This design comes from an exercise in tuning for small area and a short achievable clock period on the open sky130 flow, not from production work.
Function was checked by simulation only, so behaviour that the tests miss may differ from the original.
Some runs may be left out. An edit can pass the tests and still lose a function that they never use.
Power and IR drop assume default switching activity.

Figure 1. Signal wires on met1 (run 1).
Scale: 1 px per um. Supply wires on this layer in gray.
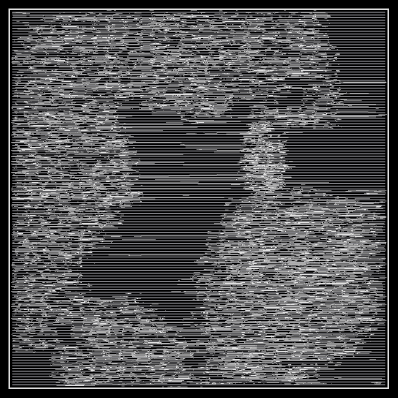
Figure 2. Signal wires on met3 (run 1).
Scale: 1 px per um. Cells faint in the background.
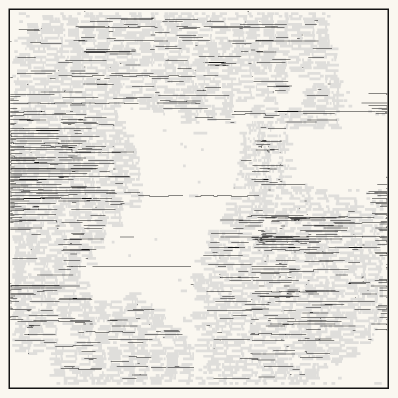
Figure 3. Clock routing (run 1).
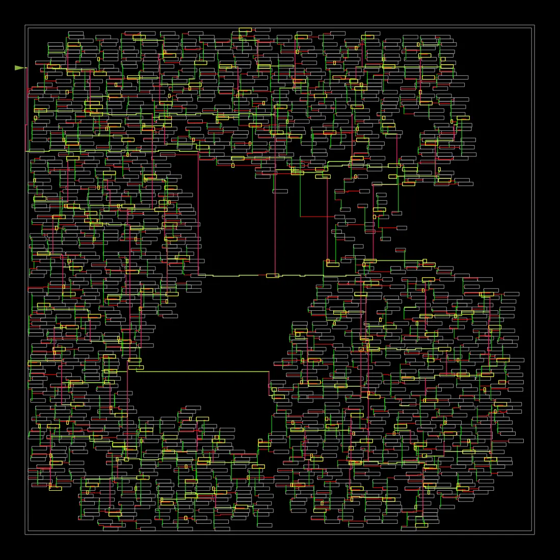
==> flow/design.v <==
module ucsbece154b_victim_cache #(
    parameter int unsigned ADDR_WIDTH = 56,
    parameter int unsigned LINE_WIDTH = 128,
    parameter int unsigned NR_ENTRIES = 8
) (
    input   logic                   clk_i,
    input   logic                   rst_ni,
    input   logic                   flush_i,
    input   logic                   en_i,
    input   logic [ADDR_WIDTH-1:0]  raddr_i,
    output  logic [LINE_WIDTH-1:0]  rdata_o,
    output  logic                   hit_o,
    input   logic                   we_i,
    input   logic [ADDR_WIDTH-1:0]  waddr_i,
    input   logic [LINE_WIDTH-1:0]  wdata_i
);
localparam int OFFSET_WIDTH = LINE_WIDTH/32;
localparam int TAG_SIZE = ADDR_WIDTH - OFFSET_WIDTH;
localparam int N = NR_ENTRIES;
logic [TAG_SIZE-1:0] rtag, wtag;
assign rtag = raddr_i[OFFSET_WIDTH +: TAG_SIZE];
assign wtag = waddr_i[OFFSET_WIDTH +: TAG_SIZE];
/*verilator lint_off UNUSED*/
wire unused = (|raddr_i[OFFSET_WIDTH-1:0])|(|waddr_i[OFFSET_WIDTH-1:0]);
/*verilator lint_on UNUSED*/
logic [N-1:0][LINE_WIDTH-1:0] data_q;
logic [N-1:0][TAG_SIZE-1:0]   tag_q;
logic [N-1:0]                 valid_q;
logic [N-1:0][N-1:0]          older_q;
logic [N-1:0] match, sel;
always_comb begin
    for (int i = 0; i < N; i++)
        match[i] = valid_q[i] && (tag_q[i] == rtag);
    for (int i = 0; i < N; i++) begin
        sel[i] = match[i];
        for (int j = 0; j < i; j++)
            if (match[j]) sel[i] = 1'b0;
    end
end
assign hit_o = en_i && (|match);
always_comb begin
    rdata_o = '0;
    for (int i = 0; i < N; i++)
        rdata_o = rdata_o | ({LINE_WIDTH{sel[i]}} & data_q[i]);
end
logic [N-1:0][N-1:0] older1, older2;
logic [N-1:0] victim;
logic clear;
assign clear = !rst_ni || flush_i || !en_i;
always_comb begin
    older1 = older_q;
    for (int i = 0; i < N; i++)
        for (int j = i+1; j < N; j++) begin
            if (sel[i]) older1[i][j] = 1'b0;
            if (sel[j]) older1[i][j] = 1'b1;
        end
    for (int i = 0; i < N; i++) begin
        victim[i] = 1'b1;
        for (int j = 0; j < N; j++) begin
            if (j > i && !older1[i][j]) victim[i] = 1'b0;
            if (j < i && older1[j][i]) victim[i] = 1'b0;
        end
    end
    older2 = older1;
    if (we_i)
        for (int i = 0; i < N; i++)
            for (int j = i+1; j < N; j++) begin
                if (victim[i]) older2[i][j] = 1'b0;
                if (victim[j]) older2[i][j] = 1'b1;
            end
end
always_ff @(posedge clk_i) begin
    if (clear) begin
        valid_q <= '0;
        for (int i = 0; i < N; i++)
            for (int j = 0; j < N; j++)
                older_q[i][j] <= 1'b1;
    end else begin
        for (int i = 0; i < N; i++)
            if (we_i && victim[i]) valid_q[i] <= 1'b1;
        older_q <= older2;
    end
end
always_ff @(posedge clk_i) begin
    for (int i = 0; i < N; i++)
        if (we_i && victim[i]) begin
            data_q[i] <= wdata_i;
            tag_q[i] <= wtag;
        end
end
endmodule
==> flow/run.sh <==
#!/bin/bash
# synth_recipe.tcl (not shown) runs the flow's synth.tcl, then flattens the netlist and writes it again
# the make line also repeats each setting of config.mk as NAME=value (left out here)
make -C /OpenROAD-flow-scripts/flow DESIGN_CONFIG=/design/flow/config.mk WORK_HOME=/design/flow/orfs CLKGATE_MAP_FILE= SYNTH_SCRIPT=/design/flow/synth_recipe.tcl finish
==> flow/config.mk <==
export PLATFORM = sky130hd
export DESIGN_NAME = ucsbece154b_victim_cache
export DESIGN_NICKNAME = ucsbece154b_victim_cache
export VERILOG_FILES = /design/flow/design.v
export SDC_FILE = /design/flow/constraint.sdc
export NUM_CORES = 4
export LEC_CHECK = 0
export CAP_MARGIN = 20
export CORE_MARGIN = 2
export CORE_UTILIZATION = 40
export SLEW_MARGIN = 20
==> flow/constraint.sdc <==
create_clock -name core_clock -period 28.0 [get_ports {clk_i}]
set_input_delay 5.6000 -clock core_clock [delete_from_list [all_inputs] [get_ports {clk_i}]]
set_output_delay 5.6000 -clock core_clock [all_outputs]
set_load 0.01 [all_outputs]
==> run notes, run 1 <==
Flip-flop and latch count after synthesis: 1476. The critical path is of the input port to output pin type. The flow ran to the end and the layout has no timing, DRC or antenna violations.

Setup repair after global routing left no endpoint under its margin. The tools report the count of placed standard cells including taps as 5410. The area occupied by multi-input gates came out at 11000 um^2.

The share of total power in sequential cells is 0.541. TritonCTS built the clock tree. The logs give 9 for the number of optimization iterations in the first detailed-route pass and 943 uW for the net switching power. The switching power as a share of total power was 0.207; the sequential standard cell area was 44000 um^2. The maximum fanout along the worst path works out to 53.

The startpoint type of the worst setup path was an input port. The overall track demand over capacity in global routing is 0.209. In this run the horizontal extent of the chip is 378 um.

Yosys instantiated no cell more often than edfxtp_1. Once the clock tree was built, the setup fixing pass inserted 0 buffers. The final worst-path setup slack was 10360 ps; the reg2reg setup slack was 20170 ps. No sink is reached through more buffers than the 3 on the longest clock path. Type of element capturing the critical path: an output pin.

On the critical path, the stage with the largest delay is an instance of clkdlybuf4s50_1. The first element of the critical path was raddr_i[20]. The count of unresolved DRC violations after routing is 0, and the fraction of synthesized cell area taken by the top area cell type is 0.775. The routed wirelength normalized by instance count is 26.6 um, and the achievable clock frequency is 56.7 MHz. The worst hold path terminates at valid_q[0]$_SDFFE_PP0P_.

For this run, the slowest stage of the critical path takes 880 ps. In this run the most critical hold path is launched from valid_q[0]$_SDFFE_PP0P_. The height of the die is 378 um. The synthesized design contains 1440 enable-type register cells.

Count of buffer and inverter cells on the critical path: 6. In the routed layout, each cell is associated on average with a via count of 5.54. Counting the fill cells in the layout gives 11700.

The mean post-synth cell area was 16.8 um^2; the area enclosed by the die boundary was 143000 um^2. The logs give 29900 for the via count of the first global-routing pass and 0 for the number of max-cap violations. Counting every net in the synthesized netlist gives 3568.

The tools report the final-report hold violation count as 0. The portion of total power attributed to combinational logic is 0.033. Initial antenna violation count: 20. Entering global routing, the biggest net connects 178 pins. The total number of H-tree levels is 4, and the number of buffers added to fix hold violations after cts is 0. The most critical setup path has its endpoint at rdata_o[65].

Among cell families on the critical path, the largest total delay comes from buffers and inverters. On the final layout, the worst hold slack is 476 ps. The proportion of register bits with asynchronous set or reset after synthesis was 0; the measured slew at the worst slew-check pin was 1350 ps. 374 I/O pins were placed.

Summed over all layers, the global routing overflow is 0. The count of nets left with antenna violations once routing finished came out at 0. Worst hold path stage count: 1.

The startpoint of the lowest-slack register-to-register path was tag_q[112]$_DFFE_PP_. The tools report the clock share of power as 0.425. For the final routed database, the setup TNS stands at 0 ps.

The signal on the critical path passes through clkdlybuf4s50_1, xor2_1, nor4_1, nand4_1, nor4_4, buf_4, buf_4, or3_1, nor3_4, buf_4, buf_4, a22oi_1, nand3_1, clkdlybuf4s50_1. Counting I/O delays and the setup requirement, the final critical path takes 17640 ps. The cell that appears most often on the critical path is buf_4. Post-route fraction of the period consumed by the critical path: 0.630. IR analysis of the VDD net gives a maximum drop of 57.0 uV. In this run, post-CTS repair resized a total of 0 instances.

Summed over all nets, the half-perimeter wirelength after detailed placement is 83700 um. The run gives 61500 um^2 as the post-detailed-placement cell area. The tools report the final weighted congestion in routability-driven placement as 0.816. Synthesis produced 3323 cells. The internal portion of the total power is 3.60 mW. CTS placed an instance of clkbuf_16 at the clock tree root. Sorting the synthesized cells by area gives the leading types as edfxtp_1 77%, xnor2_1 4.8%, a21oi_1 2.4%, nand3_1 2.4%, a222oi_1 2.3%. The most used flip-flop cell after synthesis is edfxtp_1. After routing the design area is 66300 um^2. The number of pins exceeding their max-slew limit in the final report was 0. The count of cells in the finished layout, fillers not included, comes to 5697. The tools report the area of the mapped netlist as 55800 um^2. The tools report the number of warning messages in the yosys log as 1. The share of cells above drive strength 1 came out at 0.0731.

The logs give 139000 um^2 for the area inside the core boundary and 780 ps for the worst-skew pair later-pin latency. The critical path required time is 22400 ps, and the logic depth of the worst path, buffers included is 14. The first global-routing pass estimated 215000 um of wire.

Compared with the post-synthesis result, the final layout area differs by 18.8%.
## Picture notes: Figure 1
- main direction: horizontal
- share of all routed wire: 43%
total number of vias: 31600
Final Routed Wirelength: 152000 um
GR met1 Demand/Resource: 0.297

## Picture notes: Figure 2
- share of all routed wire: 8.4%
- wire length on this layer: 12800 um
- main direction: horizontal
- nets with wire on the layer: 375
- longest straight run: 119 um
global routing usage on met3: 0.0477

## Picture notes: Figure 3
Clock buffer cells: 208
Setup Skew: 25.8 ps
Inserted Clock Buffers: 155
sequential cell count: 1476

==> run 1: flip-flops by register name, indices dropped and copies added (netlist names) <==
register,count
data_q,1024
older_q,28
tag_q,416
valid_q,8
==> run 1: power groups by stage <==
| stage | registers, mW | clock network, mW | logic [mW] |
|---|---|---|---|
| floorplan | 2.51 | 0 | 0.0564 |
| global placement | 2.51 | 0 | 0.149 |
| detailed placement | 2.51 | 0 | 0.151 |
| CTS | 2.46 | 1.97 | 0.152 |
| global route | 2.46 | 2.05 | 0.160 |
| finish | 2.46 | 1.93 | 0.151 |
==> run 1: cell type report <==
cell class                      instances  share of cell area
Clock buffer                          208              0.0628
Clock inverter                         73             0.00893
Sequential cell                      1476               0.663
Timing Repair Buffer                  416              0.0620
Antenna cell                            6            0.000226
Inverter                               13             0.00119
Tap cell                             1876              0.0354
Multi-Input combinational cell       1629               0.166
==> run 1: cells in the final DEF, fill, tap and decap left out, types with 6 or more instances in the layout <==
master / Yosys / layout
nand3_1: 267 / 267
a21oi_1: 271 / 271
nand2_1: 142 / 142
and2_1: 7 / 7
nor2_1: 13 / 11
xor2_1: 110 / 110
clkbuf_16: 0 / 158
buf_4: 3 / 45
clkinv_2: 0 / 17
nor4_1: 44 / 40
a222oi_1: 128 / 128
edfxtp_1: 1440 / 1440
clkbuf_1: 135 / 48
buf_12: 0 / 6
inv_6: 0 / 6
o21a_1: 10 / 10
nor3_1: 19 / 18
inv_1: 12 / 9
a22oi_1: 128 / 128
nand4_1: 87 / 87
o21ai_0: 18 / 18
clkinv_1: 0 / 34
clkdlybuf4s50_1: 0 / 365
xnor2_1: 305 / 305
diode_2: 0 / 6
dfxtp_1: 36 / 36
o211ai_1: 10 / 10
==> run 1: cells by family (layout without fill, tap and decap cells) <==
kind of cell,after synthesis,in the layout,share of synthesized area
and+or+nand+nor,614,614,0.0570
AOI/OAI and AO/OA,600,600,0.0741
xor gates and xnor gates,415,415,0.0651
other,0,6,0
buffers and inverters,218,710,0.0161
DFF,1476,1476,0.788
==> run 1: per-layer routing <==
metal  GRT usage  wire length, um  vias to the layer above
li1            -                -                    13900
met1       0.297            65200                    16200
met2       0.323            70400                     1191
met3      0.0477            12800                      232
met4      0.0596             3240                       26
met5           0              176                        -
==> run 2, diff against run 1 <==
--- a/flow/config.mk
+++ b/flow/config.mk
@@ -7,5 +7,6 @@
 export LEC_CHECK = 0
 export CAP_MARGIN = 20
 export CORE_MARGIN = 2
-export CORE_UTILIZATION = 40
+export CORE_UTILIZATION = 65
+export CTS_BUF_LIST = sky130_fd_sc_hd__clkbuf_4
 export SLEW_MARGIN = 20
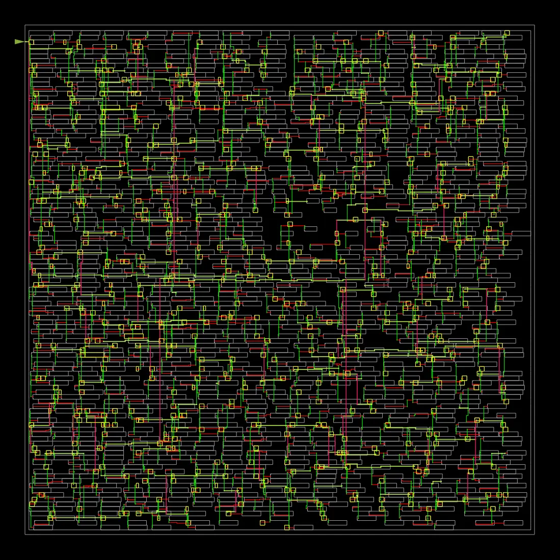
Figure 4: run 2, clock routing.
clock latency of the later-clocked register in the worst-skew pair: 1210 ps
Setup Skew: 88.9 ps
clk sink count: 1476
Inserted Clock Buffers: 367

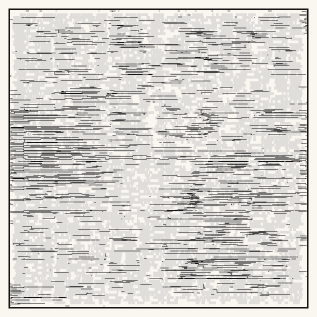
Figure 5: run 2, signal wires on met3.
Scale: 1 px per um. Cells faint in the background.
- nets with wire on the layer: 501
- share of all routed wire: 12%
- longest straight run: 111 um
- main direction: horizontal
total number of vias: 33500
Final Routed Wirelength: 146000 um
global routing usage on met3: 0.100

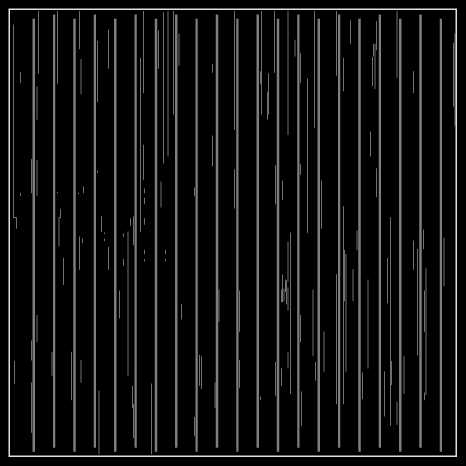
Figure 6: run 2, met4 routing.
Scale: 1.5 px per um. Supply wires on this layer in gray.
- nets with wire on the layer: 107
- main direction: vertical

==> run notes, run 2 <==
The run gives 0 (unchanged) as the post-cts sizing count. The final critical path time including I/O delays and setup was 17550 ps (-88.4 ps); the total number of H-tree levels was 5 (+1). For this design the static power due to leakage is 20.7 nW. For this design the ratio of total power to cell area is 66.0 nW/um^2. The number of buffers inserted by post-CTS setup repair is 0 (unchanged). By count the netlist is led by 1440 x edfxtp_1, 305 x xnor2_1, 271 x a21oi_1, 267 x nand3_1, 142 x nand2_1. The tools report the via count of the first global-routing pass as 33800 (+13%). Buffers placed on the I/O ports in this run total 365.

The maximum fanout along the worst path was 55 (+3.8%). The logs give 0.227 for the normalized max-slew margin and 22400 ps (about the same) for the critical path required time. The worst hold slack was 471 ps (-5.41 ps). Among cell families on the critical path, the largest total delay comes from simple AND/OR/NAND/NOR gates. Data arrives at the worst endpoint at 11950 ps. The number of flops mapped to enable cells by yosys is 1440 (unchanged). Number of standard-cell rows in the floorplan: 107.

The number of buffers added to fix hold violations after cts was 0 (unchanged); the area enclosed by the die boundary was 88200 um^2 (-38%). For the final HPWL from detailed placement, the log shows 79900 um (-4.6%). The run finished with no timing, DRC or antenna violations. The sequential share of the synthesized area was 0.788; the synthesized instance count was 3323 (unchanged). Ranked by flip-flop count, first place goes to data_q. The tools report the area inside the core boundary as 85100 um^2 (-39%). The run gives 19820 ps (-350 ps) as the reg2reg setup slack. The library cells used most frequently in the layout, excluding fill and tap cells, are 1440 x edfxtp_1, 504 x clkbuf_4, 365 x clkdlybuf4s50_1.

Dominant cell by count in the synthesized netlist: edfxtp_1. The logs give 0.330 (+0.121) for the overall track demand over capacity in global routing and 64800 um^2 (-2.2%) for the final standard cell area without fillers. The commonest register cell after synthesis is edfxtp_1. The via density per instance was 6.33 (+14%); the number of flip-flops in the largest register was 1024 (unchanged).

The initial antenna violation count is 24 (+20%), and the final weighted congestion in routability-driven placement is 0.889 (+9.0%). For the total negative slack, the log shows 0 ps (unchanged). The worst setup path is captured at an output pin.

The cell type contributing the most total cell area after synthesis is edfxtp_1. The number of buffers between clock root and the deepest sink was 4 (+1); the number of setup violations in the final report was 0. The height of the die came out at 297 um (-21%). By startpoint and endpoint, the worst setup path is classified as input port to output pin.

The worst setup path is launched from an input port. In the final design database the tool counted 4147 nets. The mean post-synth cell area works out to 16.8 um^2 (unchanged). Setup repair after global routing left no endpoint under its margin. The register clock-pin slew on the reported worst setup and hold paths works out to 60 ps.

The tree is rooted in a clkbuf_4. The run gives 55800 um^2 (unchanged) as the area of the mapped netlist. The share of cells above drive strength 1 is 0.144 (+0.0713), and the post-synth net total is 3568 (unchanged). For the number of pins exceeding their max-slew limit in the final report, the log shows 0 (unchanged).

The horizontal die dimension came out at 297 um (-21%). The number of warning messages in the yosys log is 1 (unchanged). The path class of the tightest hold or removal check is register to register. The fraction of synthesized cell area taken by the top area cell type came out at 0.775 (unchanged). The effective utilization at floorplan was 0.656; the largest incremental delay on the critical path was 880 ps (about the same). The tools report the aggregate global routing overflow as 0 (unchanged). The number of optimization iterations in the first detailed-route pass was 7 (-2); the area growth from synthesis to final layout was 16.2%. For the count of unresolved DRC violations after routing, the log shows 0 (unchanged). Walking the worst path, the cells encountered are clkdlybuf4s50_1, xnor2_1, nand4_1, nor4_1, nand4_1, nor4b_2, nor2b_4, buf_4, a222oi_1, nand3_1, clkdlybuf4s50_1. The tools report the number of max-cap violations as 0 (unchanged). The largest registers in the layout are data_q x1024, tag_q x416, older_q x28. The first-pass GRT wire length came out at 212000 um (-1.3%). The routed wirelength normalized by instance count is 27.7 um (+4.0%). The maximum number of pins on one net before global-route repair came out at 138 (-22%). For the maximum VDD drop, the log shows 49.5 uV (-13%). The measured slew at the worst slew-check pin was 1160 ps (-192 ps). Post-route fraction of the period consumed by the critical path: 0.627 (-0.00316). The library cell used most frequently in the layout, excluding fill and tap cells, is edfxtp_1. Yosys attributes the largest share of cell area to edfxtp_1 77%, xnor2_1 4.8%, a21oi_1 2.4%, nand3_1 2.4%, a222oi_1 2.3%.

The first-iteration detailed-routing DRC count is 3932, and the final cell utilization of the core is 0.762. The logs give 60600 um^2 (-1.6%) for the post-detailed-placement cell area and 0 (unchanged) for the post-route antenna net violation count. Yosys mapped the design onto 60 distinct sky130hd cell types. The count of buffer and inverter cells on the critical path is 3 (-3). The flip-flop and latch count after synthesis was 1476 (unchanged).

The run gives 0 (unchanged) as the final-report hold violation count. TritonCTS built the clock tree. The master of the slowest instance on the critical path was nor2b_4.

For the achievable clock frequency, the log shows 57.0 MHz (+0.50%). The I/O pin count is 374 (unchanged). The proportion of register bits with asynchronous set or reset after synthesis is 0 (unchanged).
==> run 2: cell count changes in the layout (fill, tap and decap cells not counted), sizes merged <==
cell      delta
buf          -1
bufinv       -1
clkbuf     +296
clkinv      +30
clkinvlp     -2
diode        +2
inv          -3
==> run 2: per-layer routing <==
layer | track usage | vias up | part of all wire | wire length [um]
met5 | 0 | - | 0.0011 | 162
met4 | 0.122 | 26 | 0.027 | 3970
met3 | 0.100 | 281 | 0.12 | 17100
li1 | - | 14500 | - | -
met1 | 0.432 | 16600 | 0.37 | 53500
met2 | 0.530 | 2046 | 0.49 | 71700
==> run 2: cell families (layout without fill, tap and decap cells) <==
group,after synthesis,after routing,share of synthesized area
buffers and inverters,218,1029,0.0161
other,0,8,0
and+or+nand+nor,614,614,0.0570
AOI/OAI and AO/OA,600,600,0.0741
xor gates and xnor gates,415,415,0.0651
DFF,1476,1476,0.788
==> run 2: worst reg2reg max path, cell delays in order, from the launching register on <==
cell and delay, ps:
edfxtp_1 380, xnor2_1 370, nand4_1 250, nor4_1 800
nand4_1 760, nor4_4 400, buf_4 660, buf_4 1000
o22a_1 290, nand4_1 150, or2_2 410, inv_8 500
buf_4 800, buf_4 900
==> run 2: metrics by stage <==
step                std cells  worst slack [ps]  power [mW]
finish                   5286             10450        4.28
CTS                      5278             10540        4.30
global route             5286             10290        4.42
detailed placement       4677             10570        2.65
floorplan                3323              2340        2.57
global placement         4677             10580        2.65
==> run 2: final timing paths <==
kind | from | end | depth (start not counted)
min reg2reg | valid_q[0]$_SDFFE_PP0P_ | valid_q[0]$_SDFFE_PP0P_ | 1
max reg2reg | tag_q[176]$_DFFE_PP_ | data_q[337]$_DFFE_PP_ | 13
min | valid_q[0]$_SDFFE_PP0P_ | valid_q[0]$_SDFFE_PP0P_ | 1
max | raddr_i[36] | rdata_o[124] | 11
==> run 2: power by group <==
group,leakage [nW],switching (mW),internal (mW)
Clock,2.55,0.807,0.862
Combinational,4.80,0.0929,0.0547
Sequential,13.3,0.00754,2.45
==> run 2: cell type report <==
| cell class | count | area, um^2 |
|---|---|---|
| Antenna cell | 8 | 20.0 |
| Multi-Input combinational cell | 1629 | 11000 |
| Timing Repair Buffer | 415 | 4070 |
| Tap cell | 1144 | 1430 |
| Fill cell | 5183 | 20300 |
| Inverter | 13 | 78.8 |
| Sequential cell | 1476 | 44000 |
| Clock inverter | 97 | 483 |
| Clock buffer | 504 | 3780 |
==> run 3, diff against run 2 <==
==> flow/flow/run.sh (new file) <==
#!/bin/bash
# Layout flow: the standard synthesis unchanged, then the standard ORFS steps with
# small port buffers and timing repair that aims past the bare constraint.
set -euo pipefail
bash standard.sh synth > synth_make.log 2>&1
bash standard.sh \
  "BUFFER_PORTS_ARGS=-buffer_cell sky130_fd_sc_hd__buf_2" \
  SETUP_SLACK_MARGIN=14 \
  finish > layout_make.log 2>&1
==> flow/standard.sh (new file) <==
#!/bin/bash
# synth_recipe.tcl (not shown) runs the flow's synth.tcl, then flattens the netlist and writes it again
# the make line also repeats each setting of config.mk as NAME=value (left out here)
make -C /OpenROAD-flow-scripts/flow DESIGN_CONFIG=/design/flow/config.mk WORK_HOME=/design/flow/orfs CLKGATE_MAP_FILE= SYNTH_SCRIPT=/design/flow/synth_recipe.tcl "${@:-finish}"
removed: flow/run.sh
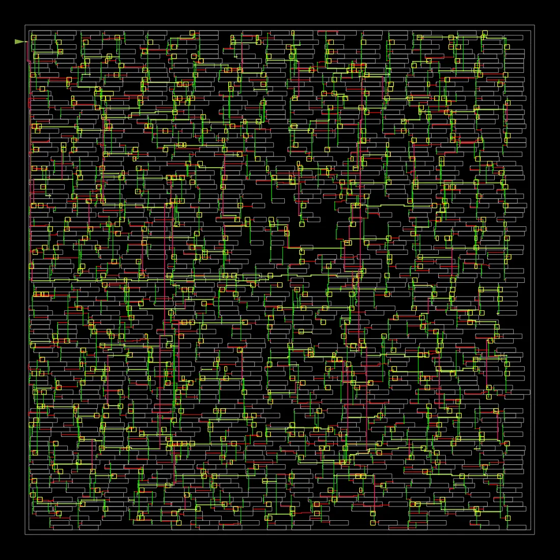
Figure 7: run 3, clock routing.
clock latency of the later-clocked register in the worst-skew pair: 1240 ps
Inserted Clock Buffers: 373
Setup Skew: 88.3 ps
power in the clock group: 1.69 mW

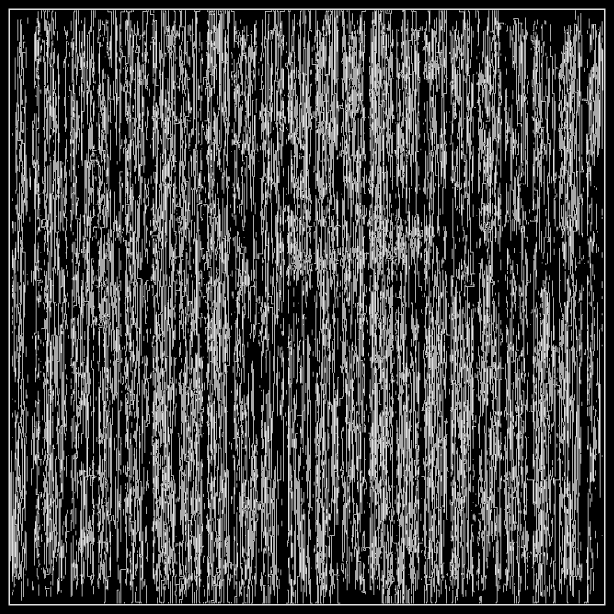
Figure 8: run 3, M2 wires.
Scale: 2 px per um.
- nets with wire on the layer: 3616
- wire length on this layer: 78.3 mm
- longest straight run: 126 um
- share of all routed wire: 48%
Final Routed Wirelength: 164000 um
total number of vias: 35000

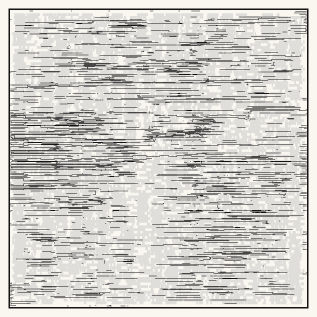
Figure 9: run 3, signal wires on met3.
Scale: 1 px per um. Cells faint in the background.
- longest straight run: 123 um
- main direction: horizontal
- share of all routed wire: 13%
- nets with wire on the layer: 613
- wire length on this layer: 20.9 mm
global routing usage on met3: 0.0973

==> run notes, run 3 <==
The via density per instance works out to 6.49 (+2.6%). The maximum fanout along the worst path works out to 11 (-80%). The number of flops mapped to enable cells by yosys is 1440 (unchanged).

Mean post-synth cell area: 16.8 um^2 (unchanged). The run gives 0.788 (unchanged) as the sequential share of the synthesized area. The tools report the final weighted congestion in routability-driven placement as 0.875 (-1.6%). The run gives 21810 ps (+1990 ps) as the reg2reg setup slack.

The logic depth of the worst path, buffers included is 15 (+4), and the maximum number of pins on one net before global-route repair is 122 (-12%). Sink count of the clock tree: 1476 (unchanged). The height of the die came out at 297 um (unchanged). The maximum VDD drop came out at 52.1 uV (+5.3%). The tools report the first-pass GRT wire length as 224000 um (+5.6%).

The run gives 33800 (+0.21%) as the via count of the first global-routing pass. The area inside the core boundary is 85100 um^2 (unchanged). The share of cells above drive strength 1 is 0.273 (+0.129). The kind of path behind the tightest hold check is register to register.

After synthesis, the most frequently instantiated cells are 1440 x edfxtp_1, 305 x xnor2_1, 271 x a21oi_1, 267 x nand3_1, 142 x nand2_1. The cell type contributing the most total cell area after synthesis was edfxtp_1. For the net switching power, the log shows 920 uW (+1.4%). The most critical setup path has its startpoint at raddr_i[26]. Leaving out fill and tap cells, the most frequent cell in the layout is edfxtp_1. The run gives 3.38 mW (+0.32%) as the design internal power. The power density over the cells is 64.9 nW/um^2 (-1.6%), and the mux contribution to synthesized area is 0 (unchanged). The tree is rooted in a clkbuf_4. The run gives 3568 (unchanged) as the post-synth net total. The count of filler cells inserted in the layout was 4946 (-4.6%). The run gives 5 (unchanged) as the total number of H-tree levels. The dominant cell by count in the synthesized netlist was edfxtp_1.

The number of optimization iterations in the first detailed-route pass was 9 (+2). The number of nets at the end of the flow is 4251 (+2.5%). Start-to-end type of the worst setup path: input port to output pin.

Number of standard-cell rows in the floorplan: 107 (unchanged). The master of the slowest instance on the critical path was nor4_4. The tools report the area of the mapped netlist as 55800 um^2 (unchanged).

Number of flip-flops in the largest register: 1024 (unchanged). The commonest register cell after synthesis is edfxtp_1. The run finished with no timing, DRC or antenna violations. The number of max-cap violations was 0 (unchanged). Hold path startpoint: valid_q[2]$_SDFFE_PP0P_. The run gives 70.0 MHz (+23%) as the achievable clock frequency. The tools report the normalized max-slew margin as 0.229 (+0.00249). Counting flops per register, the top entry is data_q. The tools report the total chip power as 4.30 mW (+0.54%). The tools report the sequential standard cell area as 44000 um^2 (unchanged). The tools report the type of element capturing the critical path as an output pin. The routed wirelength normalized by instance count was 30.3 um (+9.5%); the aggregate global routing overflow was 0 (unchanged). The area occupied by multi-input gates was 12000 um^2 (+8.6%).

The library cells used most frequently in the layout, excluding fill and tap cells, are 1440 x edfxtp_1, 533 x clkbuf_4, 301 x buf_2. By area the synthesized netlist is led by edfxtp_1 77%, xnor2_1 4.8%, a21oi_1 2.4%, nand3_1 2.4%, a222oi_1 2.3%. The first-iteration detailed-routing DRC count was 4842 (+23%). The critical path required time is 22400 ps (about the same), and the fraction of synthesized cell area taken by the top area cell type is 0.775 (unchanged). The complex-gate fraction of the synthesized area is 0.0741 (unchanged). Clock share of power: 0.394 (+0.004). The endpoint identified for the worst register-to-register timing path is data_q[886]$_DFFE_PP_. The measured slew at the worst slew-check pin was 1160 ps (-3.73 ps); the final critical path time including I/O delays and setup was 14290 ps (-3260 ps). The tools report the number of setup violations in the final report as 0 (unchanged). The logs give 374 (unchanged) for the I/O pin count and 0.656 (unchanged) for the effective utilization at floorplan.

Post-route fraction of the period consumed by the critical path: 0.510 (-0.116). The count of cell types in the netlist was 60 (unchanged); the simple-gate area share of the yosys netlist was 0.0570 (unchanged). The signal on the critical path passes through buf_6, xnor2_1, nand4_1, nor4_4, nand4_1, buf_6, buf_12, nand4_1, nor4_4, clkbuf_16, buf_12, clkbuf_16, a222oi_1, nand3_1, buf_2. The run gives 26 (+8.3%) as the initial antenna violation count. After synthesis, the largest family of logic cells by area is compound AO/OA/AOI/OAI gates. The tools report the destination of the worst hold path as valid_q[2]$_SDFFE_PP0P_. The count of buffer and inverter cells on the critical path works out to 7 (+4). Horizontal die dimension: 297 um (unchanged). Startpoint type of the worst setup path: an input port. The register clock-pin slew on the reported worst setup and hold paths came out at 60 ps (about the same).

The count of unresolved DRC violations after routing was 0 (unchanged). The post-synthesis xor/xnor area fraction came out at 0.0651 (unchanged). Number of pins exceeding their max-slew limit in the final report: 0 (unchanged).

The endpoint arrival time on the critical path is 8690 ps (-3260 ps), and the proportion of register bits with asynchronous set or reset after synthesis is 0 (unchanged). The portion of total power attributed to combinational logic is 0.034 (about the same), and the number of warning messages in the yosys log is 1 (unchanged). Flip-flop and latch count after synthesis: 1476 (unchanged). The area growth from synthesis to final layout was 18.8%. TritonCTS built the clock tree. The number of buffers added to fix hold violations after cts was 0 (unchanged). The final cell utilization of the core is 0.778 (+0.0169), and the static leakage is 22.5 nW (+8.6%). The final-report hold violation count is 0 (unchanged), and the count of cells along the worst register-to-register path is 15 (+2). The total negative slack was 0 ps (unchanged); the port buffer count was 365 (unchanged). The share of total power in sequential cells is 0.572 (-0.003), and the switching power as a share of total power is 0.214 (+0.00174). Setup repair after global routing could not meet its margin everywhere. The largest registers in the layout are data_q x1024, tag_q x416, older_q x28.

The number of buffers between clock root and the deepest sink was 4 (unchanged). The adder-cell area share of the yosys netlist is 0 (unchanged). Overall track demand over capacity in global routing: 0.354 (+0.0231). For the worst hold slack, the log shows 470 ps (-1.04 ps). The cell class contributing the biggest share of worst-path delay was simple AND/OR/NAND/NOR gates. The most frequent cell on the critical path was nand4_1. The largest incremental delay on the critical path works out to 430 ps (-450 ps). The post-route antenna net violation count is 0 (unchanged), and the area enclosed by the die boundary is 88200 um^2 (unchanged). The worst hold path stage count came out at 1 (unchanged). Final HPWL from detailed placement: 80100 um (+0.25%). The tools report the synthesized instance count as 3323 (unchanged).

The worst register-to-register path begins at tag_q[96]$_DFFE_PP_.
## run 3: changes by cell type in the layout (fill, tap and decap cells not counted), moves of 29 or more
| cell | delta |
|---|---|
| clkbuf_4 | +29 |
| clkdlybuf4s50_1 | -365 |
| buf_6 | +36 |
| xnor2_1 | -39 |
| buf_4 | +49 |
| buf_2 | +301 |
## run 3: final cells by class
cell class	count	share of cell area
Inverter	13	0.00119
Tap cell	1144	0.0216
Multi-Input combinational cell	1633	0.181
Sequential cell	1476	0.663
Antenna cell	15	0.000566
Clock buffer	533	0.0604
Timing Repair Buffer	509	0.0677
Clock inverter	71	0.00483
## run 3: worst max-delay path by stage
stage	end	slack [ps]
2_1_floorplan	data_q[384]$_DFFE_PP_	14220
3_3_place_gp	rdata_o[52]	11680
6_report	rdata_o[117]	13710
5_1_grt	rdata_o[117]	13670
3_5_place_dp	rdata_o[62]	11720
4_1_cts	rdata_o[22]	13940
## run 3: logic make-up (layout without fill, tap and decap cells)
logic type      Yosys count  after routing
xor+xnor                415            415
other cells               0             15
buf+inv                 218           1126
compound gates          600            600
flops                  1476           1476
simple gates            614            618
## run 3: power groups by stage
stage	clock network (mW)	registers (mW)	logic [mW]
after detailed placement	0	2.51	0.129
after floorplan	0	2.51	0.0566
final	1.69	2.46	0.146
after global routing	1.82	2.46	0.153
after CTS	1.70	2.46	0.141
after global placement	0	2.51	0.125
## run 3: repair_timing
item / CTS / global route
pin swaps: 121 / 170
hold endpoints to repair: 0 / 0
setup buffers: 51 / 13
cloned: 23 / 18
endpoints found under the setup margin: 129 / 128
gates resized for setup: 263 / 62
## run 3: routing by layer
metal / part of all wire / vias to the layer above / track usage / wire, um
met5: 0.0010 / - / 0 / 170
met4: 0.035 / 26 / 0.135 / 5650
met3: 0.13 / 372 / 0.0973 / 20900
met2: 0.48 / 2483 / 0.553 / 78300
met1: 0.36 / 17400 / 0.481 / 58600
li1: - / 14800 / - / -
## run 3: stage by stage
| step | setup WS [ps] | std cells | instance area (um^2) |
|---|---|---|---|
| finish | 13710 | 5394 | 66300 |
| global route | 13670 | 5387 | 66300 |
| CTS | 13940 | 5348 | 65400 |
| detailed placement | 11720 | 4670 | 58700 |
| global placement | 11680 | 4669 | 58700 |
| floorplan | 14220 | 3323 | 55800 |
==> run 4, diff against run 3 <==
==> flow/flow/run.sh (replaced) <==
#!/bin/bash
# Layout flow: the standard synthesis unchanged, then the standard ORFS steps with
# small port buffers, a clock tree of clkbuf_16 leaf clusters without dummy loads,
# and timing repair that aims past the bare constraint.
set -euo pipefail
bash standard.sh synth > synth_make.log 2>&1
bash standard.sh \
  "BUFFER_PORTS_ARGS=-buffer_cell sky130_fd_sc_hd__buf_1" \
  "CTS_ARGS=-sink_clustering_enable -repair_clock_nets -dont_use_dummy_load -sink_clustering_size 20 -sink_clustering_max_diameter 60 -buf_list sky130_fd_sc_hd__clkbuf_16" \
  SETUP_SLACK_MARGIN=13.5 \
  finish > layout_make.log 2>&1
--- a/flow/config.mk
+++ b/flow/config.mk
@@ -8,5 +8,4 @@
 export CAP_MARGIN = 20
 export CORE_MARGIN = 2
 export CORE_UTILIZATION = 65
-export CTS_BUF_LIST = sky130_fd_sc_hd__clkbuf_4
 export SLEW_MARGIN = 20
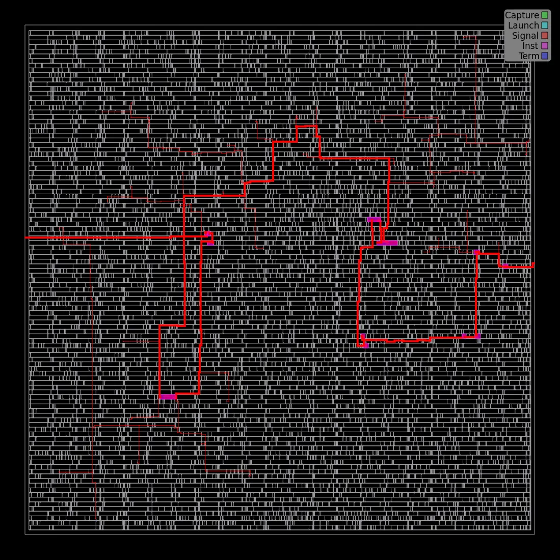
Figure 10: run 4, path with the least slack.
final critical-path setup slack: 13520 ps
Non-Filler Instances: 4859

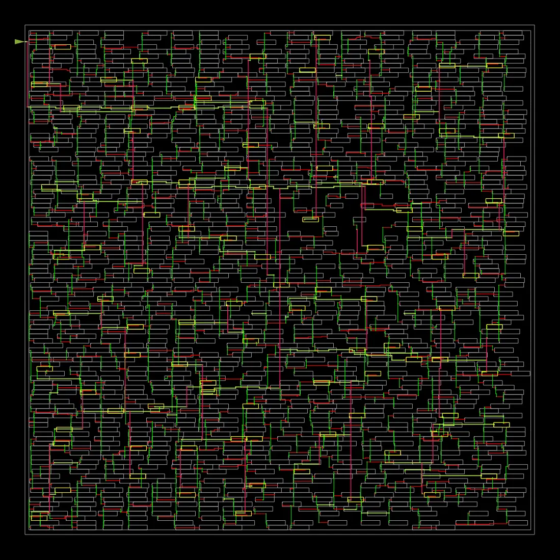
Figure 11: run 4, clock routing.
Inserted Clock Buffers: 97
clock latency of the later-clocked register in the worst-skew pair: 690 ps
Setup Skew: 77.7 ps
power in the clock group: 1.27 mW
Clock buffer cells: 97

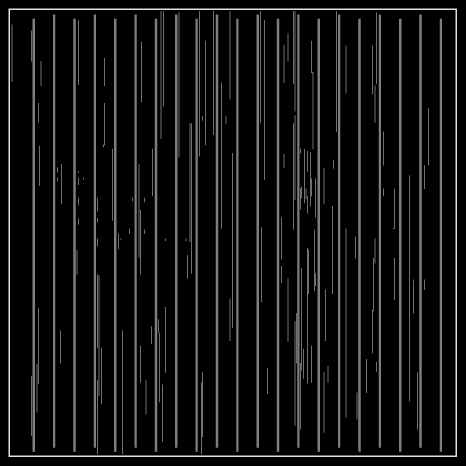
Figure 12: run 4, met4 routing.
Scale: 1.5 px per um. Supply wires on this layer in gray.
- longest straight run: 150 um
- nets with wire on the layer: 84
Final Routed Wirelength: 150000 um
total number of vias: 32400

==> run notes, run 4 <==
The run finished with no timing, DRC or antenna violations. Port buffer count: 365 (unchanged). The run gives 107 (unchanged) as the number of standard-cell rows in the floorplan. The count of cell types in the netlist came out at 60 (unchanged). Broken down by cell family, the worst path's largest delay share belongs to buffers and inverters.

The via count of the first global-routing pass came out at 31400 (-7.1%). The total negative slack is 0 ps (unchanged), and the area of the mapped netlist is 55800 um^2 (unchanged). The tools report the reg2reg setup slack as 21090 ps (-720 ps). The I/O pin count is 374 (unchanged), and the flip-flop and latch count after synthesis is 1476 (unchanged). Overall track demand over capacity in global routing: 0.334 (-0.0197). The number of flops mapped to enable cells by yosys was 1440 (unchanged); the worst hold path stage count was 1 (unchanged).

Mean post-synth cell area: 16.8 um^2 (unchanged). The worst hold path terminates at valid_q[0]$_SDFFE_PP0P_. The height of the die was 297 um (unchanged). The startpoint identified for the worst register-to-register timing path is tag_q[10]$_DFFE_PP_. The power density over the cells was 61.8 nW/um^2 (-4.8%); the final cell utilization of the core was 0.734 (-0.0445).

The fraction of synthesized cell area taken by the top area cell type came out at 0.775 (unchanged). The share of cells above drive strength 1 came out at 0.0887 (-0.185). The library cells used most frequently in the layout, excluding fill and tap cells, are 1440 x edfxtp_1, 328 x buf_1, 290 x xnor2_1. The first-iteration detailed-routing DRC count was 4601 (-5.0%). The tools report the area inside the core boundary as 85100 um^2 (unchanged). Leaving out fill and tap cells, the most frequent cell in the layout is edfxtp_1.

The post-route antenna net violation count is 0 (unchanged). The logs give 25 (-3.8%) for the initial antenna violation count and 3568 (unchanged) for the post-synth net total. The horizontal die dimension is 297 um (unchanged). The tools report the final standard cell area without fillers as 62500 um^2 (-5.7%). In this run the critical register-to-register path is captured at data_q[792]$_DFFE_PP_. The worst hold slack is 473 ps (+3.65 ps). The biggest area contributor in the post-synthesis netlist is edfxtp_1. The sink count of the clock tree was 1476 (unchanged); the count of buffer and inverter cells on the critical path was 5 (-2).

Post-route fraction of the period consumed by the critical path: 0.517 (+0.00654). The logs give 3945 (-7.2%) for the number of nets at the end of the flow and 3 (-2) for the total number of H-tree levels. In this run the most critical hold path is launched from valid_q[0]$_SDFFE_PP0P_.

Via density per instance: 6.67 (+2.7%). The critical path is of the input port to output pin type. The maximum number of pins on one net before global-route repair came out at 137 (+12%).

Walking the worst path, the cells encountered are clkbuf_4, xnor2_1, o2111ai_1, nor4_1, nand4_1, buf_4, nor4_4, bufbuf_16, clkbuf_16, a222oi_1, nand3_1, buf_1. TritonCTS built the clock tree. The number of flip-flops in the largest register was 1024 (unchanged). The effective utilization at floorplan was 0.656 (unchanged); the synthesized instance count was 3323 (unchanged). The sequential share of the synthesized area is 0.788 (unchanged). For the endpoint arrival time on the critical path, the log shows 8880 ps (+190 ps).

Master of the slowest instance on the critical path: nor4_1. The worst setup path is captured at an output pin. Measured slew at the worst slew-check pin: 1060 ps (-92.1 ps). The largest registers in the layout are data_q x1024, tag_q x416, older_q x28. The achievable clock frequency is 69.1 MHz (-1.3%). The routed wirelength normalized by instance count works out to 30.9 um (+1.9%). The tools report the count of unresolved DRC violations after routing as 0 (unchanged). The first-pass GRT wire length came out at 214000 um (-4.7%). Clock tree synthesis selected as its root buffer the cell clkbuf_16. The final-report hold violation count was 0 (unchanged). The run gives 88200 um^2 (unchanged) as the area enclosed by the die boundary.

The largest incremental delay on the critical path came out at 610 ps (+180 ps). After synthesis, the cell types taking the most area are edfxtp_1 77%, xnor2_1 4.8%, a21oi_1 2.4%, nand3_1 2.4%, a222oi_1 2.3%. The number of max-cap violations is 0 (unchanged), and the critical path required time is 22400 ps (about the same). The register clock-pin slew on the reported worst setup and hold paths came out at 80 ps (+20 ps). The register with the most flip-flops in the final layout is data_q. For the number of pins exceeding their max-slew limit in the final report, the log shows 0 (unchanged). The count of placed standard cells including taps is 4691 (+0.45%), and the number of buffers between clock root and the deepest sink is 3 (-1). The min-delay analysis places its worst path in the category register to register. The number of warning messages in the yosys log is 1 (unchanged).

The proportion of register bits with asynchronous set or reset after synthesis is 0 (unchanged), and the number of setup violations in the final report is 0 (unchanged). The critical path starts at raddr_i[53]. The tools report the static leakage as 19.3 nW (-14%).

Maximum fanout along the worst path: 40 (+29). The count of cells along the worst register-to-register path is 14 (-1), and the aggregate global routing overflow is 0 (unchanged). The logs give 3.86 mW (-10%) for the total chip power and 10770 ps (-953 ps) for the worst setup timing slack at the placement stage. The number of buffers added to fix hold violations after cts is 0 (unchanged). By count the netlist is led by 1440 x edfxtp_1, 305 x xnor2_1, 271 x a21oi_1, 267 x nand3_1, 142 x nand2_1.

The commonest register cell after synthesis is edfxtp_1. In the post-synthesis netlist, the cell with the most instances is edfxtp_1. Setup repair after global routing could not meet its margin everywhere. The final HPWL from detailed placement is 80000 um (-0.17%).

From synthesis to final layout, the design area changed by 12.0%. Final critical path time including I/O delays and setup: 14480 ps (+183 ps). For the number of optimization iterations in the first detailed-route pass, the log shows 8 (-1). The worst setup path is launched from an input port. For the post-detailed-placement cell area, the log shows 58400 um^2 (-0.50%). For the normalized max-slew margin, the log shows 0.291 (+0.0614). The maximum VDD drop is 65.8 uV (+26%), and the final weighted congestion in routability-driven placement is 0.867 (-0.89%).
[run 4: changes by cell type in the layout (fill, tap and decap cells not counted), sizes merged, moves of 2 or more]
cell / change
and4: +2
buf: -30
bufbuf: -2
bufinv: -2
clkbuf: -434
clkinv: -66
diode: +2
inv: -3
[run 4: area by class of cell]
type	count	area, um^2
diodes	17	42.5
multi-input cells	1633	11600
inverters	13	78.8
clock buffers	97	2430
flip-flops and latches	1476	44000
well taps	1144	1430
repair buffers	479	2950
fillers	5310	22700
[run 4: kinds of logic (layout without fill, tap and decap cells)]
kind of cell	count (synthesis)	in the layout	share of synthesized area
other	0	17	0
flip-flops	1476	1476	0.788
AND/OR/NAND/NOR	614	618	0.0570
buffers and inverters	218	589	0.0161
XOR/XNOR	415	415	0.0651
AO/OA/AOI/OAI	600	600	0.0741
[run 4: report_power, final]
part / total [mW] / internal (mW) / switching [mW]
Clock: 1.27 / 0.611 / 0.657
Sequential: 2.46 / 2.45 / 0.00757
Combinational: 0.135 / 0.0376 / 0.0974
[run 4: layer usage]
| layer | global-route usage | share of wire | vias to the layer above |
|---|---|---|---|
| met3 | 0.0688 | 0.11 | 278 |
| met1 | 0.470 | 0.37 | 16400 |
| li1 | - | - | 13800 |
| met4 | 0.109 | 0.030 | 26 |
| met2 | 0.532 | 0.49 | 1933 |
| met5 | 0 | 0.0011 | - |
[run 4: worst max-delay path by stage]
stage                                       end  slack, ps  cells past startpoint
after floorplan           data_q[384]$_DFFE_PP_      14220                      9
after global placement             rdata_o[121]      10860                     12
after detailed placement           rdata_o[121]      10770                     12
after CTS                           rdata_o[82]      13500                     13
after global routing                rdata_o[83]      13460                     12
final                               rdata_o[83]      13520                     12
[run 4: timing repair]
item | CTS | global route
cloned | 11 | 7
setup endpoints to repair | 129 | 111
gates resized for setup | 171 | 43
buffers inserted | 27 | 9
pin swaps | 21 | 19
==> run 5, diff against run 4 <==
--- a/flow/design.v
+++ b/flow/design.v
@@ -38,11 +38,9 @@
     end
 end
 assign hit_o = en_i && (|match);
-always_comb begin
-    rdata_o = '0;
-    for (int i = 0; i < N; i++)
-        rdata_o = rdata_o | ({LINE_WIDTH{sel[i]}} & data_q[i]);
-end
+ucsbece154b_victim_cache_rmux #(.W(LINE_WIDTH), .N(N)) u_rmux (
+    .sel_i(sel), .data_i(data_q), .data_o(rdata_o)
+);
 logic [N-1:0][N-1:0] older1, older2;
 logic [N-1:0] victim;
 logic clear;
@@ -89,3 +87,17 @@
         end
 end
 endmodule
+module ucsbece154b_victim_cache_rmux #(
+    parameter int W = 128,
+    parameter int N = 8
+) (
+    input  logic [N-1:0]        sel_i,
+    input  logic [N-1:0][W-1:0] data_i,
+    output logic [W-1:0]        data_o
+);
+always_comb begin
+    data_o = '0;
+    for (int i = 0; i < N; i++)
+        data_o = data_o | ({W{sel_i[i]}} & data_i[i]);
+end
+endmodule
--- a/flow/config.mk
+++ b/flow/config.mk
@@ -9,3 +9,5 @@
 export CORE_MARGIN = 2
 export CORE_UTILIZATION = 65
 export SLEW_MARGIN = 20
+export SYNTH_HIERARCHICAL = 1
+export SYNTH_MINIMUM_KEEP_SIZE = 0
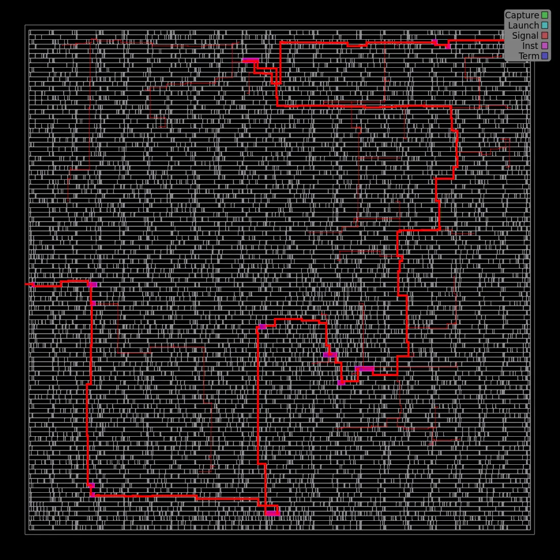
Figure 13: run 5, path with the least slack.
Core Util, Final: 0.719
Fin Setup TNS: 0 ps
minimum period implied by the final worst setup slack: 14490 ps
final critical-path setup slack: 13510 ps

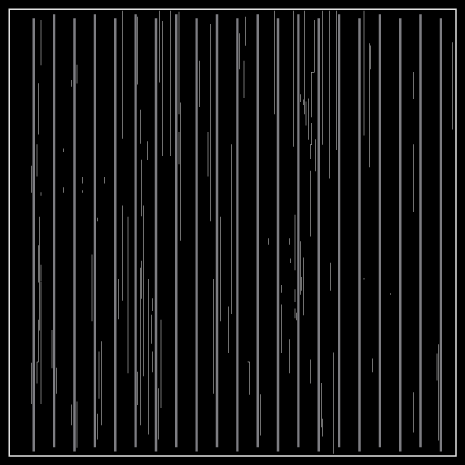
Figure 14: run 5, met4 routing.
Scale: 1.5 px per um. Supply wires on this layer in gray.
- main direction: vertical
- nets with wire on the layer: 72
- share of all routed wire: 2.8%
Final Routed Wirelength: 143000 um
total number of vias: 30500

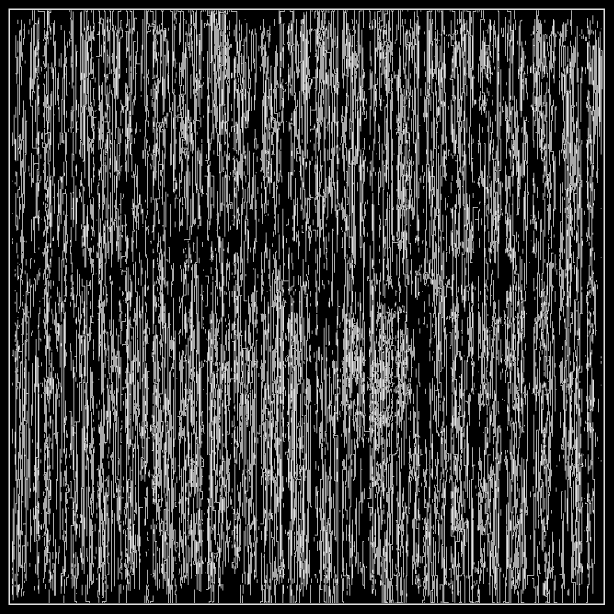
Figure 15: run 5, M2 wires.
Scale: 2 px per um.
- wire length on this layer: 69.2 mm
- main direction: vertical
- longest straight run: 116 um
routing usage on met2: 0.509

==> run notes, run 5 <==
The register clock-pin slew on the reported worst setup and hold paths works out to 70 ps (about the same). The met1 wire length is 55500 um (-0.46%), and the routed wirelength normalized by instance count is 31.2 um (+1.1%). Counting instances in the post-synthesis netlist gives the leading cell types as 1440 x edfxtp_1, 513 x a22oi_1, 366 x xnor2_1, 226 x nand4_1, 96 x buf_6. The tightest min-delay check is of the register to register type. The number of flip-flops in the largest register was 1024 (unchanged). The worst hold path stage count is 1 (unchanged). The tools report the number of buffers added by the clock tree synthesis step as 95 (-2.1%).

The cell class contributing the biggest share of worst-path delay was simple AND/OR/NAND/NOR gates. The most common cell after layout, fill and taps aside was edfxtp_1. The cell type contributing the most total cell area after synthesis was edfxtp_1. The run gives 73.5 ps (-4.20 ps) as the final worst clock skew. The flow ran to the end and the layout has no timing, DRC or antenna violations. The flip-flop and latch count after synthesis is 1476 (unchanged). Traced cell by cell, the critical path runs through buf_1, buf_8, buf_4, xnor2_1, nand4_1, nor4_4, and4_4, nor4_4, nand2_4, bufinv_16, clkbuf_16, a22oi_1, nand4_1, buf_1. For the first-iteration detailed-routing DRC count, the log shows 3821 (-17%). The port buffer count came out at 365 (unchanged). Ranked by flip-flop count, first place goes to data_q.

Fraction of synthesized cell area taken by the top area cell type: 0.776 (+0.00136). Final-report hold violation count: 0 (unchanged). The highest metal layer with signal wires is met5. The number of flops mapped to enable cells by yosys works out to 1440 (unchanged).

The worst hold slack is 471 ps (-2.18 ps). The area of the mapped netlist is 55700 um^2 (-0.17%), and the height of the die is 297 um (about the same). The final standard cell area without fillers is 61100 um^2 (-2.2%).

Setup repair after global routing could not meet its margin everywhere. The aggregate global routing overflow is 0 (unchanged). The initial antenna violation count was 19 (-24%). By area the synthesized netlist is led by edfxtp_1 78%, a22oi_1 6.9%, xnor2_1 5.8%, nand4_1 2.5%, buf_6 1.9%. The power density over the cells came out at 62.9 nW/um^2 (+1.8%).

The number of pins exceeding their max-slew limit in the final report was 0 (unchanged). The logic depth of the worst path, buffers included is 14 (+2). The type of element capturing the critical path was an output pin. The achievable clock frequency is 69.0 MHz (about the same). The post-route antenna net violation count is 0 (unchanged), and the detailed route wirelength on metal3 is 13800 um (-16%). The logs give 1476 (unchanged) for the sink count of the clock tree and 85000 um^2 (-0.16%) for the area inside the core boundary. The post-route non-filler standard cell count was 4566 (-6.0%); the amount of wire on met2 after detailed routing was 69200 um (-5.5%). The count of cell types in the netlist is 59 (-1.7%), and the share of cells above drive strength 1 is 0.0837 (-0.00500). The number of nets at the end of the flow is 3652 (-7.4%), and the post-route fraction of the period consumed by the critical path is 0.517 (about the same). The logs give 5264 (-0.87%) for the count of filler cells inserted in the layout and 3269 (-8.4%) for the post-synth net total.

The run gives 3 (unchanged) as the number of buffers between clock root and the deepest sink. The largest registers in the layout are data_q x1024, tag_q x416, older_q x28. Number of warning messages in the yosys log: 8 (+7). By instance count, the leading cell after synthesis is edfxtp_1.

The slowest stage of the critical path is the nor4_4 cell. The worst setup timing slack at the placement stage came out at 11250 ps (+480 ps). The first-pass GRT wire length is 203000 um (-4.9%). Count of unresolved DRC violations after routing: 0 (unchanged).

The number of optimization iterations in the first detailed-route pass came out at 6 (-2). The measured slew at the worst slew-check pin came out at 1070 ps (+9.31 ps). The static leakage is 18.4 nW (-4.6%), and the via density per instance is 6.68 (+0.13%).

From synthesis to final layout, the design area changed by 9.72%. The normalized max-slew margin was 0.285 (-0.00621); the number of setup violations in the final report was 0 (unchanged). The tools report the startpoint type of the worst setup path as an input port. The synthesized instance count is 3024 (-9.0%), and the final weighted congestion in routability-driven placement is 0.869 (+0.28%). The area enclosed by the die boundary is 88100 um^2 (-0.17%), and the proportion of register bits with asynchronous set or reset after synthesis is 0 (unchanged). Final HPWL from detailed placement: 76400 um (-4.5%).

The setup path with the least slack is of type input port to output pin. The post-detailed-placement cell area is 57600 um^2 (-1.4%). The mean post-synth cell area is 18.4 um^2 (+9.7%).

The I/O pin count was 374 (unchanged). The tools report the worst-skew pair later-pin latency as 680 ps (about the same). The maximum number of pins on one net before global-route repair is 113 (-18%), and the count of placed standard cells including taps is 4412 (-5.9%). The top cell types in the final layout, fill and taps aside, are 1440 x edfxtp_1, 512 x a22oi_1, 357 x xnor2_1.

The effective utilization at floorplan is 0.655 (about the same), and the maximum VDD drop is 56.7 uV (-14%). The sequential share of the synthesized area is 0.789 (+0.00138). For this run, the leading register cell type out of synthesis is edfxtp_1.

The tools report the number of standard-cell rows in the floorplan as 107 (unchanged). The count of cells along the worst register-to-register path was 12 (-2); the count of buffer and inverter cells on the critical path was 6 (+1). The tools report the via count of the first global-routing pass as 29300 (-6.8%).

The largest incremental delay on the critical path was 460 ps (-150 ps). The overall track demand over capacity in global routing is 0.320 (-0.0143). Clock tree synthesis selected as its root buffer the cell clkbuf_16. TritonCTS built the clock tree.

The horizontal die dimension is 297 um (about the same). The number of max-cap violations was 0 (unchanged). The number of buffers added to fix hold violations after cts is 0 (unchanged), and the critical path required time is 22400 ps (about the same). The tools report the total chip power as 3.84 mW (-0.42%). The maximum fanout along the worst path was 36 (-10%); the endpoint arrival time on the critical path was 8890 ps (about the same). For the total number of H-tree levels, the log shows 3 (unchanged).
-- run 5: logic make-up (layout without fill, tap and decap cells) --
| family | count (synthesis) | count (layout) | synth area share |
|---|---|---|---|
| and+or+nand+nor | 352 | 353 | 0.0389 |
| DFF | 1476 | 1476 | 0.789 |
| AOI/OAI and AO/OA | 590 | 590 | 0.0792 |
| other | 0 | 17 | 0 |
| buffers and inverters | 190 | 570 | 0.0275 |
| xor gates and xnor gates | 416 | 416 | 0.0654 |
-- run 5: path summary, 6_finish.rpt --
path                                 from                 endpoint  slack [ps]
setup reg to reg     tag_q[195]$_DFFE_PP_    data_q[540]$_DFFE_PP_       21720
hold / removal    valid_q[3]$_SDFFE_PP0P_  valid_q[3]$_SDFFE_PP0P_         470
hold reg to reg   valid_q[3]$_SDFFE_PP0P_  valid_q[3]$_SDFFE_PP0P_         470
setup / recovery              raddr_i[52]              rdata_o[13]       13510
-- run 5: cell type report --
cell class,instances,area (um^2),area share
antenna,17,42.5,0.000696
clock buffer,95,2380,0.0389
inverter,18,243,0.00397
multi-input combinational,1359,10600,0.173
sequential,1476,44000,0.719
tap,1144,1430,0.0234
timing repair buffer,450,2410,0.0395
timing repair inverter,7,61.3,0.00100
-- run 5: report_power, final --
part / leakage [nW] / internal [mW] / switching, mW
clock: 1.17 / 0.599 / 0.656
combinational: 3.92 / 0.0369 / 0.0942
sequential: 13.3 / 2.45 / 0.00787
total: 18.4 / 3.09 / 0.758
-- run 5: what timing repair did --
item | 4_1_cts | 5_1_grt
pin swaps | 15 | 10
endpoints found under the hold margin | 0 | 0
buffers inserted | 14 | 14
resized for setup | 153 | 13
cloned | 12 | 2
setup endpoints to repair | 128 | 116
-- run 5: worst register-to-register path, delay by kind of cell, from the launching register on --
family                    cells  cell delay, ps
buffers and inverters         4            2510
DFF                           1             380
xor gates and xnor gates      1             360
and+or+nand+nor               5            1800
AOI/OAI and AO/OA             2             780
-- run 5: metal layers --
| layer | vias up | track usage |
|---|---|---|
| li1 | 12900 | - |
| met1 | 15700 | 0.462 |
| met2 | 1589 | 0.509 |
| met3 | 229 | 0.0544 |
| met4 | 16 | 0.0960 |
| met5 | - | 0 |
==> run 6, diff against run 5 <==
==> flow/flow/run.sh (replaced) <==
#!/bin/bash
# Layout flow: the standard synthesis unchanged, then the standard ORFS steps with
# small port buffers, a clock tree of clkbuf_8 leaf clusters without dummy loads,
# and timing repair that aims past the bare constraint.
set -euo pipefail
bash standard.sh synth > synth_make.log 2>&1
bash standard.sh \
  "BUFFER_PORTS_ARGS=-buffer_cell sky130_fd_sc_hd__buf_1" \
  "CTS_ARGS=-sink_clustering_enable -repair_clock_nets -dont_use_dummy_load -sink_clustering_size 16 -sink_clustering_max_diameter 40 -buf_list sky130_fd_sc_hd__clkbuf_8" \
  SETUP_SLACK_MARGIN=13.5 \
  finish > layout_make.log 2>&1
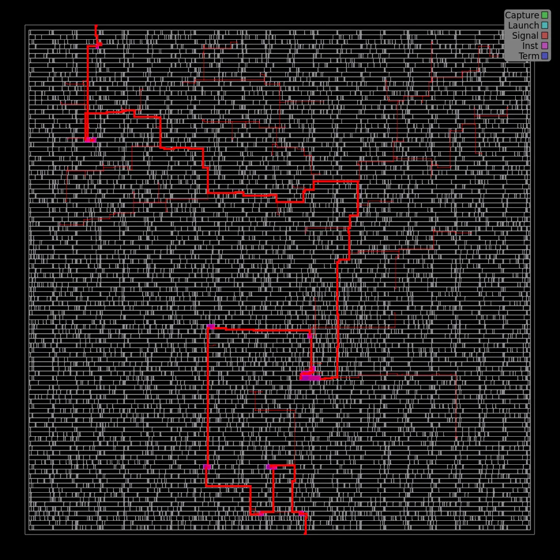
Figure 16: run 6, path with the least slack.
Non-Filler Instances: 4625
Core Util, Final: 0.717
minimum period implied by the final worst setup slack: 14430 ps
final critical-path setup slack: 13570 ps

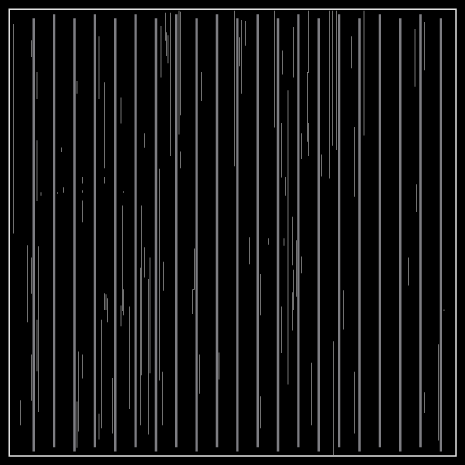
Figure 17: run 6, met4 routing.
Scale: 1.5 px per um. Supply wires on this layer in gray.
- main direction: vertical
- nets with wire on the layer: 74
- longest straight run: 196 um
Final Routed Wirelength: 143000 um
total number of vias: 30700

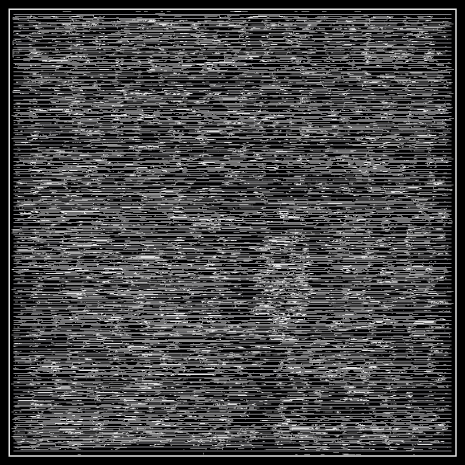
Figure 18: run 6, signal wires on met1.
Scale: 1.5 px per um. Supply wires on this layer in gray.
- share of all routed wire: 39%
- longest straight run: 113 um
- wire length on this layer: 55.9 mm
- main direction: horizontal
- nets with wire on the layer: 3498
GR met1 Demand/Resource: 0.462

==> run notes, run 6 <==
The run finished with no timing, DRC or antenna violations. Area inside the core boundary: 85000 um^2 (unchanged). The tools report the total chip power as 3.73 mW (-3.0%). The sink count of the clock tree was 1476 (unchanged).

The worst hold slack was 465 ps (-5.91 ps); the horizontal die dimension was 297 um (unchanged). The tools report the share of total power in sequential cells as 0.659 (+0.019). data_q holds more flip-flops than any other register. The sequential standard cell area was 44000 um^2 (unchanged); the maximum fanout along the worst path was 68 (+89%).

The largest registers in the layout are data_q x1024, tag_q x416, older_q x28. The routed wirelength normalized by instance count works out to 31.0 um (-0.89%). The run gives 22400 ps (about the same) as the critical path required time. The sequential share of the synthesized area is 0.789 (unchanged). The total negative slack is 0 ps (unchanged), and the largest incremental delay on the critical path is 600 ps (+140 ps). The number of buffers added by the clock tree synthesis step was 154 (+62%); the height of the die was 297 um (unchanged). Static leakage: 18.4 nW (-0.22%). The via density per instance works out to 6.63 (-0.68%). The fraction of synthesized cell area taken by the top area cell type was 0.776 (unchanged).

The share of cells above drive strength 1 came out at 0.102 (+0.0184). For the endpoint arrival time on the critical path, the log shows 8830 ps (-60 ps). The signal on the critical path passes through clkbuf_4, xnor2_2, nand4_1, or4_4, or4_4, nand4_1, buf_4, nor3_4, bufbuf_16, a22oi_1, nand4_1, buf_1. The number of warning messages in the yosys log came out at 8 (unchanged). For the final-report hold violation count, the log shows 0 (unchanged). The power density over the cells was 61.3 nW/um^2 (-2.6%); the final HPWL from detailed placement was 76400 um (unchanged).

The run gives 29600 (+1.1%) as the via count of the first global-routing pass. The design internal power came out at 2.98 mW (-3.6%). The CTS root buffer was clkbuf_8. The logs give 374 (unchanged) for the I/O pin count and 0.869 (unchanged) for the final weighted congestion in routability-driven placement. The register clock-pin slew on the reported worst setup and hold paths works out to 50 ps (-20 ps).

TritonCTS built the clock tree. Portion of total power attributed to combinational logic: 0.035 (about the same). The measured slew at the worst slew-check pin works out to 1080 ps (+4.71 ps). The cell class contributing the biggest share of worst-path delay was simple AND/OR/NAND/NOR gates. The logs give 0 (unchanged) for the post-route antenna net violation count and 113 (unchanged) for the maximum number of pins on one net before global-route repair. Sorting the synthesized cells by how often they occur yields 1440 x edfxtp_1, 513 x a22oi_1, 366 x xnor2_1, 226 x nand4_1, 96 x buf_6. The initial antenna violation count is 18 (-1), and the number of pins exceeding their max-slew limit in the final report is 0 (unchanged).

The run gives 204000 um (+0.18%) as the first-pass GRT wire length. The switching power as a share of total power was 0.202 (+0.00490). By area the synthesized netlist is led by edfxtp_1 78%, a22oi_1 6.9%, xnor2_1 5.8%, nand4_1 2.5%, buf_6 1.9%. Number of standard-cell rows in the floorplan: 107 (unchanged). The number of buffers between clock root and the deepest sink was 3 (unchanged); the area growth from synthesis to final layout was 9.32%. The tools report the startpoint type of the worst setup path as an input port. The tools report the clock share of power as 0.305 (-0.021). The most frequent cell on the critical path was nand4_1. The number of nets at the end of the flow was 3715 (+1.7%); the number of flops mapped to enable cells by yosys was 1440 (unchanged).

The first-iteration detailed-routing DRC count is 3763 (-1.5%). The number of optimization iterations in the first detailed-route pass was 5 (-1); the achievable clock frequency was 69.3 MHz (+0.37%). The post-synth net total came out at 3269 (unchanged).

Aggregate global routing overflow: 0 (unchanged). The run gives 55700 um^2 (unchanged) as the area of the mapped netlist. The number of flip-flops in the largest register is 1024 (unchanged), and the post-route fraction of the period consumed by the critical path is 0.515 (-0.00189). For the synthesized instance count, the log shows 3024 (unchanged). The total number of H-tree levels was 4 (+1); the effective utilization at floorplan was 0.655 (unchanged).

The count of buffer and inverter cells on the critical path is 4 (-2). In the layout the commonest cells are 1440 x edfxtp_1, 509 x a22oi_1, 357 x xnor2_1. The tools report the worst-skew pair later-pin latency as 840 ps (+160 ps). The worst setup path is of the input port to output pin kind.

The area occupied by multi-input gates was 10600 um^2 (+0.17%); the proportion of register bits with asynchronous set or reset after synthesis was 0 (unchanged). For this run, the leading register cell type out of synthesis is edfxtp_1. The count of cell types in the netlist is 59 (unchanged).

The biggest area contributor in the post-synthesis netlist is edfxtp_1. The port buffer count was 365 (unchanged); the area enclosed by the die boundary was 88100 um^2 (unchanged). The net switching power is 754 uW (-0.55%), and the mean post-synth cell area is 18.4 um^2 (unchanged).

In the post-synthesis netlist, the cell with the most instances is edfxtp_1. The flip-flop and latch count after synthesis was 1476 (unchanged). The worst hold path belongs to the class register to register. STA classifies the critical path endpoint as an output pin.

The overall track demand over capacity in global routing is 0.322 (+0.00197), and the final worst clock skew is 94.2 ps (+20.7 ps). The maximum VDD drop is 59.8 uV (+5.3%), and the normalized max-slew margin is 0.281 (-0.00314). The number of max-cap violations was 0 (unchanged). The count of filler cells inserted in the layout is 5286 (+0.42%), and the worst setup timing slack at the placement stage is 11250 ps (unchanged). The count of unresolved DRC violations after routing came out at 0 (unchanged). The number of setup violations in the final report is 0 (unchanged). The slowest stage of the critical path belongs to the cell or4_4. Leaving out fill and tap cells, the most frequent cell in the layout is edfxtp_1. Setup repair after global routing left no endpoint under its margin.
==> run 6: cell counts after synthesis <==
No cell type changed its count.
==> run 6: power groups by stage <==
| stage | sequential (mW) | clock [mW] | combinational [mW] |
|---|---|---|---|
| after detailed placement | 2.51 | 0 | 0.125 |
| after CTS | 2.46 | 1.16 | 0.129 |
| final | 2.46 | 1.14 | 0.131 |
| after global routing | 2.46 | 1.23 | 0.140 |
| after floorplan | 2.51 | 0 | 0.0573 |
| after global placement | 2.51 | 0 | 0.121 |
==> run 6: what timing repair did <==
item,in CTS,in global routing
setup endpoints to repair,128,106
pin swaps,15,12
hold buffers,0,0
gates resized for setup,155,26
setup buffers,14,17
cloned,11,4
==> run 6: logic make-up after synthesis <==
kind of cell | synth area share
AO/OA/AOI/OAI | 0.0792
XOR/XNOR | 0.0654
buffers and inverters | 0.0275
AND/OR/NAND/NOR | 0.0389
flip-flops | 0.789
==> run 6: layer usage <==
metal	routed length (um)	global-route usage	vias to the layer above
met5	86	0	-
met2	69800	0.513	1667
met1	55900	0.462	15700
met3	13500	0.0554	230
li1	-	-	13000
met4	3880	0.100	14
==> run 6: area by class of cell <==
class	instances	area share
Inverter	18	0.00382
Clock buffer	154	0.0348
Timing Repair inverter	7	0.00101
Antenna cell	13	0.000534
Multi-Input combinational cell	1359	0.174
Sequential cell	1476	0.722
Tap cell	1144	0.0235
Timing Repair Buffer	454	0.0403
==> run 6: worst paths after layout <==
kind,endpoint,slack (ps),depth (start not counted),from
setup reg to reg,data_q[548]$_DFFE_PP_,21710,13,tag_q[346]$_DFFE_PP_
hold / removal,valid_q[3]$_SDFFE_PP0P_,470,1,valid_q[3]$_SDFFE_PP0P_
setup / recovery,rdata_o[35],13570,12,raddr_i[51]
hold reg to reg,valid_q[3]$_SDFFE_PP0P_,470,1,valid_q[3]$_SDFFE_PP0P_
==> run 6: stage by stage <==
stage | cell area [um^2] | instances
final | 60900 | 4625
after global routing | 60900 | 4620
after CTS | 60600 | 4591
after detailed placement | 57600 | 4412
after global placement | 57600 | 4412
after floorplan | 55700 | 3024
==> run 7, diff against run 6 <==
==> flow/flow/run.sh (replaced) <==
#!/bin/bash
# Layout flow: the standard synthesis unchanged, then the standard ORFS steps with
# small port buffers, a clock tree of small clkbuf_4 leaf clusters without dummy
# loads, and timing repair that aims past the bare constraint.
set -euo pipefail
bash standard.sh synth > synth_make.log 2>&1
bash standard.sh \
  "BUFFER_PORTS_ARGS=-buffer_cell sky130_fd_sc_hd__buf_1" \
  "CTS_ARGS=-sink_clustering_enable -repair_clock_nets -dont_use_dummy_load -sink_clustering_size 10 -sink_clustering_max_diameter 35 -buf_list sky130_fd_sc_hd__clkbuf_4" \
  SETUP_SLACK_MARGIN=13.75 \
  finish > layout_make.log 2>&1
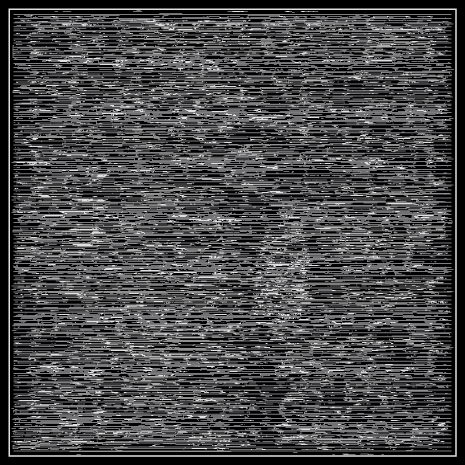
Figure 19: run 7, signal wires on met1.
Scale: 1.5 px per um. Supply wires on this layer in gray.
- longest straight run: 108 um
- main direction: horizontal
- nets with wire on the layer: 3578
GR met1 Demand/Resource: 0.471
total number of vias: 31400
Final Routed Wirelength: 151000 um

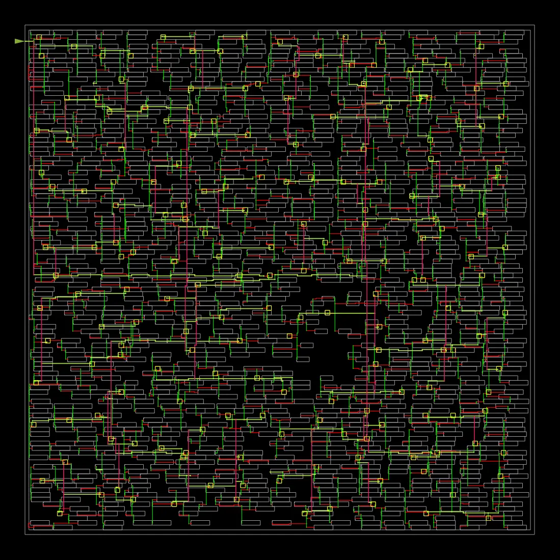
Figure 20: run 7, clock routing.
Setup Skew: 131 ps
power in the clock group: 952 uW
Inserted Clock Buffers: 189
clock latency of the later-clocked register in the worst-skew pair: 1150 ps

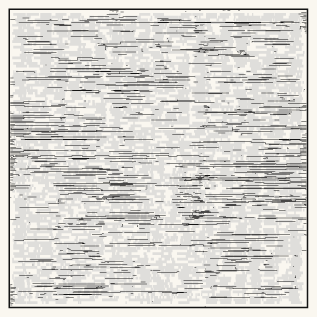
Figure 21: run 7, signal wires on met3.
Scale: 1 px per um. Cells faint in the background.
- main direction: horizontal
- share of all routed wire: 10%
- wire length on this layer: 15100 um
- nets with wire on the layer: 483
- longest straight run: 184 um
global routing usage on met3: 0.0614

==> run notes, run 7 <==
The switching power as a share of total power was 0.211 (+0.00846). TritonCTS built the clock tree. The number of flip-flops in the largest register works out to 1024 (unchanged). Counting instances in the post-synthesis netlist gives the leading cell types as 1440 x edfxtp_1, 513 x a22oi_1, 366 x xnor2_1, 226 x nand4_1, 96 x buf_6. The post-synth net total was 3269 (unchanged); the number of buffers added to fix hold violations after cts was 0 (unchanged). The maximum number of pins on one net before global-route repair is 113 (unchanged), and the sequential share of the synthesized area is 0.789 (unchanged). The simple-gate area share of the yosys netlist came out at 0.0389 (unchanged). The worst hold slack was 469 ps (+4.34 ps). The count of cells along the worst register-to-register path was 15 (+2). The post-route non-filler standard cell count came out at 4705 (+1.7%).

The total negative slack is 0 ps (unchanged), and the design internal power is 2.80 mW (-6.0%). In the final layout, the registers with the most flip-flops are data_q x1024, tag_q x416, older_q x28. For the first-pass GRT wire length, the log shows 209000 um (+2.4%).

For the number of pins exceeding their max-slew limit in the final report, the log shows 0 (unchanged). The run gives 0.694 (+0.035) as the share of total power in sequential cells. Following the worst setup path forward leads to its endpoint at rdata_o[35]. The achievable clock frequency is 70.2 MHz (+1.3%). The routed wirelength normalized by instance count works out to 32.1 um (+3.6%). The tools report the final cell utilization of the core as 0.720 (+0.00303).

The tools report the number of warning messages in the yosys log as 8 (unchanged). The final standard cell area without fillers was 61200 um^2 (+0.42%). The start-to-end type of the worst setup path was input port to output pin.

The power density over the cells is 57.9 nW/um^2 (-5.4%). edfxtp_1 is the most common cell in the netlist. For the number of nets at the end of the flow, the log shows 3790 (+2.0%). The register clock-pin slew on the reported worst setup and hold paths was 60 ps (about the same).

In the layout the commonest cells are 1440 x edfxtp_1, 473 x a22oi_1, 356 x xnor2_1. The clock share of power was 0.269 (-0.036); the mux contribution to synthesized area was 0 (unchanged). The run gives 59 (unchanged) as the count of cell types in the netlist. The total chip power is 3.54 mW (-5.0%). The most frequent cell on the critical path was nand4_1. The worst register-to-register path begins at tag_q[55]$_DFFE_PP_. The run gives 41.1 uV (-31%) as the maximum VDD drop. The fraction of synthesized cell area taken by the top area cell type came out at 0.776 (unchanged). Largest incremental delay on the critical path: 590 ps (about the same).

The critical path required time was 22400 ps (about the same). The area growth from synthesis to final layout is 9.79%. The number of standard-cell rows in the floorplan is 107 (unchanged), and the area of the mapped netlist is 55700 um^2 (unchanged).

Walking the worst path, the cells encountered are buf_1, buf_6, xnor2_4, nand4_1, or4_4, or4_4, nand4_1, buf_4, nor3_4, buf_6, buf_16, a22oi_1, nand4_1, buf_2. The maximum fanout along the worst path works out to 9 (-87%). The tools report the endpoint arrival time on the critical path as 8650 ps (-180 ps). For the overall track demand over capacity in global routing, the log shows 0.331 (+0.00934). The mean post-synth cell area is 18.4 um^2 (unchanged). The flip-flop and latch count after synthesis was 1476 (unchanged). Master of the slowest instance on the critical path: or4_4. The path class of the tightest hold or removal check is register to register. The adder-cell area share of the yosys netlist was 0 (unchanged); the via count of the first global-routing pass was 30300 (+2.2%). The flow ran to the end and the layout has no timing, DRC or antenna violations.

The post-route fraction of the period consumed by the critical path was 0.509 (-0.00653). The logs give 0.038 (+0.003) for the portion of total power attributed to combinational logic and 0 (unchanged) for the final-report hold violation count. The proportion of register bits with asynchronous set or reset after synthesis is 0 (unchanged). Leaving out fill and tap cells, the most frequent cell in the layout is edfxtp_1. Count of filler cells inserted in the layout: 5327 (+0.78%).

The first element of the critical path is raddr_i[7]. The tools report the static leakage as 18.6 nW (+1.2%). The port buffer count works out to 365 (unchanged). The share of cells above drive strength 1 was 0.139 (+0.0368). The post-route antenna net violation count is 0 (unchanged), and the final critical path time including I/O delays and setup is 14250 ps (-183 ps).

The post-synthesis xor/xnor area fraction is 0.0654 (unchanged), and the initial antenna violation count is 18 (unchanged). The number of flops mapped to enable cells by yosys was 1440 (unchanged).
-- run 7: changes by cell type in the layout (fill, tap and decap cells not counted), sizes merged --
cell / delta
clkbuf: +48
buf: +27
diode: +5
inv: +5
bufbuf: -3
bufinv: -1
clkinv: -1
-- run 7: routing by layer --
| metal | share of wire | GRT usage |
|---|---|---|
| met1 | 0.39 | 0.471 |
| met2 | 0.48 | 0.528 |
| met3 | 0.10 | 0.0614 |
| met4 | 0.030 | 0.106 |
| met5 | 0.00071 | 0 |
-- run 7: cell families after synthesis --
logic type | after synthesis
AOI/OAI and AO/OA | 590
xor gates and xnor gates | 416
buffers and inverters | 190
DFF | 1476
and+or+nand+nor | 352
-- run 7: worst min-delay path by stage --
stage | from | end | slack, ps
after floorplan | valid_q[6]$_SDFFE_PP0P_ | valid_q[6]$_SDFFE_PP0P_ | 430
after global placement | valid_q[4]$_SDFFE_PP0P_ | valid_q[4]$_SDFFE_PP0P_ | 450
after detailed placement | valid_q[4]$_SDFFE_PP0P_ | valid_q[4]$_SDFFE_PP0P_ | 460
after CTS | valid_q[3]$_SDFFE_PP0P_ | valid_q[3]$_SDFFE_PP0P_ | 470
after global routing | valid_q[3]$_SDFFE_PP0P_ | valid_q[3]$_SDFFE_PP0P_ | 480
final | valid_q[3]$_SDFFE_PP0P_ | valid_q[3]$_SDFFE_PP0P_ | 470
-- run 7: power groups by stage --
stage,registers (mW),logic (mW),clock network [mW]
global route,2.46,0.141,1.04
detailed placement,2.51,0.125,0
floorplan,2.51,0.0573,0
CTS,2.46,0.131,0.964
global placement,2.51,0.121,0
finish,2.46,0.133,0.952
-- run 7: cell type report --
class                           count  area [um^2]  share of cell area
Inverter                           18          213             0.00348
Multi-Input combinational cell   1359        10900               0.177
Clock buffer                      189         1420              0.0232
Timing Repair inverter             10          109             0.00178
Sequential cell                  1476        44000               0.719
Antenna cell                       18         45.0            0.000736
Tap cell                         1144         1430              0.0234
Timing Repair Buffer              491         3140              0.0513
-- run 7: timing repair --
item,CTS,global route
gates cloned,22,16
pin swaps,23,24
endpoints found under the setup margin,129,128
buffers inserted,33,15
resized for setup,205,83
-- run 7: worst max-delay path, delay by kind of cell --
family	cells	cell delay (ps)
simple gates	6	1720
buf+inv	6	940
compound gates	1	180
xor+xnor	1	170
==> run 8, diff against run 7 <==
--- a/flow/design.v
+++ b/flow/design.v
@@ -27,17 +27,21 @@
 logic [N-1:0][TAG_SIZE-1:0]   tag_q;
 logic [N-1:0]                 valid_q;
 logic [N-1:0][N-1:0]          older_q;
-logic [N-1:0] match, sel;
+logic [N-1:0] match_n, match, sel;
+for (genvar g = 0; g < N; g++) begin : g_cmp
+    ucsbece154b_victim_cache_cmp u_cmp (
+        .valid_i(valid_q[g]), .tag_i(tag_q[g]), .rtag_i(rtag), .match_no(match_n[g])
+    );
+end
+assign match = ~match_n;
 always_comb begin
-    for (int i = 0; i < N; i++)
-        match[i] = valid_q[i] && (tag_q[i] == rtag);
     for (int i = 0; i < N; i++) begin
         sel[i] = match[i];
         for (int j = 0; j < i; j++)
             if (match[j]) sel[i] = 1'b0;
     end
 end
-assign hit_o = en_i && (|match);
+assign hit_o = en_i && !(&match_n);
 ucsbece154b_victim_cache_rmux #(.W(LINE_WIDTH), .N(N)) u_rmux (
     .sel_i(sel), .data_i(data_q), .data_o(rdata_o)
 );
@@ -101,3 +105,39 @@
         data_o = data_o | ({W{sel_i[i]}} & data_i[i]);
 end
 endmodule
+module ucsbece154b_victim_cache_cmp (
+    input  logic        valid_i,
+    input  logic [51:0] tag_i,
+    input  logic [51:0] rtag_i,
+    output logic        match_no
+);
+logic [12:0] ne;
+logic [3:0]  eq;
+for (genvar g = 0; g < 13; g++) begin : g_eq
+    ucsbece154b_victim_cache_ne4 u_ne (.a_i(tag_i[4*g +: 4]), .b_i(rtag_i[4*g +: 4]), .ne_o(ne[g]));
+end
+for (genvar g = 0; g < 3; g++) begin : g_nor
+    ucsbece154b_victim_cache_nor4 u_nor (.a_i(ne[4*g +: 4]), .y_o(eq[g]));
+end
+assign eq[3] = valid_i && !ne[12];
+ucsbece154b_victim_cache_nand4 u_nand (.a_i(eq), .y_o(match_no));
+endmodule
+module ucsbece154b_victim_cache_ne4 (
+    input  logic [3:0] a_i,
+    input  logic [3:0] b_i,
+    output logic       ne_o
+);
+assign ne_o = !(&(a_i ~^ b_i));
+endmodule
+module ucsbece154b_victim_cache_nor4 (
+    input  logic [3:0] a_i,
+    output logic       y_o
+);
+assign y_o = !(|a_i);
+endmodule
+module ucsbece154b_victim_cache_nand4 (
+    input  logic [3:0] a_i,
+    output logic       y_o
+);
+assign y_o = !(&a_i);
+endmodule
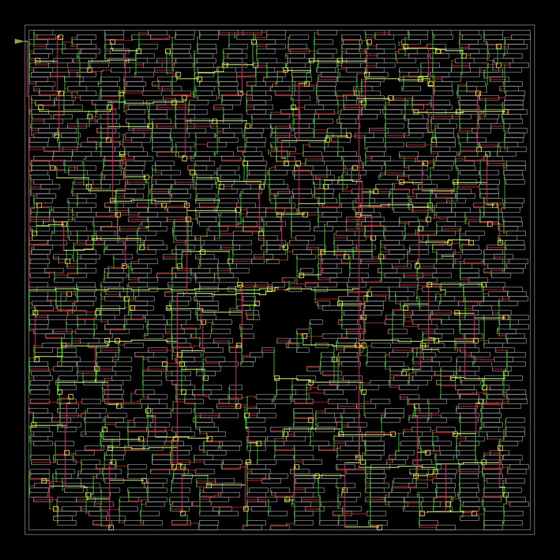
Figure 22: run 8, clock routing.
Inserted Clock Buffers: 194
Clock buffer cells: 194
power in the clock group: 949 uW
clock latency of the later-clocked register in the worst-skew pair: 1120 ps

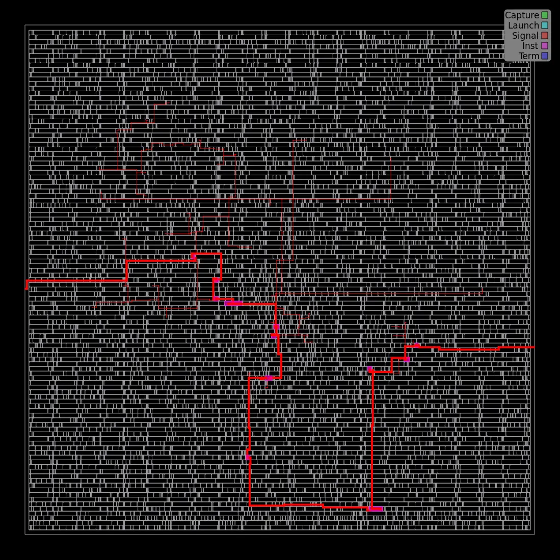
Figure 23: run 8, path with the least slack.
Core Util, Final: 0.708
Non-Filler Instances: 4647
minimum period implied by the final worst setup slack: 14200 ps
final critical-path setup slack: 13800 ps

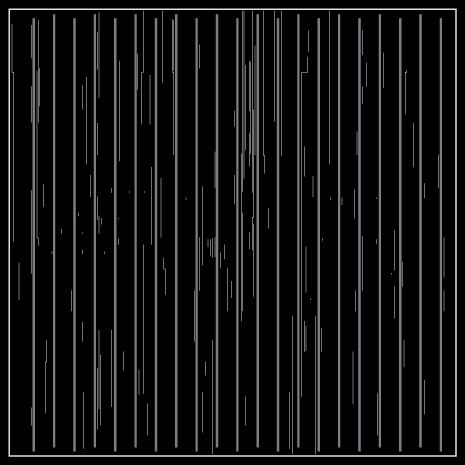
Figure 24: run 8, met4 routing.
Scale: 1.5 px per um. Supply wires on this layer in gray.
- nets with wire on the layer: 80
- wire length on this layer: 4480 um
- longest straight run: 216 um
- share of all routed wire: 3.4%
total number of vias: 30200
Final Routed Wirelength: 134000 um

==> run notes, run 8 <==
Traced cell by cell, the critical path runs through buf_2, xnor2_1, nand4_1, nor4_4, nand4_1, buf_6, and3_2, and2_4, buf_16, a22oi_1, nand4_1, buf_2. The type of element capturing the critical path was an output pin. Prior to clock tree synthesis, the placed netlist has a worst setup slack of 11790 ps. The count of cells along the worst register-to-register path was 13 (-2). The worst hold path stage count was 1. The mean post-synth cell area is 18.7 um^2 (+1.5%).

The horizontal die dimension was 297 um. The register with the most flip-flops in the final layout is data_q. The run gives 0.656 as the effective utilization at floorplan. The tools report the number of nets at the end of the flow as 3734 (-1.5%). The root buffer cell chosen for the clock tree is clkbuf_4. The maximum number of pins on one net before global-route repair is 124 (+9.7%). The most frequent cell on the critical path was nand4_1.

Sequential share of the synthesized area: 0.789 (about the same). The area of the mapped netlist was 55700 um^2 (about the same). The die is 297 um tall. The worst register-to-register path has a setup slack of 21690 ps. The run gives 69700 um as the final HPWL from detailed placement. The startpoint of the lowest-slack register-to-register path is tag_q[403]$_DFFE_PP_. The cell type contributing the most total cell area after synthesis is edfxtp_1. Number of optimization iterations in the first detailed-route pass: 7. The achievable clock frequency is 70.4 MHz (+0.37%).

Kind of path behind the tightest hold check: register to register. The area enclosed by the die boundary was 88100 um^2. Master of the slowest instance on the critical path: nor4_4. The commonest cells after synthesis are 1440 x edfxtp_1, 514 x a22oi_1, 416 x xnor2_1, 241 x nand4_1, 91 x buf_6.

The tools report the number of setup violations in the final report as 0. The floorplan step defined a core boundary enclosing 85000 um^2. Following the worst setup path forward leads to its endpoint at rdata_o[60].

The power density over the cells is 58.5 nW/um^2 (+0.95%). The flip-flop and latch count after synthesis was 1476 (unchanged); the number of flip-flops in the largest register was 1024 (unchanged). The post-route antenna net violation count was 0 (unchanged); the number of buffers added to fix hold violations after cts was 0 (unchanged).

For the static leakage, the log shows 18.0 nW (-3.3%). The run gives 195000 um (-6.3%) as the first-pass GRT wire length. The post-route fraction of the period consumed by the critical path is 0.507 (-0.00187), and the final weighted congestion in routability-driven placement is 0.812. The port buffer count is 365 (unchanged). The register clock-pin slew on the reported worst setup and hold paths was 60 ps (about the same); the endpoint arrival time on the critical path was 8600 ps (-50 ps). The tools report the capture instance of the worst register-to-register path as tag_q[203]$_DFFE_PP_.

The run gives 3225 (-1.3%) as the post-synth net total. Count of filler cells inserted in the layout: 5420 (+1.7%). The total negative slack was 0 ps (unchanged). The hold path startpoint was valid_q[2]$_SDFFE_PP0P_.

For this run, the leading register cell type out of synthesis is edfxtp_1. In the synthesized netlist, the number of instances is 2980. The worst hold path terminates at valid_q[2]$_SDFFE_PP0P_. The number of max-cap violations was 0. After the first detailed-routing iteration, the DRC count stood at 2797. The routed wirelength normalized by instance count works out to 28.7 um (-10%).

The count of unresolved DRC violations after routing came out at 0. Setup repair after global routing left no endpoint under its margin. The run gives 0 (unchanged) as the number of pins exceeding their max-slew limit in the final report.

The share of cells above drive strength 1 is 0.111 (-0.0276). Yosys instantiated no cell more often than edfxtp_1. TritonCTS built the clock tree. The initial antenna violation count was 32 (+14). The via density per instance came out at 6.51.

The count of cell types in the netlist was 65 (+10%); the normalized max-slew margin was 0.286. The H-tree was split into 4 levels. The largest registers in the layout are data_q x1024, tag_q x416, older_q x28.

By area the synthesized netlist is led by edfxtp_1 78%, a22oi_1 6.9%, xnor2_1 6.5%, nand4_1 2.7%, buf_6 1.8%. The via count of the first global-routing pass is 31200 (+2.8%), and the overall track demand over capacity in global routing is 0.301 (-0.0295). The final-report hold violation count is 0 (unchanged), and the maximum fanout along the worst path is 25 (+16). 374 I/O pins were placed.

Global routing finished with a remaining overflow of 0. The tools report the number of warning messages in the yosys log as 8 (unchanged). The flow ran to the end and the layout has no timing, DRC or antenna violations. The fraction of synthesized cell area taken by the top area cell type is 0.776 (about the same), and the measured slew at the worst slew-check pin is 1070 ps.

Leaving out fill and tap cells, the most frequent cell in the layout is edfxtp_1. Compared with the post-synthesis result, the final layout area differs by 8.00%. The start-to-end type of the worst setup path is input port to output pin. Counting every sink on the clock net gives 1476. The largest incremental delay on the critical path is 350 ps (-240 ps).

In this run the worst setup path begins at raddr_i[24]. The maximum VDD drop was 39.7 uV (-3.3%). The critical path required time was 22400 ps (about the same). In the layout the commonest cells are 1440 x edfxtp_1, 514 x a22oi_1, 414 x xnor2_1. Number of flops mapped to enable cells by yosys: 1440 (unchanged). STA classifies the critical path startpoint as an input port. The area occupied by multi-input gates was 10800 um^2 (-0.95%). The run gives 107 (unchanged) as the number of standard-cell rows in the floorplan. The run gives 3 as the number of buffers between clock root and the deepest sink.

The proportion of register bits with asynchronous set or reset after synthesis was 0 (unchanged); the final worst clock skew was 108 ps (-23.4 ps). The tools report the sequential standard cell area as 44000 um^2 (unchanged).
[run 8: worst max-delay path: cells and delay by family]
| kind | cells | cell delay (ps) |
|---|---|---|
| xor gates and xnor gates | 1 | 260 |
| and+or+nand+nor | 6 | 1660 |
| AOI/OAI and AO/OA | 1 | 200 |
| buffers and inverters | 4 | 860 |
[run 8: cell families (layout without fill, tap and decap cells)]
logic type             count (synthesis)  after routing  share of synthesized area
AO/OA/AOI/OAI                        603            603                     0.0804
XOR/XNOR                             416            416                     0.0654
buffers and inverters                137            643                     0.0224
flip-flops                          1476           1476                      0.789
other                                  0             16                          0
AND/OR/NAND/NOR                      348            349                     0.0431
[run 8: per-stage QoR]
step	power [mW]	hold slack, ps	cell area, um^2	instances	util
after global routing	3.64	481	60200	4644	0.708
after detailed placement	2.62	459	57700	4400	0.679
final	3.52	474	60200	4647	0.708
after global placement	2.61	447	57700	4399	0.679
after floorplan	2.56	441	55800	2980	-
after CTS	3.55	476	59800	4613	0.703
[run 8: routing by layer]
metal  vias to the layer above  share of wire  global-route usage
met4                        28          0.034               0.118
met1                     15300           0.38               0.391
met3                       305          0.090              0.0723
met5                         -         0.0012                   0
li1                      13200              -                   -
met2                      1411           0.49               0.497
[run 8: modules after synthesis, one instance, submodules excluded, excerpt]
module | cell area [um^2] | flip-flops and latches | copies in the design
ucsbece154b_victim_cache_nor4 | 12.5 | 0 | 24
ucsbece154b_victim_cache_cmp | 13.8 | 0 | 8
ucsbece154b_victim_cache_nand4 | 6.26 | 0 | 8
ucsbece154b_victim_cache_ne4 | 41.3 | 0 | 104
ucsbece154b_victim_cache | 45200 | 1476 | 1
[run 8: layout make-up]
class                           count  area share
Timing Repair Buffer              430      0.0390
Tap cell                         1144      0.0238
Antenna cell                       16    0.000665
Clock buffer                      194      0.0242
Inverter                           14     0.00270
Multi-Input combinational cell   1368       0.179
Timing Repair inverter              5    0.000769
Sequential cell                  1476       0.730
[run 8: report_power, final]
group	switching [mW]	leakage, nW	internal (mW)
Clock	0.632	0.893	0.317
Combinational	0.0779	3.75	0.0353
Sequential	0.00778	13.3	2.45
Total	0.718	18.0	2.80
[run 8: what timing repair did]
item                                   4_1_cts  5_1_grt
resized for setup                          111       37
buffers inserted                            10       12
setup endpoints to repair                  128      128
pin swaps                                   10       19
cloned                                       9        5
endpoints found under the hold margin        0        0
==> run 9, diff against run 8 <==
--- a/flow/design.v
+++ b/flow/design.v
@@ -34,13 +34,7 @@
     );
 end
 assign match = ~match_n;
-always_comb begin
-    for (int i = 0; i < N; i++) begin
-        sel[i] = match[i];
-        for (int j = 0; j < i; j++)
-            if (match[j]) sel[i] = 1'b0;
-    end
-end
+ucsbece154b_victim_cache_selgen #(.N(N)) u_sel (.match_ni(match_n), .sel_o(sel));
 assign hit_o = en_i && !(&match_n);
 ucsbece154b_victim_cache_rmux #(.W(LINE_WIDTH), .N(N)) u_rmux (
     .sel_i(sel), .data_i(data_q), .data_o(rdata_o)
@@ -141,3 +135,17 @@
 );
 assign y_o = !(&a_i);
 endmodule
+module ucsbece154b_victim_cache_selgen #(
+    parameter int N = 8
+) (
+    input  logic [N-1:0] match_ni,
+    output logic [N-1:0] sel_o
+);
+always_comb begin
+    for (int i = 0; i < N; i++) begin
+        sel_o[i] = !match_ni[i];
+        for (int j = 0; j < i; j++)
+            if (!match_ni[j]) sel_o[i] = 1'b0;
+    end
+end
+endmodule
--- a/flow/flow/run.sh
+++ b/flow/flow/run.sh
@@ -7,5 +7,5 @@
 bash standard.sh \
   "BUFFER_PORTS_ARGS=-buffer_cell sky130_fd_sc_hd__buf_1" \
   "CTS_ARGS=-sink_clustering_enable -repair_clock_nets -dont_use_dummy_load -sink_clustering_size 10 -sink_clustering_max_diameter 35 -buf_list sky130_fd_sc_hd__clkbuf_4" \
-  SETUP_SLACK_MARGIN=13.75 \
+  SETUP_SLACK_MARGIN=14.0 \
   finish > layout_make.log 2>&1
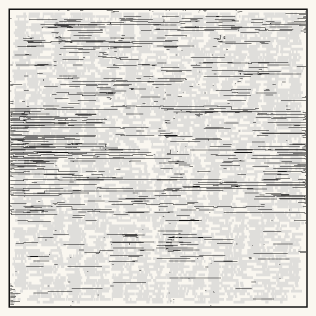
Figure 25: run 9, signal wires on met3.
Scale: 1 px per um. Cells faint in the background.
- share of all routed wire: 9.6%
- wire length on this layer: 12900 um
- longest straight run: 145 um
- nets with wire on the layer: 366
total number of vias: 29800
Final Routed Wirelength: 134000 um
global routing usage on met3: 0.0749

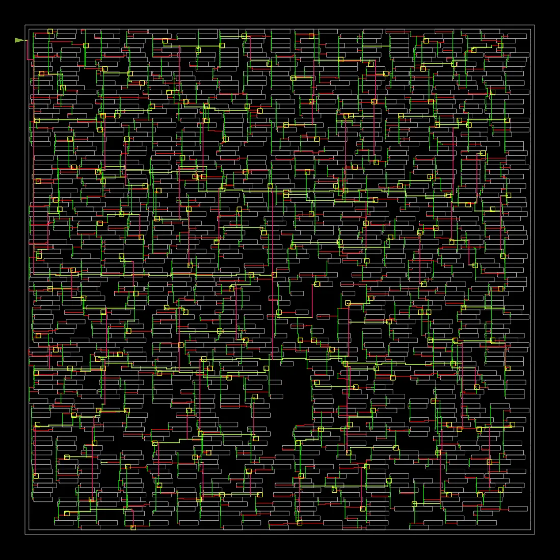
Figure 26: run 9, clock routing.
Setup Skew: 116 ps
Clock buffer cells: 195
clock latency of the later-clocked register in the worst-skew pair: 1150 ps
Inserted Clock Buffers: 195

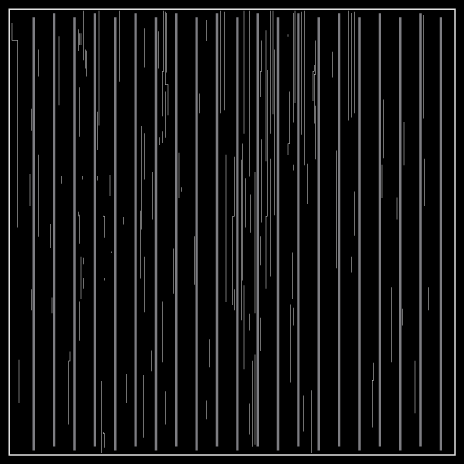
Figure 27: run 9, met4 routing.
Scale: 1.5 px per um. Supply wires on this layer in gray.
- wire length on this layer: 4810 um
- share of all routed wire: 3.6%
- main direction: vertical

==> run notes, run 9 <==
The run finished with no timing, DRC or antenna violations. The run gives 97 (-13%) as the post-cts sizing count. Normalized max-slew margin: 0.237 (-0.0491).

The count of cells along the worst register-to-register path was 13 (unchanged). The count of buffer and inverter cells on the critical path was 5 (+1). The kind of cell with the highest combined delay along the critical path is buffers and inverters. The tools report the number of nets at the end of the flow as 3713 (-0.56%). The run gives 0 (unchanged) as the number of max-cap violations. The adder-cell area share of the yosys netlist is 0 (unchanged). Sorting the synthesized cells by area gives the leading types as edfxtp_1 78%, a22oi_1 6.9%, xnor2_1 6.6%, nand4_1 2.7%, buf_6 1.8%. The endpoint arrival time on the critical path was 8370 ps (-230 ps); the post-synth net total was 3201 (-0.74%).

The initial antenna violation count came out at 30 (-6.3%). Start-to-end type of the worst setup path: input port to output pin. For the effective utilization at floorplan, the log shows 0.654 (-0.00191). Fraction of synthesized cell area taken by the top area cell type: 0.779 (+0.00350). The proportion of register bits with asynchronous set or reset after synthesis was 0 (unchanged). The maximum fanout along the worst path was 58 (+130%); the power density over the cells was 58.5 nW/um^2 (about the same). The worst hold path belongs to the class register to register. The worst hold path stage count was 1 (unchanged); the number of setup violations in the final report was 0 (unchanged). Aggregate global routing overflow: 0 (unchanged). The critical path goes through buf_2, xnor2_1, nand4_1, nor4_4, nand4_1, buf_4, nor3b_4, buf_12, buf_12, a22oi_1, nand4_1, buf_1.

TritonCTS built the clock tree. Number of standard-cell rows in the floorplan: 107 (unchanged). First-pass GRT wire length: 190000 um (-3.0%). Dominant cell by count in the synthesized netlist: edfxtp_1.

The port buffer count is 365 (unchanged), and the post-synthesis xor/xnor area fraction is 0.0657 (+0.000295). The horizontal die dimension is 296 um (-0.22%), and the I/O pin count is 374 (unchanged). In this run the critical register-to-register path is launched from tag_q[89]$_DFFE_PP_. The worst setup path is captured at an output pin. The tools report the achievable clock frequency as 71.6 MHz (+1.6%). The post-route fraction of the period consumed by the critical path works out to 0.499 (-0.00815). The mean post-synth cell area came out at 18.8 um^2 (+0.36%). The worst hold slack was 472 ps (-1.58 ps). The area inside the core boundary is 84900 um^2 (-0.16%).

The destination of the worst hold path was valid_q[6]$_SDFFE_PP0P_. The tools report the startpoint type of the worst setup path as an input port. The synthesized design spends more area on one cell type than any other, namely edfxtp_1.

The routed wirelength normalized by instance count is 28.9 um (+0.49%). The largest registers in the layout are data_q x1024, tag_q x416, older_q x28. The critical path required time was 22400 ps (about the same); the post-route non-filler standard cell count was 4639 (-0.17%). The tools report the post-route antenna net violation count as 0 (unchanged). The sequential share of the synthesized area came out at 0.792 (+0.00356).

For the total number of H-tree levels, the log shows 4 (unchanged). The sink count of the clock tree was 1476 (unchanged); the count of placed standard cells including taps was 4375 (-0.57%). The tools report the number of optimization iterations in the first detailed-route pass as 5 (-2). The capture instance of the worst register-to-register path was data_q[24]$_DFFE_PP_. The CTS root buffer is clkbuf_4.

Setup repair after global routing could not meet its margin everywhere. The count of cell types in the netlist is 51 (-22%), and the measured slew at the worst slew-check pin is 1140 ps (+73.7 ps). The height of the die works out to 296 um (-0.22%).

Leaving out fill and tap cells, the most frequent cell in the layout is edfxtp_1. The maximum number of pins on one net before global-route repair was 135 (+8.9%); the final critical path time including I/O delays and setup was 13970 ps (-228 ps). For the area enclosed by the die boundary, the log shows 87700 um^2 (-0.44%).

The register clock-pin slew on the reported worst setup and hold paths was 70 ps (about the same). The area growth from synthesis to layout is 8.57%. By instance count, the cell type seen most on the critical path is nand4_1.

Via density per instance: 6.43 (-1.2%). The mux contribution to synthesized area was 0 (unchanged); the maximum VDD drop was 39.4 uV (-0.71%). The tools report the final-report hold violation count as 0 (unchanged).

The count of unresolved DRC violations after routing is 0 (unchanged). Share of cells above drive strength 1: 0.122 (+0.0111). The number of pins exceeding their max-slew limit in the final report came out at 0 (unchanged). The final HPWL from detailed placement was 66400 um (-4.7%). The synthesized instance count came out at 2956 (-0.81%).

The largest incremental delay on the critical path was 450 ps (+100 ps). The reg2reg setup slack was 22180 ps (+490 ps); the number of buffers inserted by post-CTS setup repair was 19 (+9). The most flop-heavy register was data_q. The overall track demand over capacity in global routing is 0.300 (-0.00179). By area, the combinational part of the netlist is dominated by compound AO/OA/AOI/OAI gates.

The run gives 0 ps (unchanged) as the total negative slack. The first-iteration detailed-routing DRC count came out at 2313 (-17%). The complex-gate fraction of the synthesized area is 0.0768 (-0.00356), and the via count of the first global-routing pass is 29700 (-4.6%). The final weighted congestion in routability-driven placement is 0.810 (-0.20%). The worst hold path begins at valid_q[6]$_SDFFE_PP0P_.

Simple-gate area share of the yosys netlist: 0.0438 (+0.000690). Master of the slowest instance on the critical path: nor4_4. The number of buffers added to fix hold violations after cts came out at 0 (unchanged). The number of flip-flops in the largest register works out to 1024 (unchanged). The first element of the critical path was raddr_i[26].

The area of the mapped netlist came out at 55500 um^2 (-0.45%). The number of buffers between clock root and the deepest sink is 3 (unchanged), and the number of warning messages in the yosys log is 9 (+1). Ranked by instance count, the synthesized netlist is headed by 1440 x edfxtp_1, 512 x a22oi_1, 416 x xnor2_1, 243 x nand4_1, 89 x buf_6. The commonest register cell after synthesis was edfxtp_1.

The number of flops mapped to enable cells by yosys is 1440 (unchanged). The static leakage came out at 17.9 nW (-0.35%). In the layout the commonest cells are 1440 x edfxtp_1, 483 x a22oi_1, 414 x xnor2_1. The flip-flop and latch count after synthesis is 1476 (unchanged).
==> run 9: cell count changes after synthesis, sizes merged, moves of 5 or more <==
cell / delta
nand2b: -5
nor2b: +15
inv: -5
a21oi: -13
nor2: +15
buf: -6
nand2: -5
==> run 9: metrics by stage <==
stage | worst slack, ps | utilization | cell area (um^2) | total power, mW
CTS | 14000 | 0.705 | 59800 | 3.55
global route | 13990 | 0.709 | 60200 | 3.64
finish | 14030 | 0.710 | 60200 | 3.52
floorplan | 14200 | - | 55500 | 2.56
global placement | 12510 | 0.678 | 57500 | 2.61
detailed placement | 12440 | 0.678 | 57500 | 2.62
==> run 9: power breakdown <==
part | total (mW) | leakage (nW) | switching, mW | internal (mW)
registers | 2.46 | 13.3 | 0.00771 | 2.45
logic | 0.114 | 3.68 | 0.0787 | 0.0356
clock network | 0.949 | 0.897 | 0.631 | 0.318
==> run 9: layer usage <==
| layer | vias to the layer above | global-route usage | part of all wire |
|---|---|---|---|
| met1 | 15100 | 0.401 | 0.38 |
| met3 | 288 | 0.0749 | 0.096 |
| li1 | 13100 | - | - |
| met2 | 1327 | 0.483 | 0.48 |
| met5 | - | 0 | 0.0012 |
| met4 | 24 | 0.110 | 0.036 |
==> run 9: modules after synthesis (local to each module, per instance), a selection <==
| module | flops+latches | times used | cells | area (um^2) |
|---|---|---|---|---|
| ucsbece154b_victim_cache | 1476 | 1 | 1632 | 44900 |
| ucsbece154b_victim_cache_cmp | 0 | 8 | 1 | 13.8 |
| ucsbece154b_victim_cache_ne4 | 0 | 104 | 5 | 41.3 |
| ucsbece154b_victim_cache_nand4 | 0 | 8 | 1 | 6.26 |
| ucsbece154b_victim_cache_nor4 | 0 | 24 | 1 | 12.5 |
==> run 9: area by class of cell <==
class                   instances  area [um^2]
fillers                      5523        24600
inverters                       9         72.6
diodes                         29         72.6
repair buffers                431         2480
flip-flops and latches       1476        44000
repair inverters                2         20.0
well taps                    1144         1430
multi-input cells            1353        10700
clock buffers                 195         1460
==> run 9: how the worst max path moves through the flow <==
stage	endpoint	slack (ps)	cells past startpoint
after CTS	rdata_o[30]	14000	13
after floorplan	data_q[640]$_DFFE_PP_	14200	9
after global routing	rdata_o[35]	13990	11
after detailed placement	rdata_o[71]	12440	10
final	rdata_o[35]	14030	12
after global placement	rdata_o[71]	12510	10
==> run 10, diff against run 9 <==
--- a/flow/flow/run.sh
+++ b/flow/flow/run.sh
@@ -6,6 +6,6 @@
 bash standard.sh synth > synth_make.log 2>&1
 bash standard.sh \
   "BUFFER_PORTS_ARGS=-buffer_cell sky130_fd_sc_hd__buf_1" \
-  "CTS_ARGS=-sink_clustering_enable -repair_clock_nets -dont_use_dummy_load -sink_clustering_size 10 -sink_clustering_max_diameter 35 -buf_list sky130_fd_sc_hd__clkbuf_4" \
+  "CTS_ARGS=-sink_clustering_enable -repair_clock_nets -dont_use_dummy_load -sink_clustering_size 10 -sink_clustering_max_diameter 60 -buf_list sky130_fd_sc_hd__clkbuf_4" \
   SETUP_SLACK_MARGIN=14.0 \
   finish > layout_make.log 2>&1
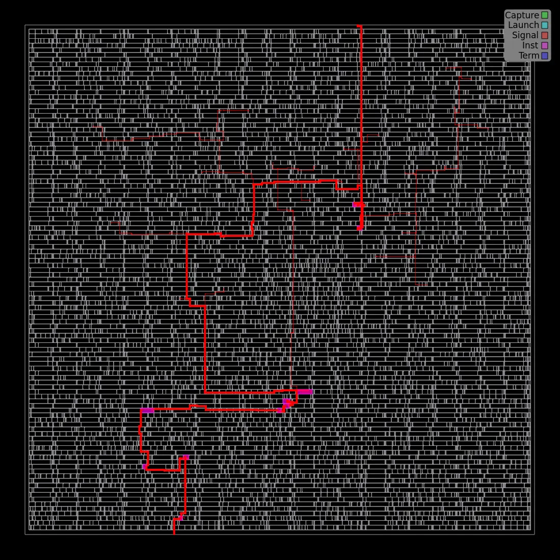
Figure 28: run 10, path with the least slack.
final critical-path setup slack: 13960 ps
Core Util, Final: 0.708
Non-Filler Instances: 4600
minimum period implied by the final worst setup slack: 14040 ps

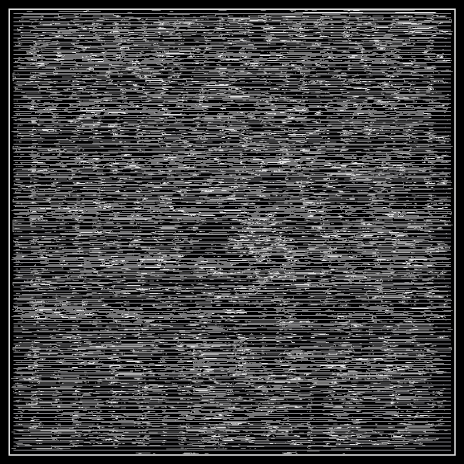
Figure 29: run 10, signal wires on met1.
Scale: 1.5 px per um. Supply wires on this layer in gray.
- main direction: horizontal
- share of all routed wire: 39%
- wire length on this layer: 52.1 mm
- longest straight run: 77.7 um
- nets with wire on the layer: 3483
total number of vias: 29900
GR met1 Demand/Resource: 0.401
Final Routed Wirelength: 135000 um

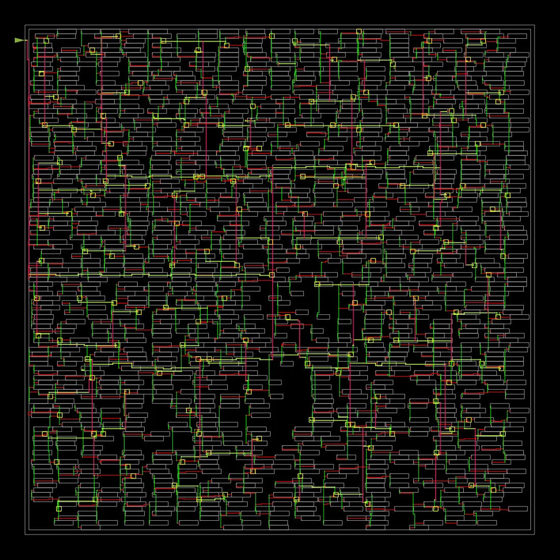
Figure 30: run 10, clock routing.
Setup Skew: 88.0 ps
Inserted Clock Buffers: 165
Clock buffer cells: 165
power in the clock group: 898 uW
clock latency of the later-clocked register in the worst-skew pair: 1110 ps

==> run notes, run 10 <==
The run finished with no timing, DRC or antenna violations. In the layout the commonest cells are 1440 x edfxtp_1, 469 x a22oi_1, 416 x xnor2_1. The overall track demand over capacity in global routing was 0.297 (-0.00289); the flip-flop and latch count after synthesis was 1476 (unchanged). Number of buffers added to fix hold violations after cts: 0 (unchanged).

The via count of the first global-routing pass is 29400 (-1.1%), and the number of max-cap violations is 0 (unchanged). The tools report the first-pass GRT wire length as 188000 um (-0.80%). The start-to-end type of the worst setup path is input port to output pin.

The commonest cells after synthesis are 1440 x edfxtp_1, 512 x a22oi_1, 416 x xnor2_1, 243 x nand4_1, 89 x buf_6. The final weighted congestion in routability-driven placement is 0.810 (unchanged), and the via density per instance is 6.49 (+1.0%). For the area of the mapped netlist, the log shows 55500 um^2 (unchanged).

TritonCTS built the clock tree. The aggregate global routing overflow came out at 0 (unchanged). In this run the critical register-to-register path is launched from tag_q[136]$_DFFE_PP_. The tools report the critical path required time as 22400 ps (about the same).

The maximum VDD drop came out at 49.0 uV (+24%). The cell type contributing the most total cell area after synthesis was edfxtp_1. The worst setup path is launched from an input port.

The achievable clock frequency came out at 71.2 MHz (-0.47%). The share of cells above drive strength 1 was 0.120 (-0.00246); the number of setup violations in the final report was 0 (unchanged). The proportion of register bits with asynchronous set or reset after synthesis is 0 (unchanged).

In the post-synthesis netlist, the biggest area contributors are edfxtp_1 78%, a22oi_1 6.9%, xnor2_1 6.6%, nand4_1 2.7%, buf_6 1.8%. The count of placed standard cells including taps is 4375 (unchanged). Count of cell types in the netlist: 51 (unchanged). The measured slew at the worst slew-check pin was 1070 ps (-77.4 ps). The library cell used most frequently in the layout, excluding fill and tap cells, is edfxtp_1. data_q holds more flip-flops than any other register. The worst hold slack was 483 ps (+11.0 ps); the largest incremental delay on the critical path was 450 ps (about the same). The tools report the count of unresolved DRC violations after routing as 0 (unchanged). Total number of H-tree levels: 4 (unchanged). The number of warning messages in the yosys log is 9 (unchanged). The maximum fanout along the worst path works out to 34 (-41%).

The initial antenna violation count was 27 (-10%). The kind of path behind the tightest hold check is register to register. The tools report the area inside the core boundary as 84900 um^2 (unchanged). The number of flip-flops in the largest register was 1024 (unchanged); the height of the die was 296 um (unchanged).

The tools report the post-route antenna net violation count as 0 (unchanged). The worst setup path is captured at an output pin. The most numerous cell type found on the critical path is nand4_1.

The horizontal die dimension came out at 296 um (unchanged). The effective utilization at floorplan is 0.654 (unchanged). Traced cell by cell, the critical path runs through buf_2, xnor2_1, nand4_1, nor4_4, nand4_1, nand4b_1, nor2_4, clkbuf_16, a22oi_1, nand4_1, buf_1. The tools report the area enclosed by the die boundary as 87700 um^2 (unchanged). Fraction of synthesized cell area taken by the top area cell type: 0.779 (unchanged).

The number of pins exceeding their max-slew limit in the final report is 0 (unchanged). The number of buffers between clock root and the deepest sink was 3 (unchanged). Clock tree synthesis selected as its root buffer the cell clkbuf_4.

The post-synth net total was 3201 (unchanged). The routed wirelength normalized by instance count is 29.4 um (+1.8%). Setup repair after global routing could not meet its margin everywhere. The synthesized instance count is 2956 (unchanged), and the normalized max-slew margin is 0.288 (+0.0516). The final-report hold violation count was 0 (unchanged). The sequential share of the synthesized area was 0.792 (unchanged). The number of optimization iterations in the first detailed-route pass was 5 (unchanged).

The I/O pin count is 374 (unchanged), and the number of standard-cell rows in the floorplan is 107 (unchanged). For the number of nets at the end of the flow, the log shows 3684 (-0.78%). The largest individual stage delay along the critical path comes from the cell nor4_4. The worst setup timing slack at the placement stage came out at 12440 ps (unchanged).

The cell class contributing the biggest share of worst-path delay is simple AND/OR/NAND/NOR gates. The run gives 60100 um^2 (-0.31%) as the final standard cell area without fillers. In the final layout, the registers with the most flip-flops are data_q x1024, tag_q x416, older_q x28.

The most used flip-flop cell after synthesis is edfxtp_1. The static leakage was 17.8 nW (-0.61%); the total negative slack was 0 ps (unchanged). The post-route fraction of the period consumed by the critical path came out at 0.501 (+0.00238). Hold path startpoint: valid_q[6]$_SDFFE_PP0P_.

The power density over the cells is 57.8 nW/um^2 (-1.2%), and the sink count of the clock tree is 1476 (unchanged). The final HPWL from detailed placement is 66400 um (unchanged). The post-detailed-placement cell area is 57500 um^2 (unchanged). First-iteration detailed-routing DRC count: 2437 (+5.4%).

The port buffer count was 365 (unchanged). By instance count, the leading cell after synthesis is edfxtp_1. The endpoint arrival time on the critical path came out at 8440 ps (+70 ps). The maximum number of pins on one net before global-route repair is 135 (unchanged). The first element of the critical path is raddr_i[41].

The total chip power was 3.47 mW (-1.5%); the count of buffer and inverter cells on the critical path was 3 (-2). The area growth from synthesis to final layout works out to 8.23%. The register clock-pin slew on the reported worst setup and hold paths works out to 110 ps (+40 ps).

The number of flops mapped to enable cells by yosys came out at 1440 (unchanged). The mean post-synth cell area was 18.8 um^2 (unchanged).
-- run 10: cell counts after synthesis --
Identical to the previous run, type by type.
-- run 10: area by class of cell --
cell class	count	area, um^2
diodes	19	47.5
repair inverters	2	25.0
well taps	1144	1430
multi-input cells	1353	10800
fillers	5536	24800
clock buffers	165	1240
repair buffers	432	2480
inverters	9	72.6
flip-flops and latches	1476	44000
-- run 10: cell families (layout without fill, tap and decap cells) --
logic type,Yosys count,in the layout,synth area share
flops,1476,1476,0.792
compound gates,576,576,0.0768
xor+xnor,416,416,0.0657
simple gates,360,361,0.0438
buf+inv,128,608,0.0214
other cells,0,19,0
-- run 10: report_power, final --
part	internal (mW)	switching, mW	total (mW)	leakage [nW]
sequential	2.45	0.00773	2.46	13.3
clock	0.271	0.626	0.898	0.759
combinational	0.0349	0.0786	0.114	3.71
total	2.76	0.713	3.47	17.8
-- run 10: Yosys stat by module (local to each module, per instance), a selection --
module / flops+latches / cell area, um^2 / times used
ucsbece154b_victim_cache_cmp: 0 / 13.8 / 8
ucsbece154b_victim_cache: 1476 / 44900 / 1
ucsbece154b_victim_cache_ne4: 0 / 41.3 / 104
ucsbece154b_victim_cache_nand4: 0 / 6.26 / 8
ucsbece154b_victim_cache_nor4: 0 / 12.5 / 24
-- run 10: timing repair --
| item | 4_1_cts | 5_1_grt |
|---|---|---|
| setup endpoints to repair | 128 | 128 |
| pin swaps | 13 | 9 |
| buffers inserted | 16 | 4 |
| gates resized for setup | 79 | 109 |
| gates cloned | 9 | 12 |
-- run 10: routing by layer --
layer | global-route usage | up-vias | wire length, um
met1 | 0.401 | 15200 | 52100
met3 | 0.0729 | 242 | 13100
li1 | - | 13000 | -
met2 | 0.480 | 1353 | 66000
met4 | 0.0993 | 30 | 3850
met5 | 0 | - | 205
-- run 10: path summary, 6_finish.rpt --
check	to	slack (ps)	cells past startpoint
min	valid_q[6]$_SDFFE_PP0P_	480	1
min reg2reg	valid_q[6]$_SDFFE_PP0P_	480	1
max reg2reg	data_q[34]$_DFFE_PP_	22100	14
max	rdata_o[4]	13960	11
-- run 10: worst register-to-register path, stage by stage (launching register included) --
cell,delay [ps]
edfxtp_1,420
xnor2_1,170
nand4_1,310
nor4_4,450
nand4_1,130
buf_4,200
nor3b_4,210
buf_4,250
buf_6,340
nand2_1,100
o22ai_1,240
o2111ai_1,350
inv_8,750
buf_4,930
buf_4,680
==> run 11, diff against run 10 <==
--- a/flow/design.v
+++ b/flow/design.v
@@ -36,8 +36,20 @@
 assign match = ~match_n;
 ucsbece154b_victim_cache_selgen #(.N(N)) u_sel (.match_ni(match_n), .sel_o(sel));
 assign hit_o = en_i && !(&match_n);
-ucsbece154b_victim_cache_rmux #(.W(LINE_WIDTH), .N(N)) u_rmux (
-    .sel_i(sel), .data_i(data_q), .data_o(rdata_o)
+localparam int H = LINE_WIDTH/2;
+logic [N-1:0] sel_hi;
+logic [N-1:0][H-1:0] data_lo, data_hi;
+always_comb
+    for (int i = 0; i < N; i++) begin
+        data_lo[i] = data_q[i][H-1:0];
+        data_hi[i] = data_q[i][LINE_WIDTH-1:H];
+    end
+ucsbece154b_victim_cache_selgen #(.N(N)) u_sel_hi (.match_ni(match_n), .sel_o(sel_hi));
+ucsbece154b_victim_cache_rmux #(.W(H), .N(N)) u_rmux_lo (
+    .sel_i(sel), .data_i(data_lo), .data_o(rdata_o[H-1:0])
+);
+ucsbece154b_victim_cache_rmux #(.W(H), .N(N)) u_rmux_hi (
+    .sel_i(sel_hi), .data_i(data_hi), .data_o(rdata_o[LINE_WIDTH-1:H])
 );
 logic [N-1:0][N-1:0] older1, older2;
 logic [N-1:0] victim;
--- a/flow/flow/run.sh
+++ b/flow/flow/run.sh
@@ -6,6 +6,6 @@
 bash standard.sh synth > synth_make.log 2>&1
 bash standard.sh \
   "BUFFER_PORTS_ARGS=-buffer_cell sky130_fd_sc_hd__buf_1" \
-  "CTS_ARGS=-sink_clustering_enable -repair_clock_nets -dont_use_dummy_load -sink_clustering_size 10 -sink_clustering_max_diameter 60 -buf_list sky130_fd_sc_hd__clkbuf_4" \
+  "CTS_ARGS=-sink_clustering_enable -repair_clock_nets -dont_use_dummy_load -sink_clustering_size 10 -sink_clustering_max_diameter 35 -buf_list sky130_fd_sc_hd__clkbuf_4" \
   SETUP_SLACK_MARGIN=14.0 \
   finish > layout_make.log 2>&1
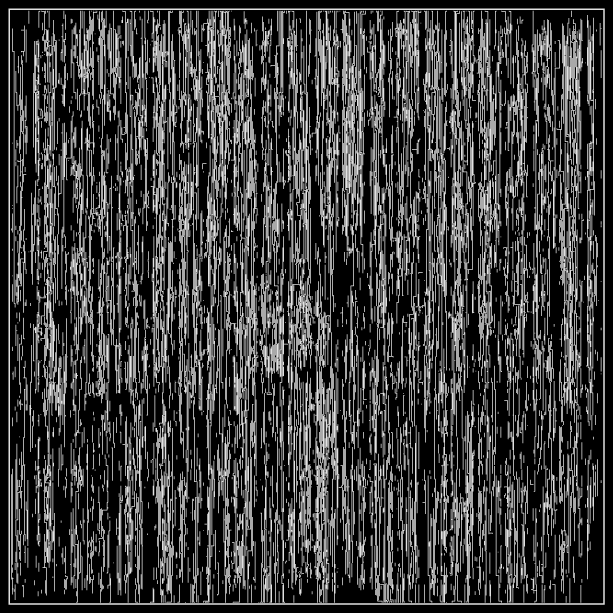
Figure 31: run 11, M2 wires.
Scale: 2 px per um.
- longest straight run: 126 um
- wire length on this layer: 64.7 mm
- share of all routed wire: 49%
- main direction: vertical
Final Routed Wirelength: 132000 um
total number of vias: 30000
routing usage on met2: 0.473

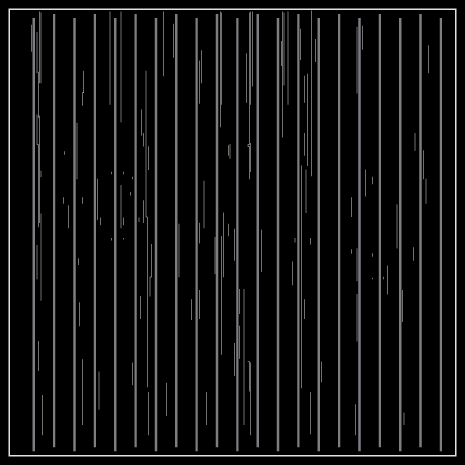
Figure 32: run 11, met4 routing.
Scale: 1.5 px per um. Supply wires on this layer in gray.
- nets with wire on the layer: 68
- main direction: vertical
- wire length on this layer: 3350 um
- longest straight run: 148 um
- share of all routed wire: 2.5%

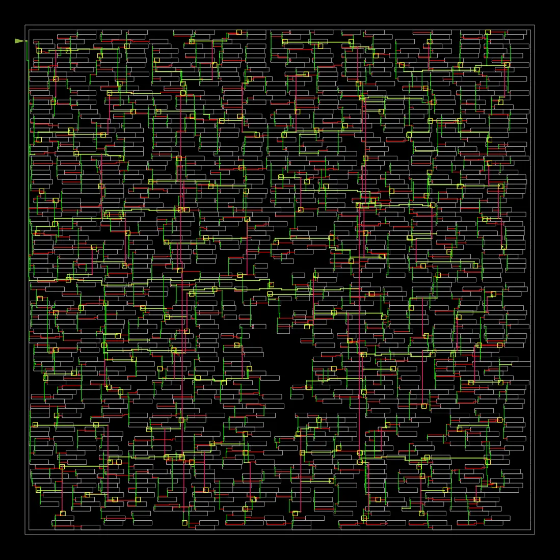
Figure 33: run 11, clock routing.
Inserted Clock Buffers: 191
Clock buffer cells: 191

==> run notes, run 11 <==
The tools report the count of cell types in the netlist as 51 (unchanged). The tools report the endpoint arrival time on the critical path as 8360 ps (-80 ps). The total negative slack came out at 0 ps (unchanged).

The logs give 0 (unchanged) for the number of max-cap violations and 0.258 (-0.0300) for the normalized max-slew margin. The sink count of the clock tree was 1476 (unchanged). The critical path goes through clkbuf_4, xnor2_1, nand4_1, nor4_4, nand4_1, buf_4, inv_6, buf_16, nor3b_4, buf_12, clkbuf_16, a22oi_1, nand4_1, buf_1. The cell that appears most often on the critical path is nand4_1. The initial antenna violation count was 26 (-3.7%); the number of nets at the end of the flow was 3738 (+1.5%). Most flop-heavy register: data_q.

The number of setup violations in the final report was 0 (unchanged). The area growth from synthesis to final layout was 8.77%; the I/O pin count was 374 (unchanged). The run gives 0 (unchanged) as the count of unresolved DRC violations after routing. The final cell utilization of the core came out at 0.712 (+0.00457). The run gives 3213 (+0.37%) as the post-synth net total.

The synthesized instance count is 2968 (+0.41%). For the met1 usage, the log shows 0.390 (-0.0111). In the post-synthesis netlist, the cell with the most instances is edfxtp_1. The achievable clock frequency is 71.6 MHz (+0.53%), and the number of flip-flops in the largest register is 1024 (unchanged). The tools report the static leakage as 18.1 nW (+1.8%). The mean post-synth cell area is 18.8 um^2 (about the same).

Worst-skew pair later-pin latency: 1120 ps (about the same). The tools report the count of filler cells inserted in the layout as 5497 (-0.70%). The tightest min-delay check is of the register to register type.

TritonCTS built the clock tree. The final worst clock skew was 104 ps (+16.5 ps); the worst setup timing slack at the placement stage was 12400 ps (-42.2 ps). The number of warning messages in the yosys log came out at 9 (unchanged).

Startpoint type of the worst setup path: an input port. The horizontal die dimension came out at 297 um (+0.15%). The run gives 0.818 (+0.95%) as the final weighted congestion in routability-driven placement. The first-pass GRT wire length came out at 186000 um (-1.0%). CTS root buffer: clkbuf_4. Among all flip-flop cells after synthesis, the most frequent one is edfxtp_1. The final critical path time including I/O delays and setup came out at 13960 ps (-74.2 ps).

In the layout the commonest cells are 1440 x edfxtp_1, 503 x a22oi_1, 408 x xnor2_1. edfxtp_1 takes more of the synthesized area than any other cell. For the critical path required time, the log shows 22400 ps (about the same). The maximum number of pins on one net before global-route repair was 124 (-8.1%). The final HPWL from detailed placement was 68700 um (+3.5%); the maximum fanout along the worst path was 32 (-5.9%). The commonest cells after synthesis are 1440 x edfxtp_1, 512 x a22oi_1, 416 x xnor2_1, 243 x nand4_1, 100 x buf_6. The register clock-pin slew on the reported worst setup and hold paths is 70 ps (-40 ps).

The fraction of synthesized cell area taken by the top area cell type came out at 0.777 (-0.00238). The area enclosed by the die boundary was 88000 um^2 (+0.30%); the share of cells above drive strength 1 was 0.125 (+0.00559). The run finished with no timing, DRC or antenna violations. The largest individual stage delay along the critical path comes from the cell nor4_4. The number of optimization iterations in the first detailed-route pass is 5 (unchanged). For the number of standard-cell rows in the floorplan, the log shows 107 (unchanged).

The final-report hold violation count was 0 (unchanged).
-- run 11: layer usage --
layer / vias up / part of all wire
met5: - / 0.0012
met4: 28 / 0.025
met3: 258 / 0.092
met2: 1319 / 0.49
met1: 15200 / 0.39
li1: 13100 / -
-- run 11: per-module statistics from Yosys, one instance, submodules excluded, excerpt --
module                          flops+latches  cell area [um^2]  cells inside  times used
ucsbece154b_victim_cache                 1476             44900          1632           1
ucsbece154b_victim_cache_ne4                0              41.3             5         104
ucsbece154b_victim_cache_cmp                0              13.8             1           8
ucsbece154b_victim_cache_nor4               0              12.5             1          24
ucsbece154b_victim_cache_nand4              0              6.26             1           8
-- run 11: cell families after synthesis --
family	synth area share
AOI/OAI and AO/OA	0.0766
xor gates and xnor gates	0.0655
buffers and inverters	0.0231
DFF	0.790
and+or+nand+nor	0.0450
-- run 11: worst paths after layout --
check,startpoint,end,slack (ps),cells past startpoint
worst min-delay path,valid_q[7]$_SDFFE_PP0P_,valid_q[7]$_SDFFE_PP0P_,480,1
worst min register to register,valid_q[7]$_SDFFE_PP0P_,valid_q[7]$_SDFFE_PP0P_,480,1
worst max-delay path,raddr_i[43],rdata_o[83],14040,14
worst max register to register,tag_q[354]$_DFFE_PP_,data_q[903]$_DFFE_PP_,22100,12
-- run 11: what timing repair did --
item | CTS | global route
gates resized for setup | 125 | 100
buffers inserted | 18 | 8
endpoints found under the setup margin | 128 | 122
cloned | 4 | 14
pin swaps | 14 | 20
-- run 11: layout make-up --
| class | count | share of cell area |
|---|---|---|
| antenna | 21 | 0.000868 |
| clock buffer | 191 | 0.0237 |
| sequential | 1476 | 0.726 |
| tap | 1144 | 0.0236 |
| inverter | 10 | 0.00128 |
| multi-input combinational | 1365 | 0.179 |
| timing repair buffer | 449 | 0.0455 |
-- run 11: power by group --
part | switching, mW | leakage (nW) | internal (mW)
sequential | 0.00771 | 13.3 | 2.45
combinational | 0.0784 | 3.90 | 0.0357
clock | 0.629 | 0.879 | 0.312
total | 0.716 | 18.1 | 2.80
-- run 11: worst max-delay path: cells and delay by family --
kind	cells	cell delay (ps)
and+or+nand+nor	5	1030
buffers and inverters	7	1270
xor gates and xnor gates	1	200
AOI/OAI and AO/OA	1	210

==> screenshots <==
Signal wires on met3.
Scale: 1 px per um. Cells faint in the background.
picture 1
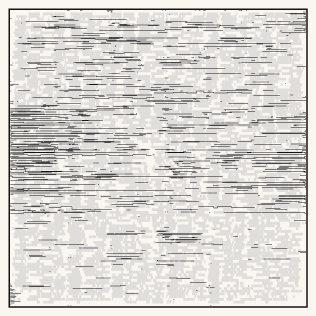
picture 2
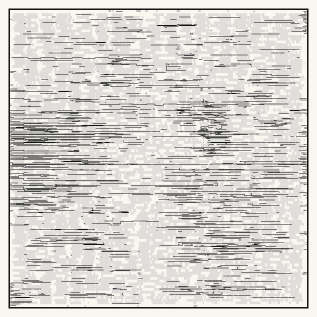
picture 3
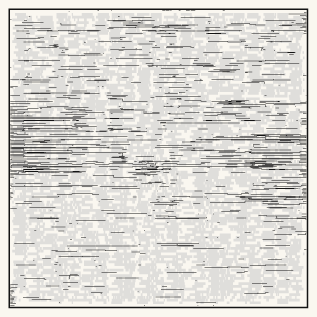
picture 4
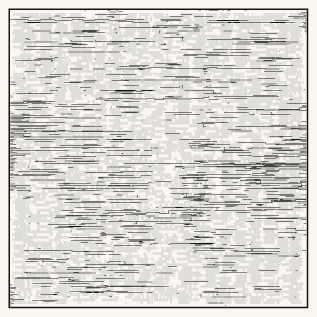
picture 5
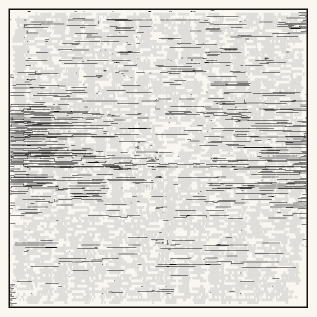
- run 10 = picture 1
- run 4 = picture 2
- run 11 = picture 5
- run 8 = picture 3
- run 5 = picture 4

Key to picture 4:
- share of all routed wire: 9.7%
- main direction: horizontal
- nets with wire on the layer: 453
- wire length on this layer: 13800 um


==> gallery <==
Path with the least slack.
panel A
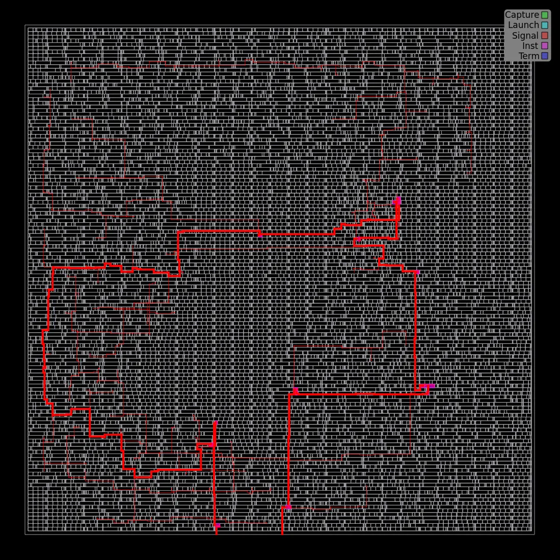
panel B
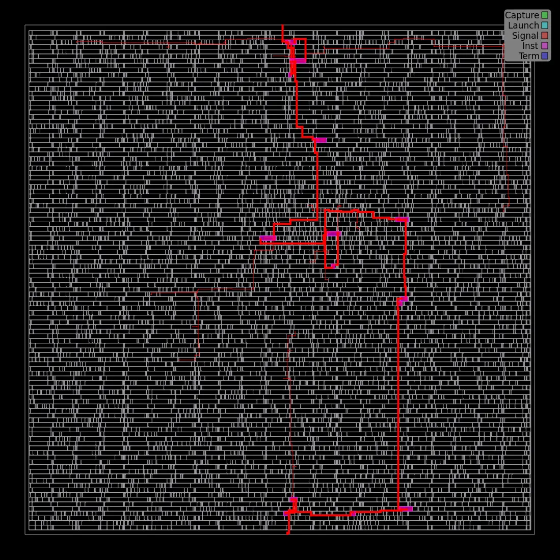
Of these, highest utilization: panel B
| picture | from |
|---|---|
| panel B | run 3 |
| panel A | run 1 |

port drivers added, routing unchanged:
How much do the figures lean on ideal ports? The routed layouts below were timed once more, with nothing changed but the port constraints. Step 1 (the two cells are an assumption about what drives the block):
set clk [get_ports {clk_i}]
set_driving_cell -lib_cell sky130_fd_sc_hd__clkbuf_16 $clk
set_driving_cell -lib_cell sky130_fd_sc_hd__buf_2 [delete_from_list [all_inputs] $clk]
Step 2 also shifts input and output timing later by t, the mid clock arrival at the registers, as if the neighbouring blocks saw the same clock. Three values: ideal ports, drivers, drivers and shift; two values: the first two.
run | shift t [ns] | setup slack, ns | hold WS [ns] | worst data-port slew with drivers (ns) | pins driven straight from the clock port
run 1 | 0.843 | 10.359 / 10.325 / 10.325 | 0.476 / 0.476 / 0.476 | 0.17 | 1
run 2 | 1.238 | 10.447 / 10.422 / 10.422 | 0.471 / 0.471 / 0.471 | 0.14 | 1
run 3 | 1.262 | 13.706 / 13.655 / 13.655 | 0.470 / 0.470 / 0.470 | 0.16 | 1
run 4 | 0.720 | 13.523 / 13.421 / 13.421 | 0.473 / 0.473 / 0.473 | 0.14 | 1
run 5 | 0.714 | 13.513 / 13.491 / 13.491 | 0.471 / 0.471 / 0.471 | 0.15 | 1
run 6 | 0.858 | 13.566 / 13.536 / 13.536 | 0.465 / 0.465 / 0.465 | 0.14 | 1
run 7 | 1.154 | 13.749 / 13.713 / 13.713 | 0.469 / 0.469 / 0.469 | 0.15 | 1
run 8 | 1.137 | 13.801 / 13.720 / 13.720 | 0.474 / 0.474 / 0.474 | 0.14 | 1
run 9 | 1.163 | 14.030 / 14.005 / 14.005 | 0.472 / 0.472 / 0.472 | 0.15 | 1
run 10 | 1.130 | 13.963 / 13.940 / 13.940 | 0.483 / 0.483 / 0.483 | 0.14 | 1
run 11 | 1.128 | 14.037 / 14.002 / 14.002 | 0.481 / 0.481 / 0.481 | 0.17 | 1
After both steps every run listed still meets setup and hold. The setup slack of run 4, which loses most, moves by -0.102 ns with the drivers and by -0.102 ns with both steps.
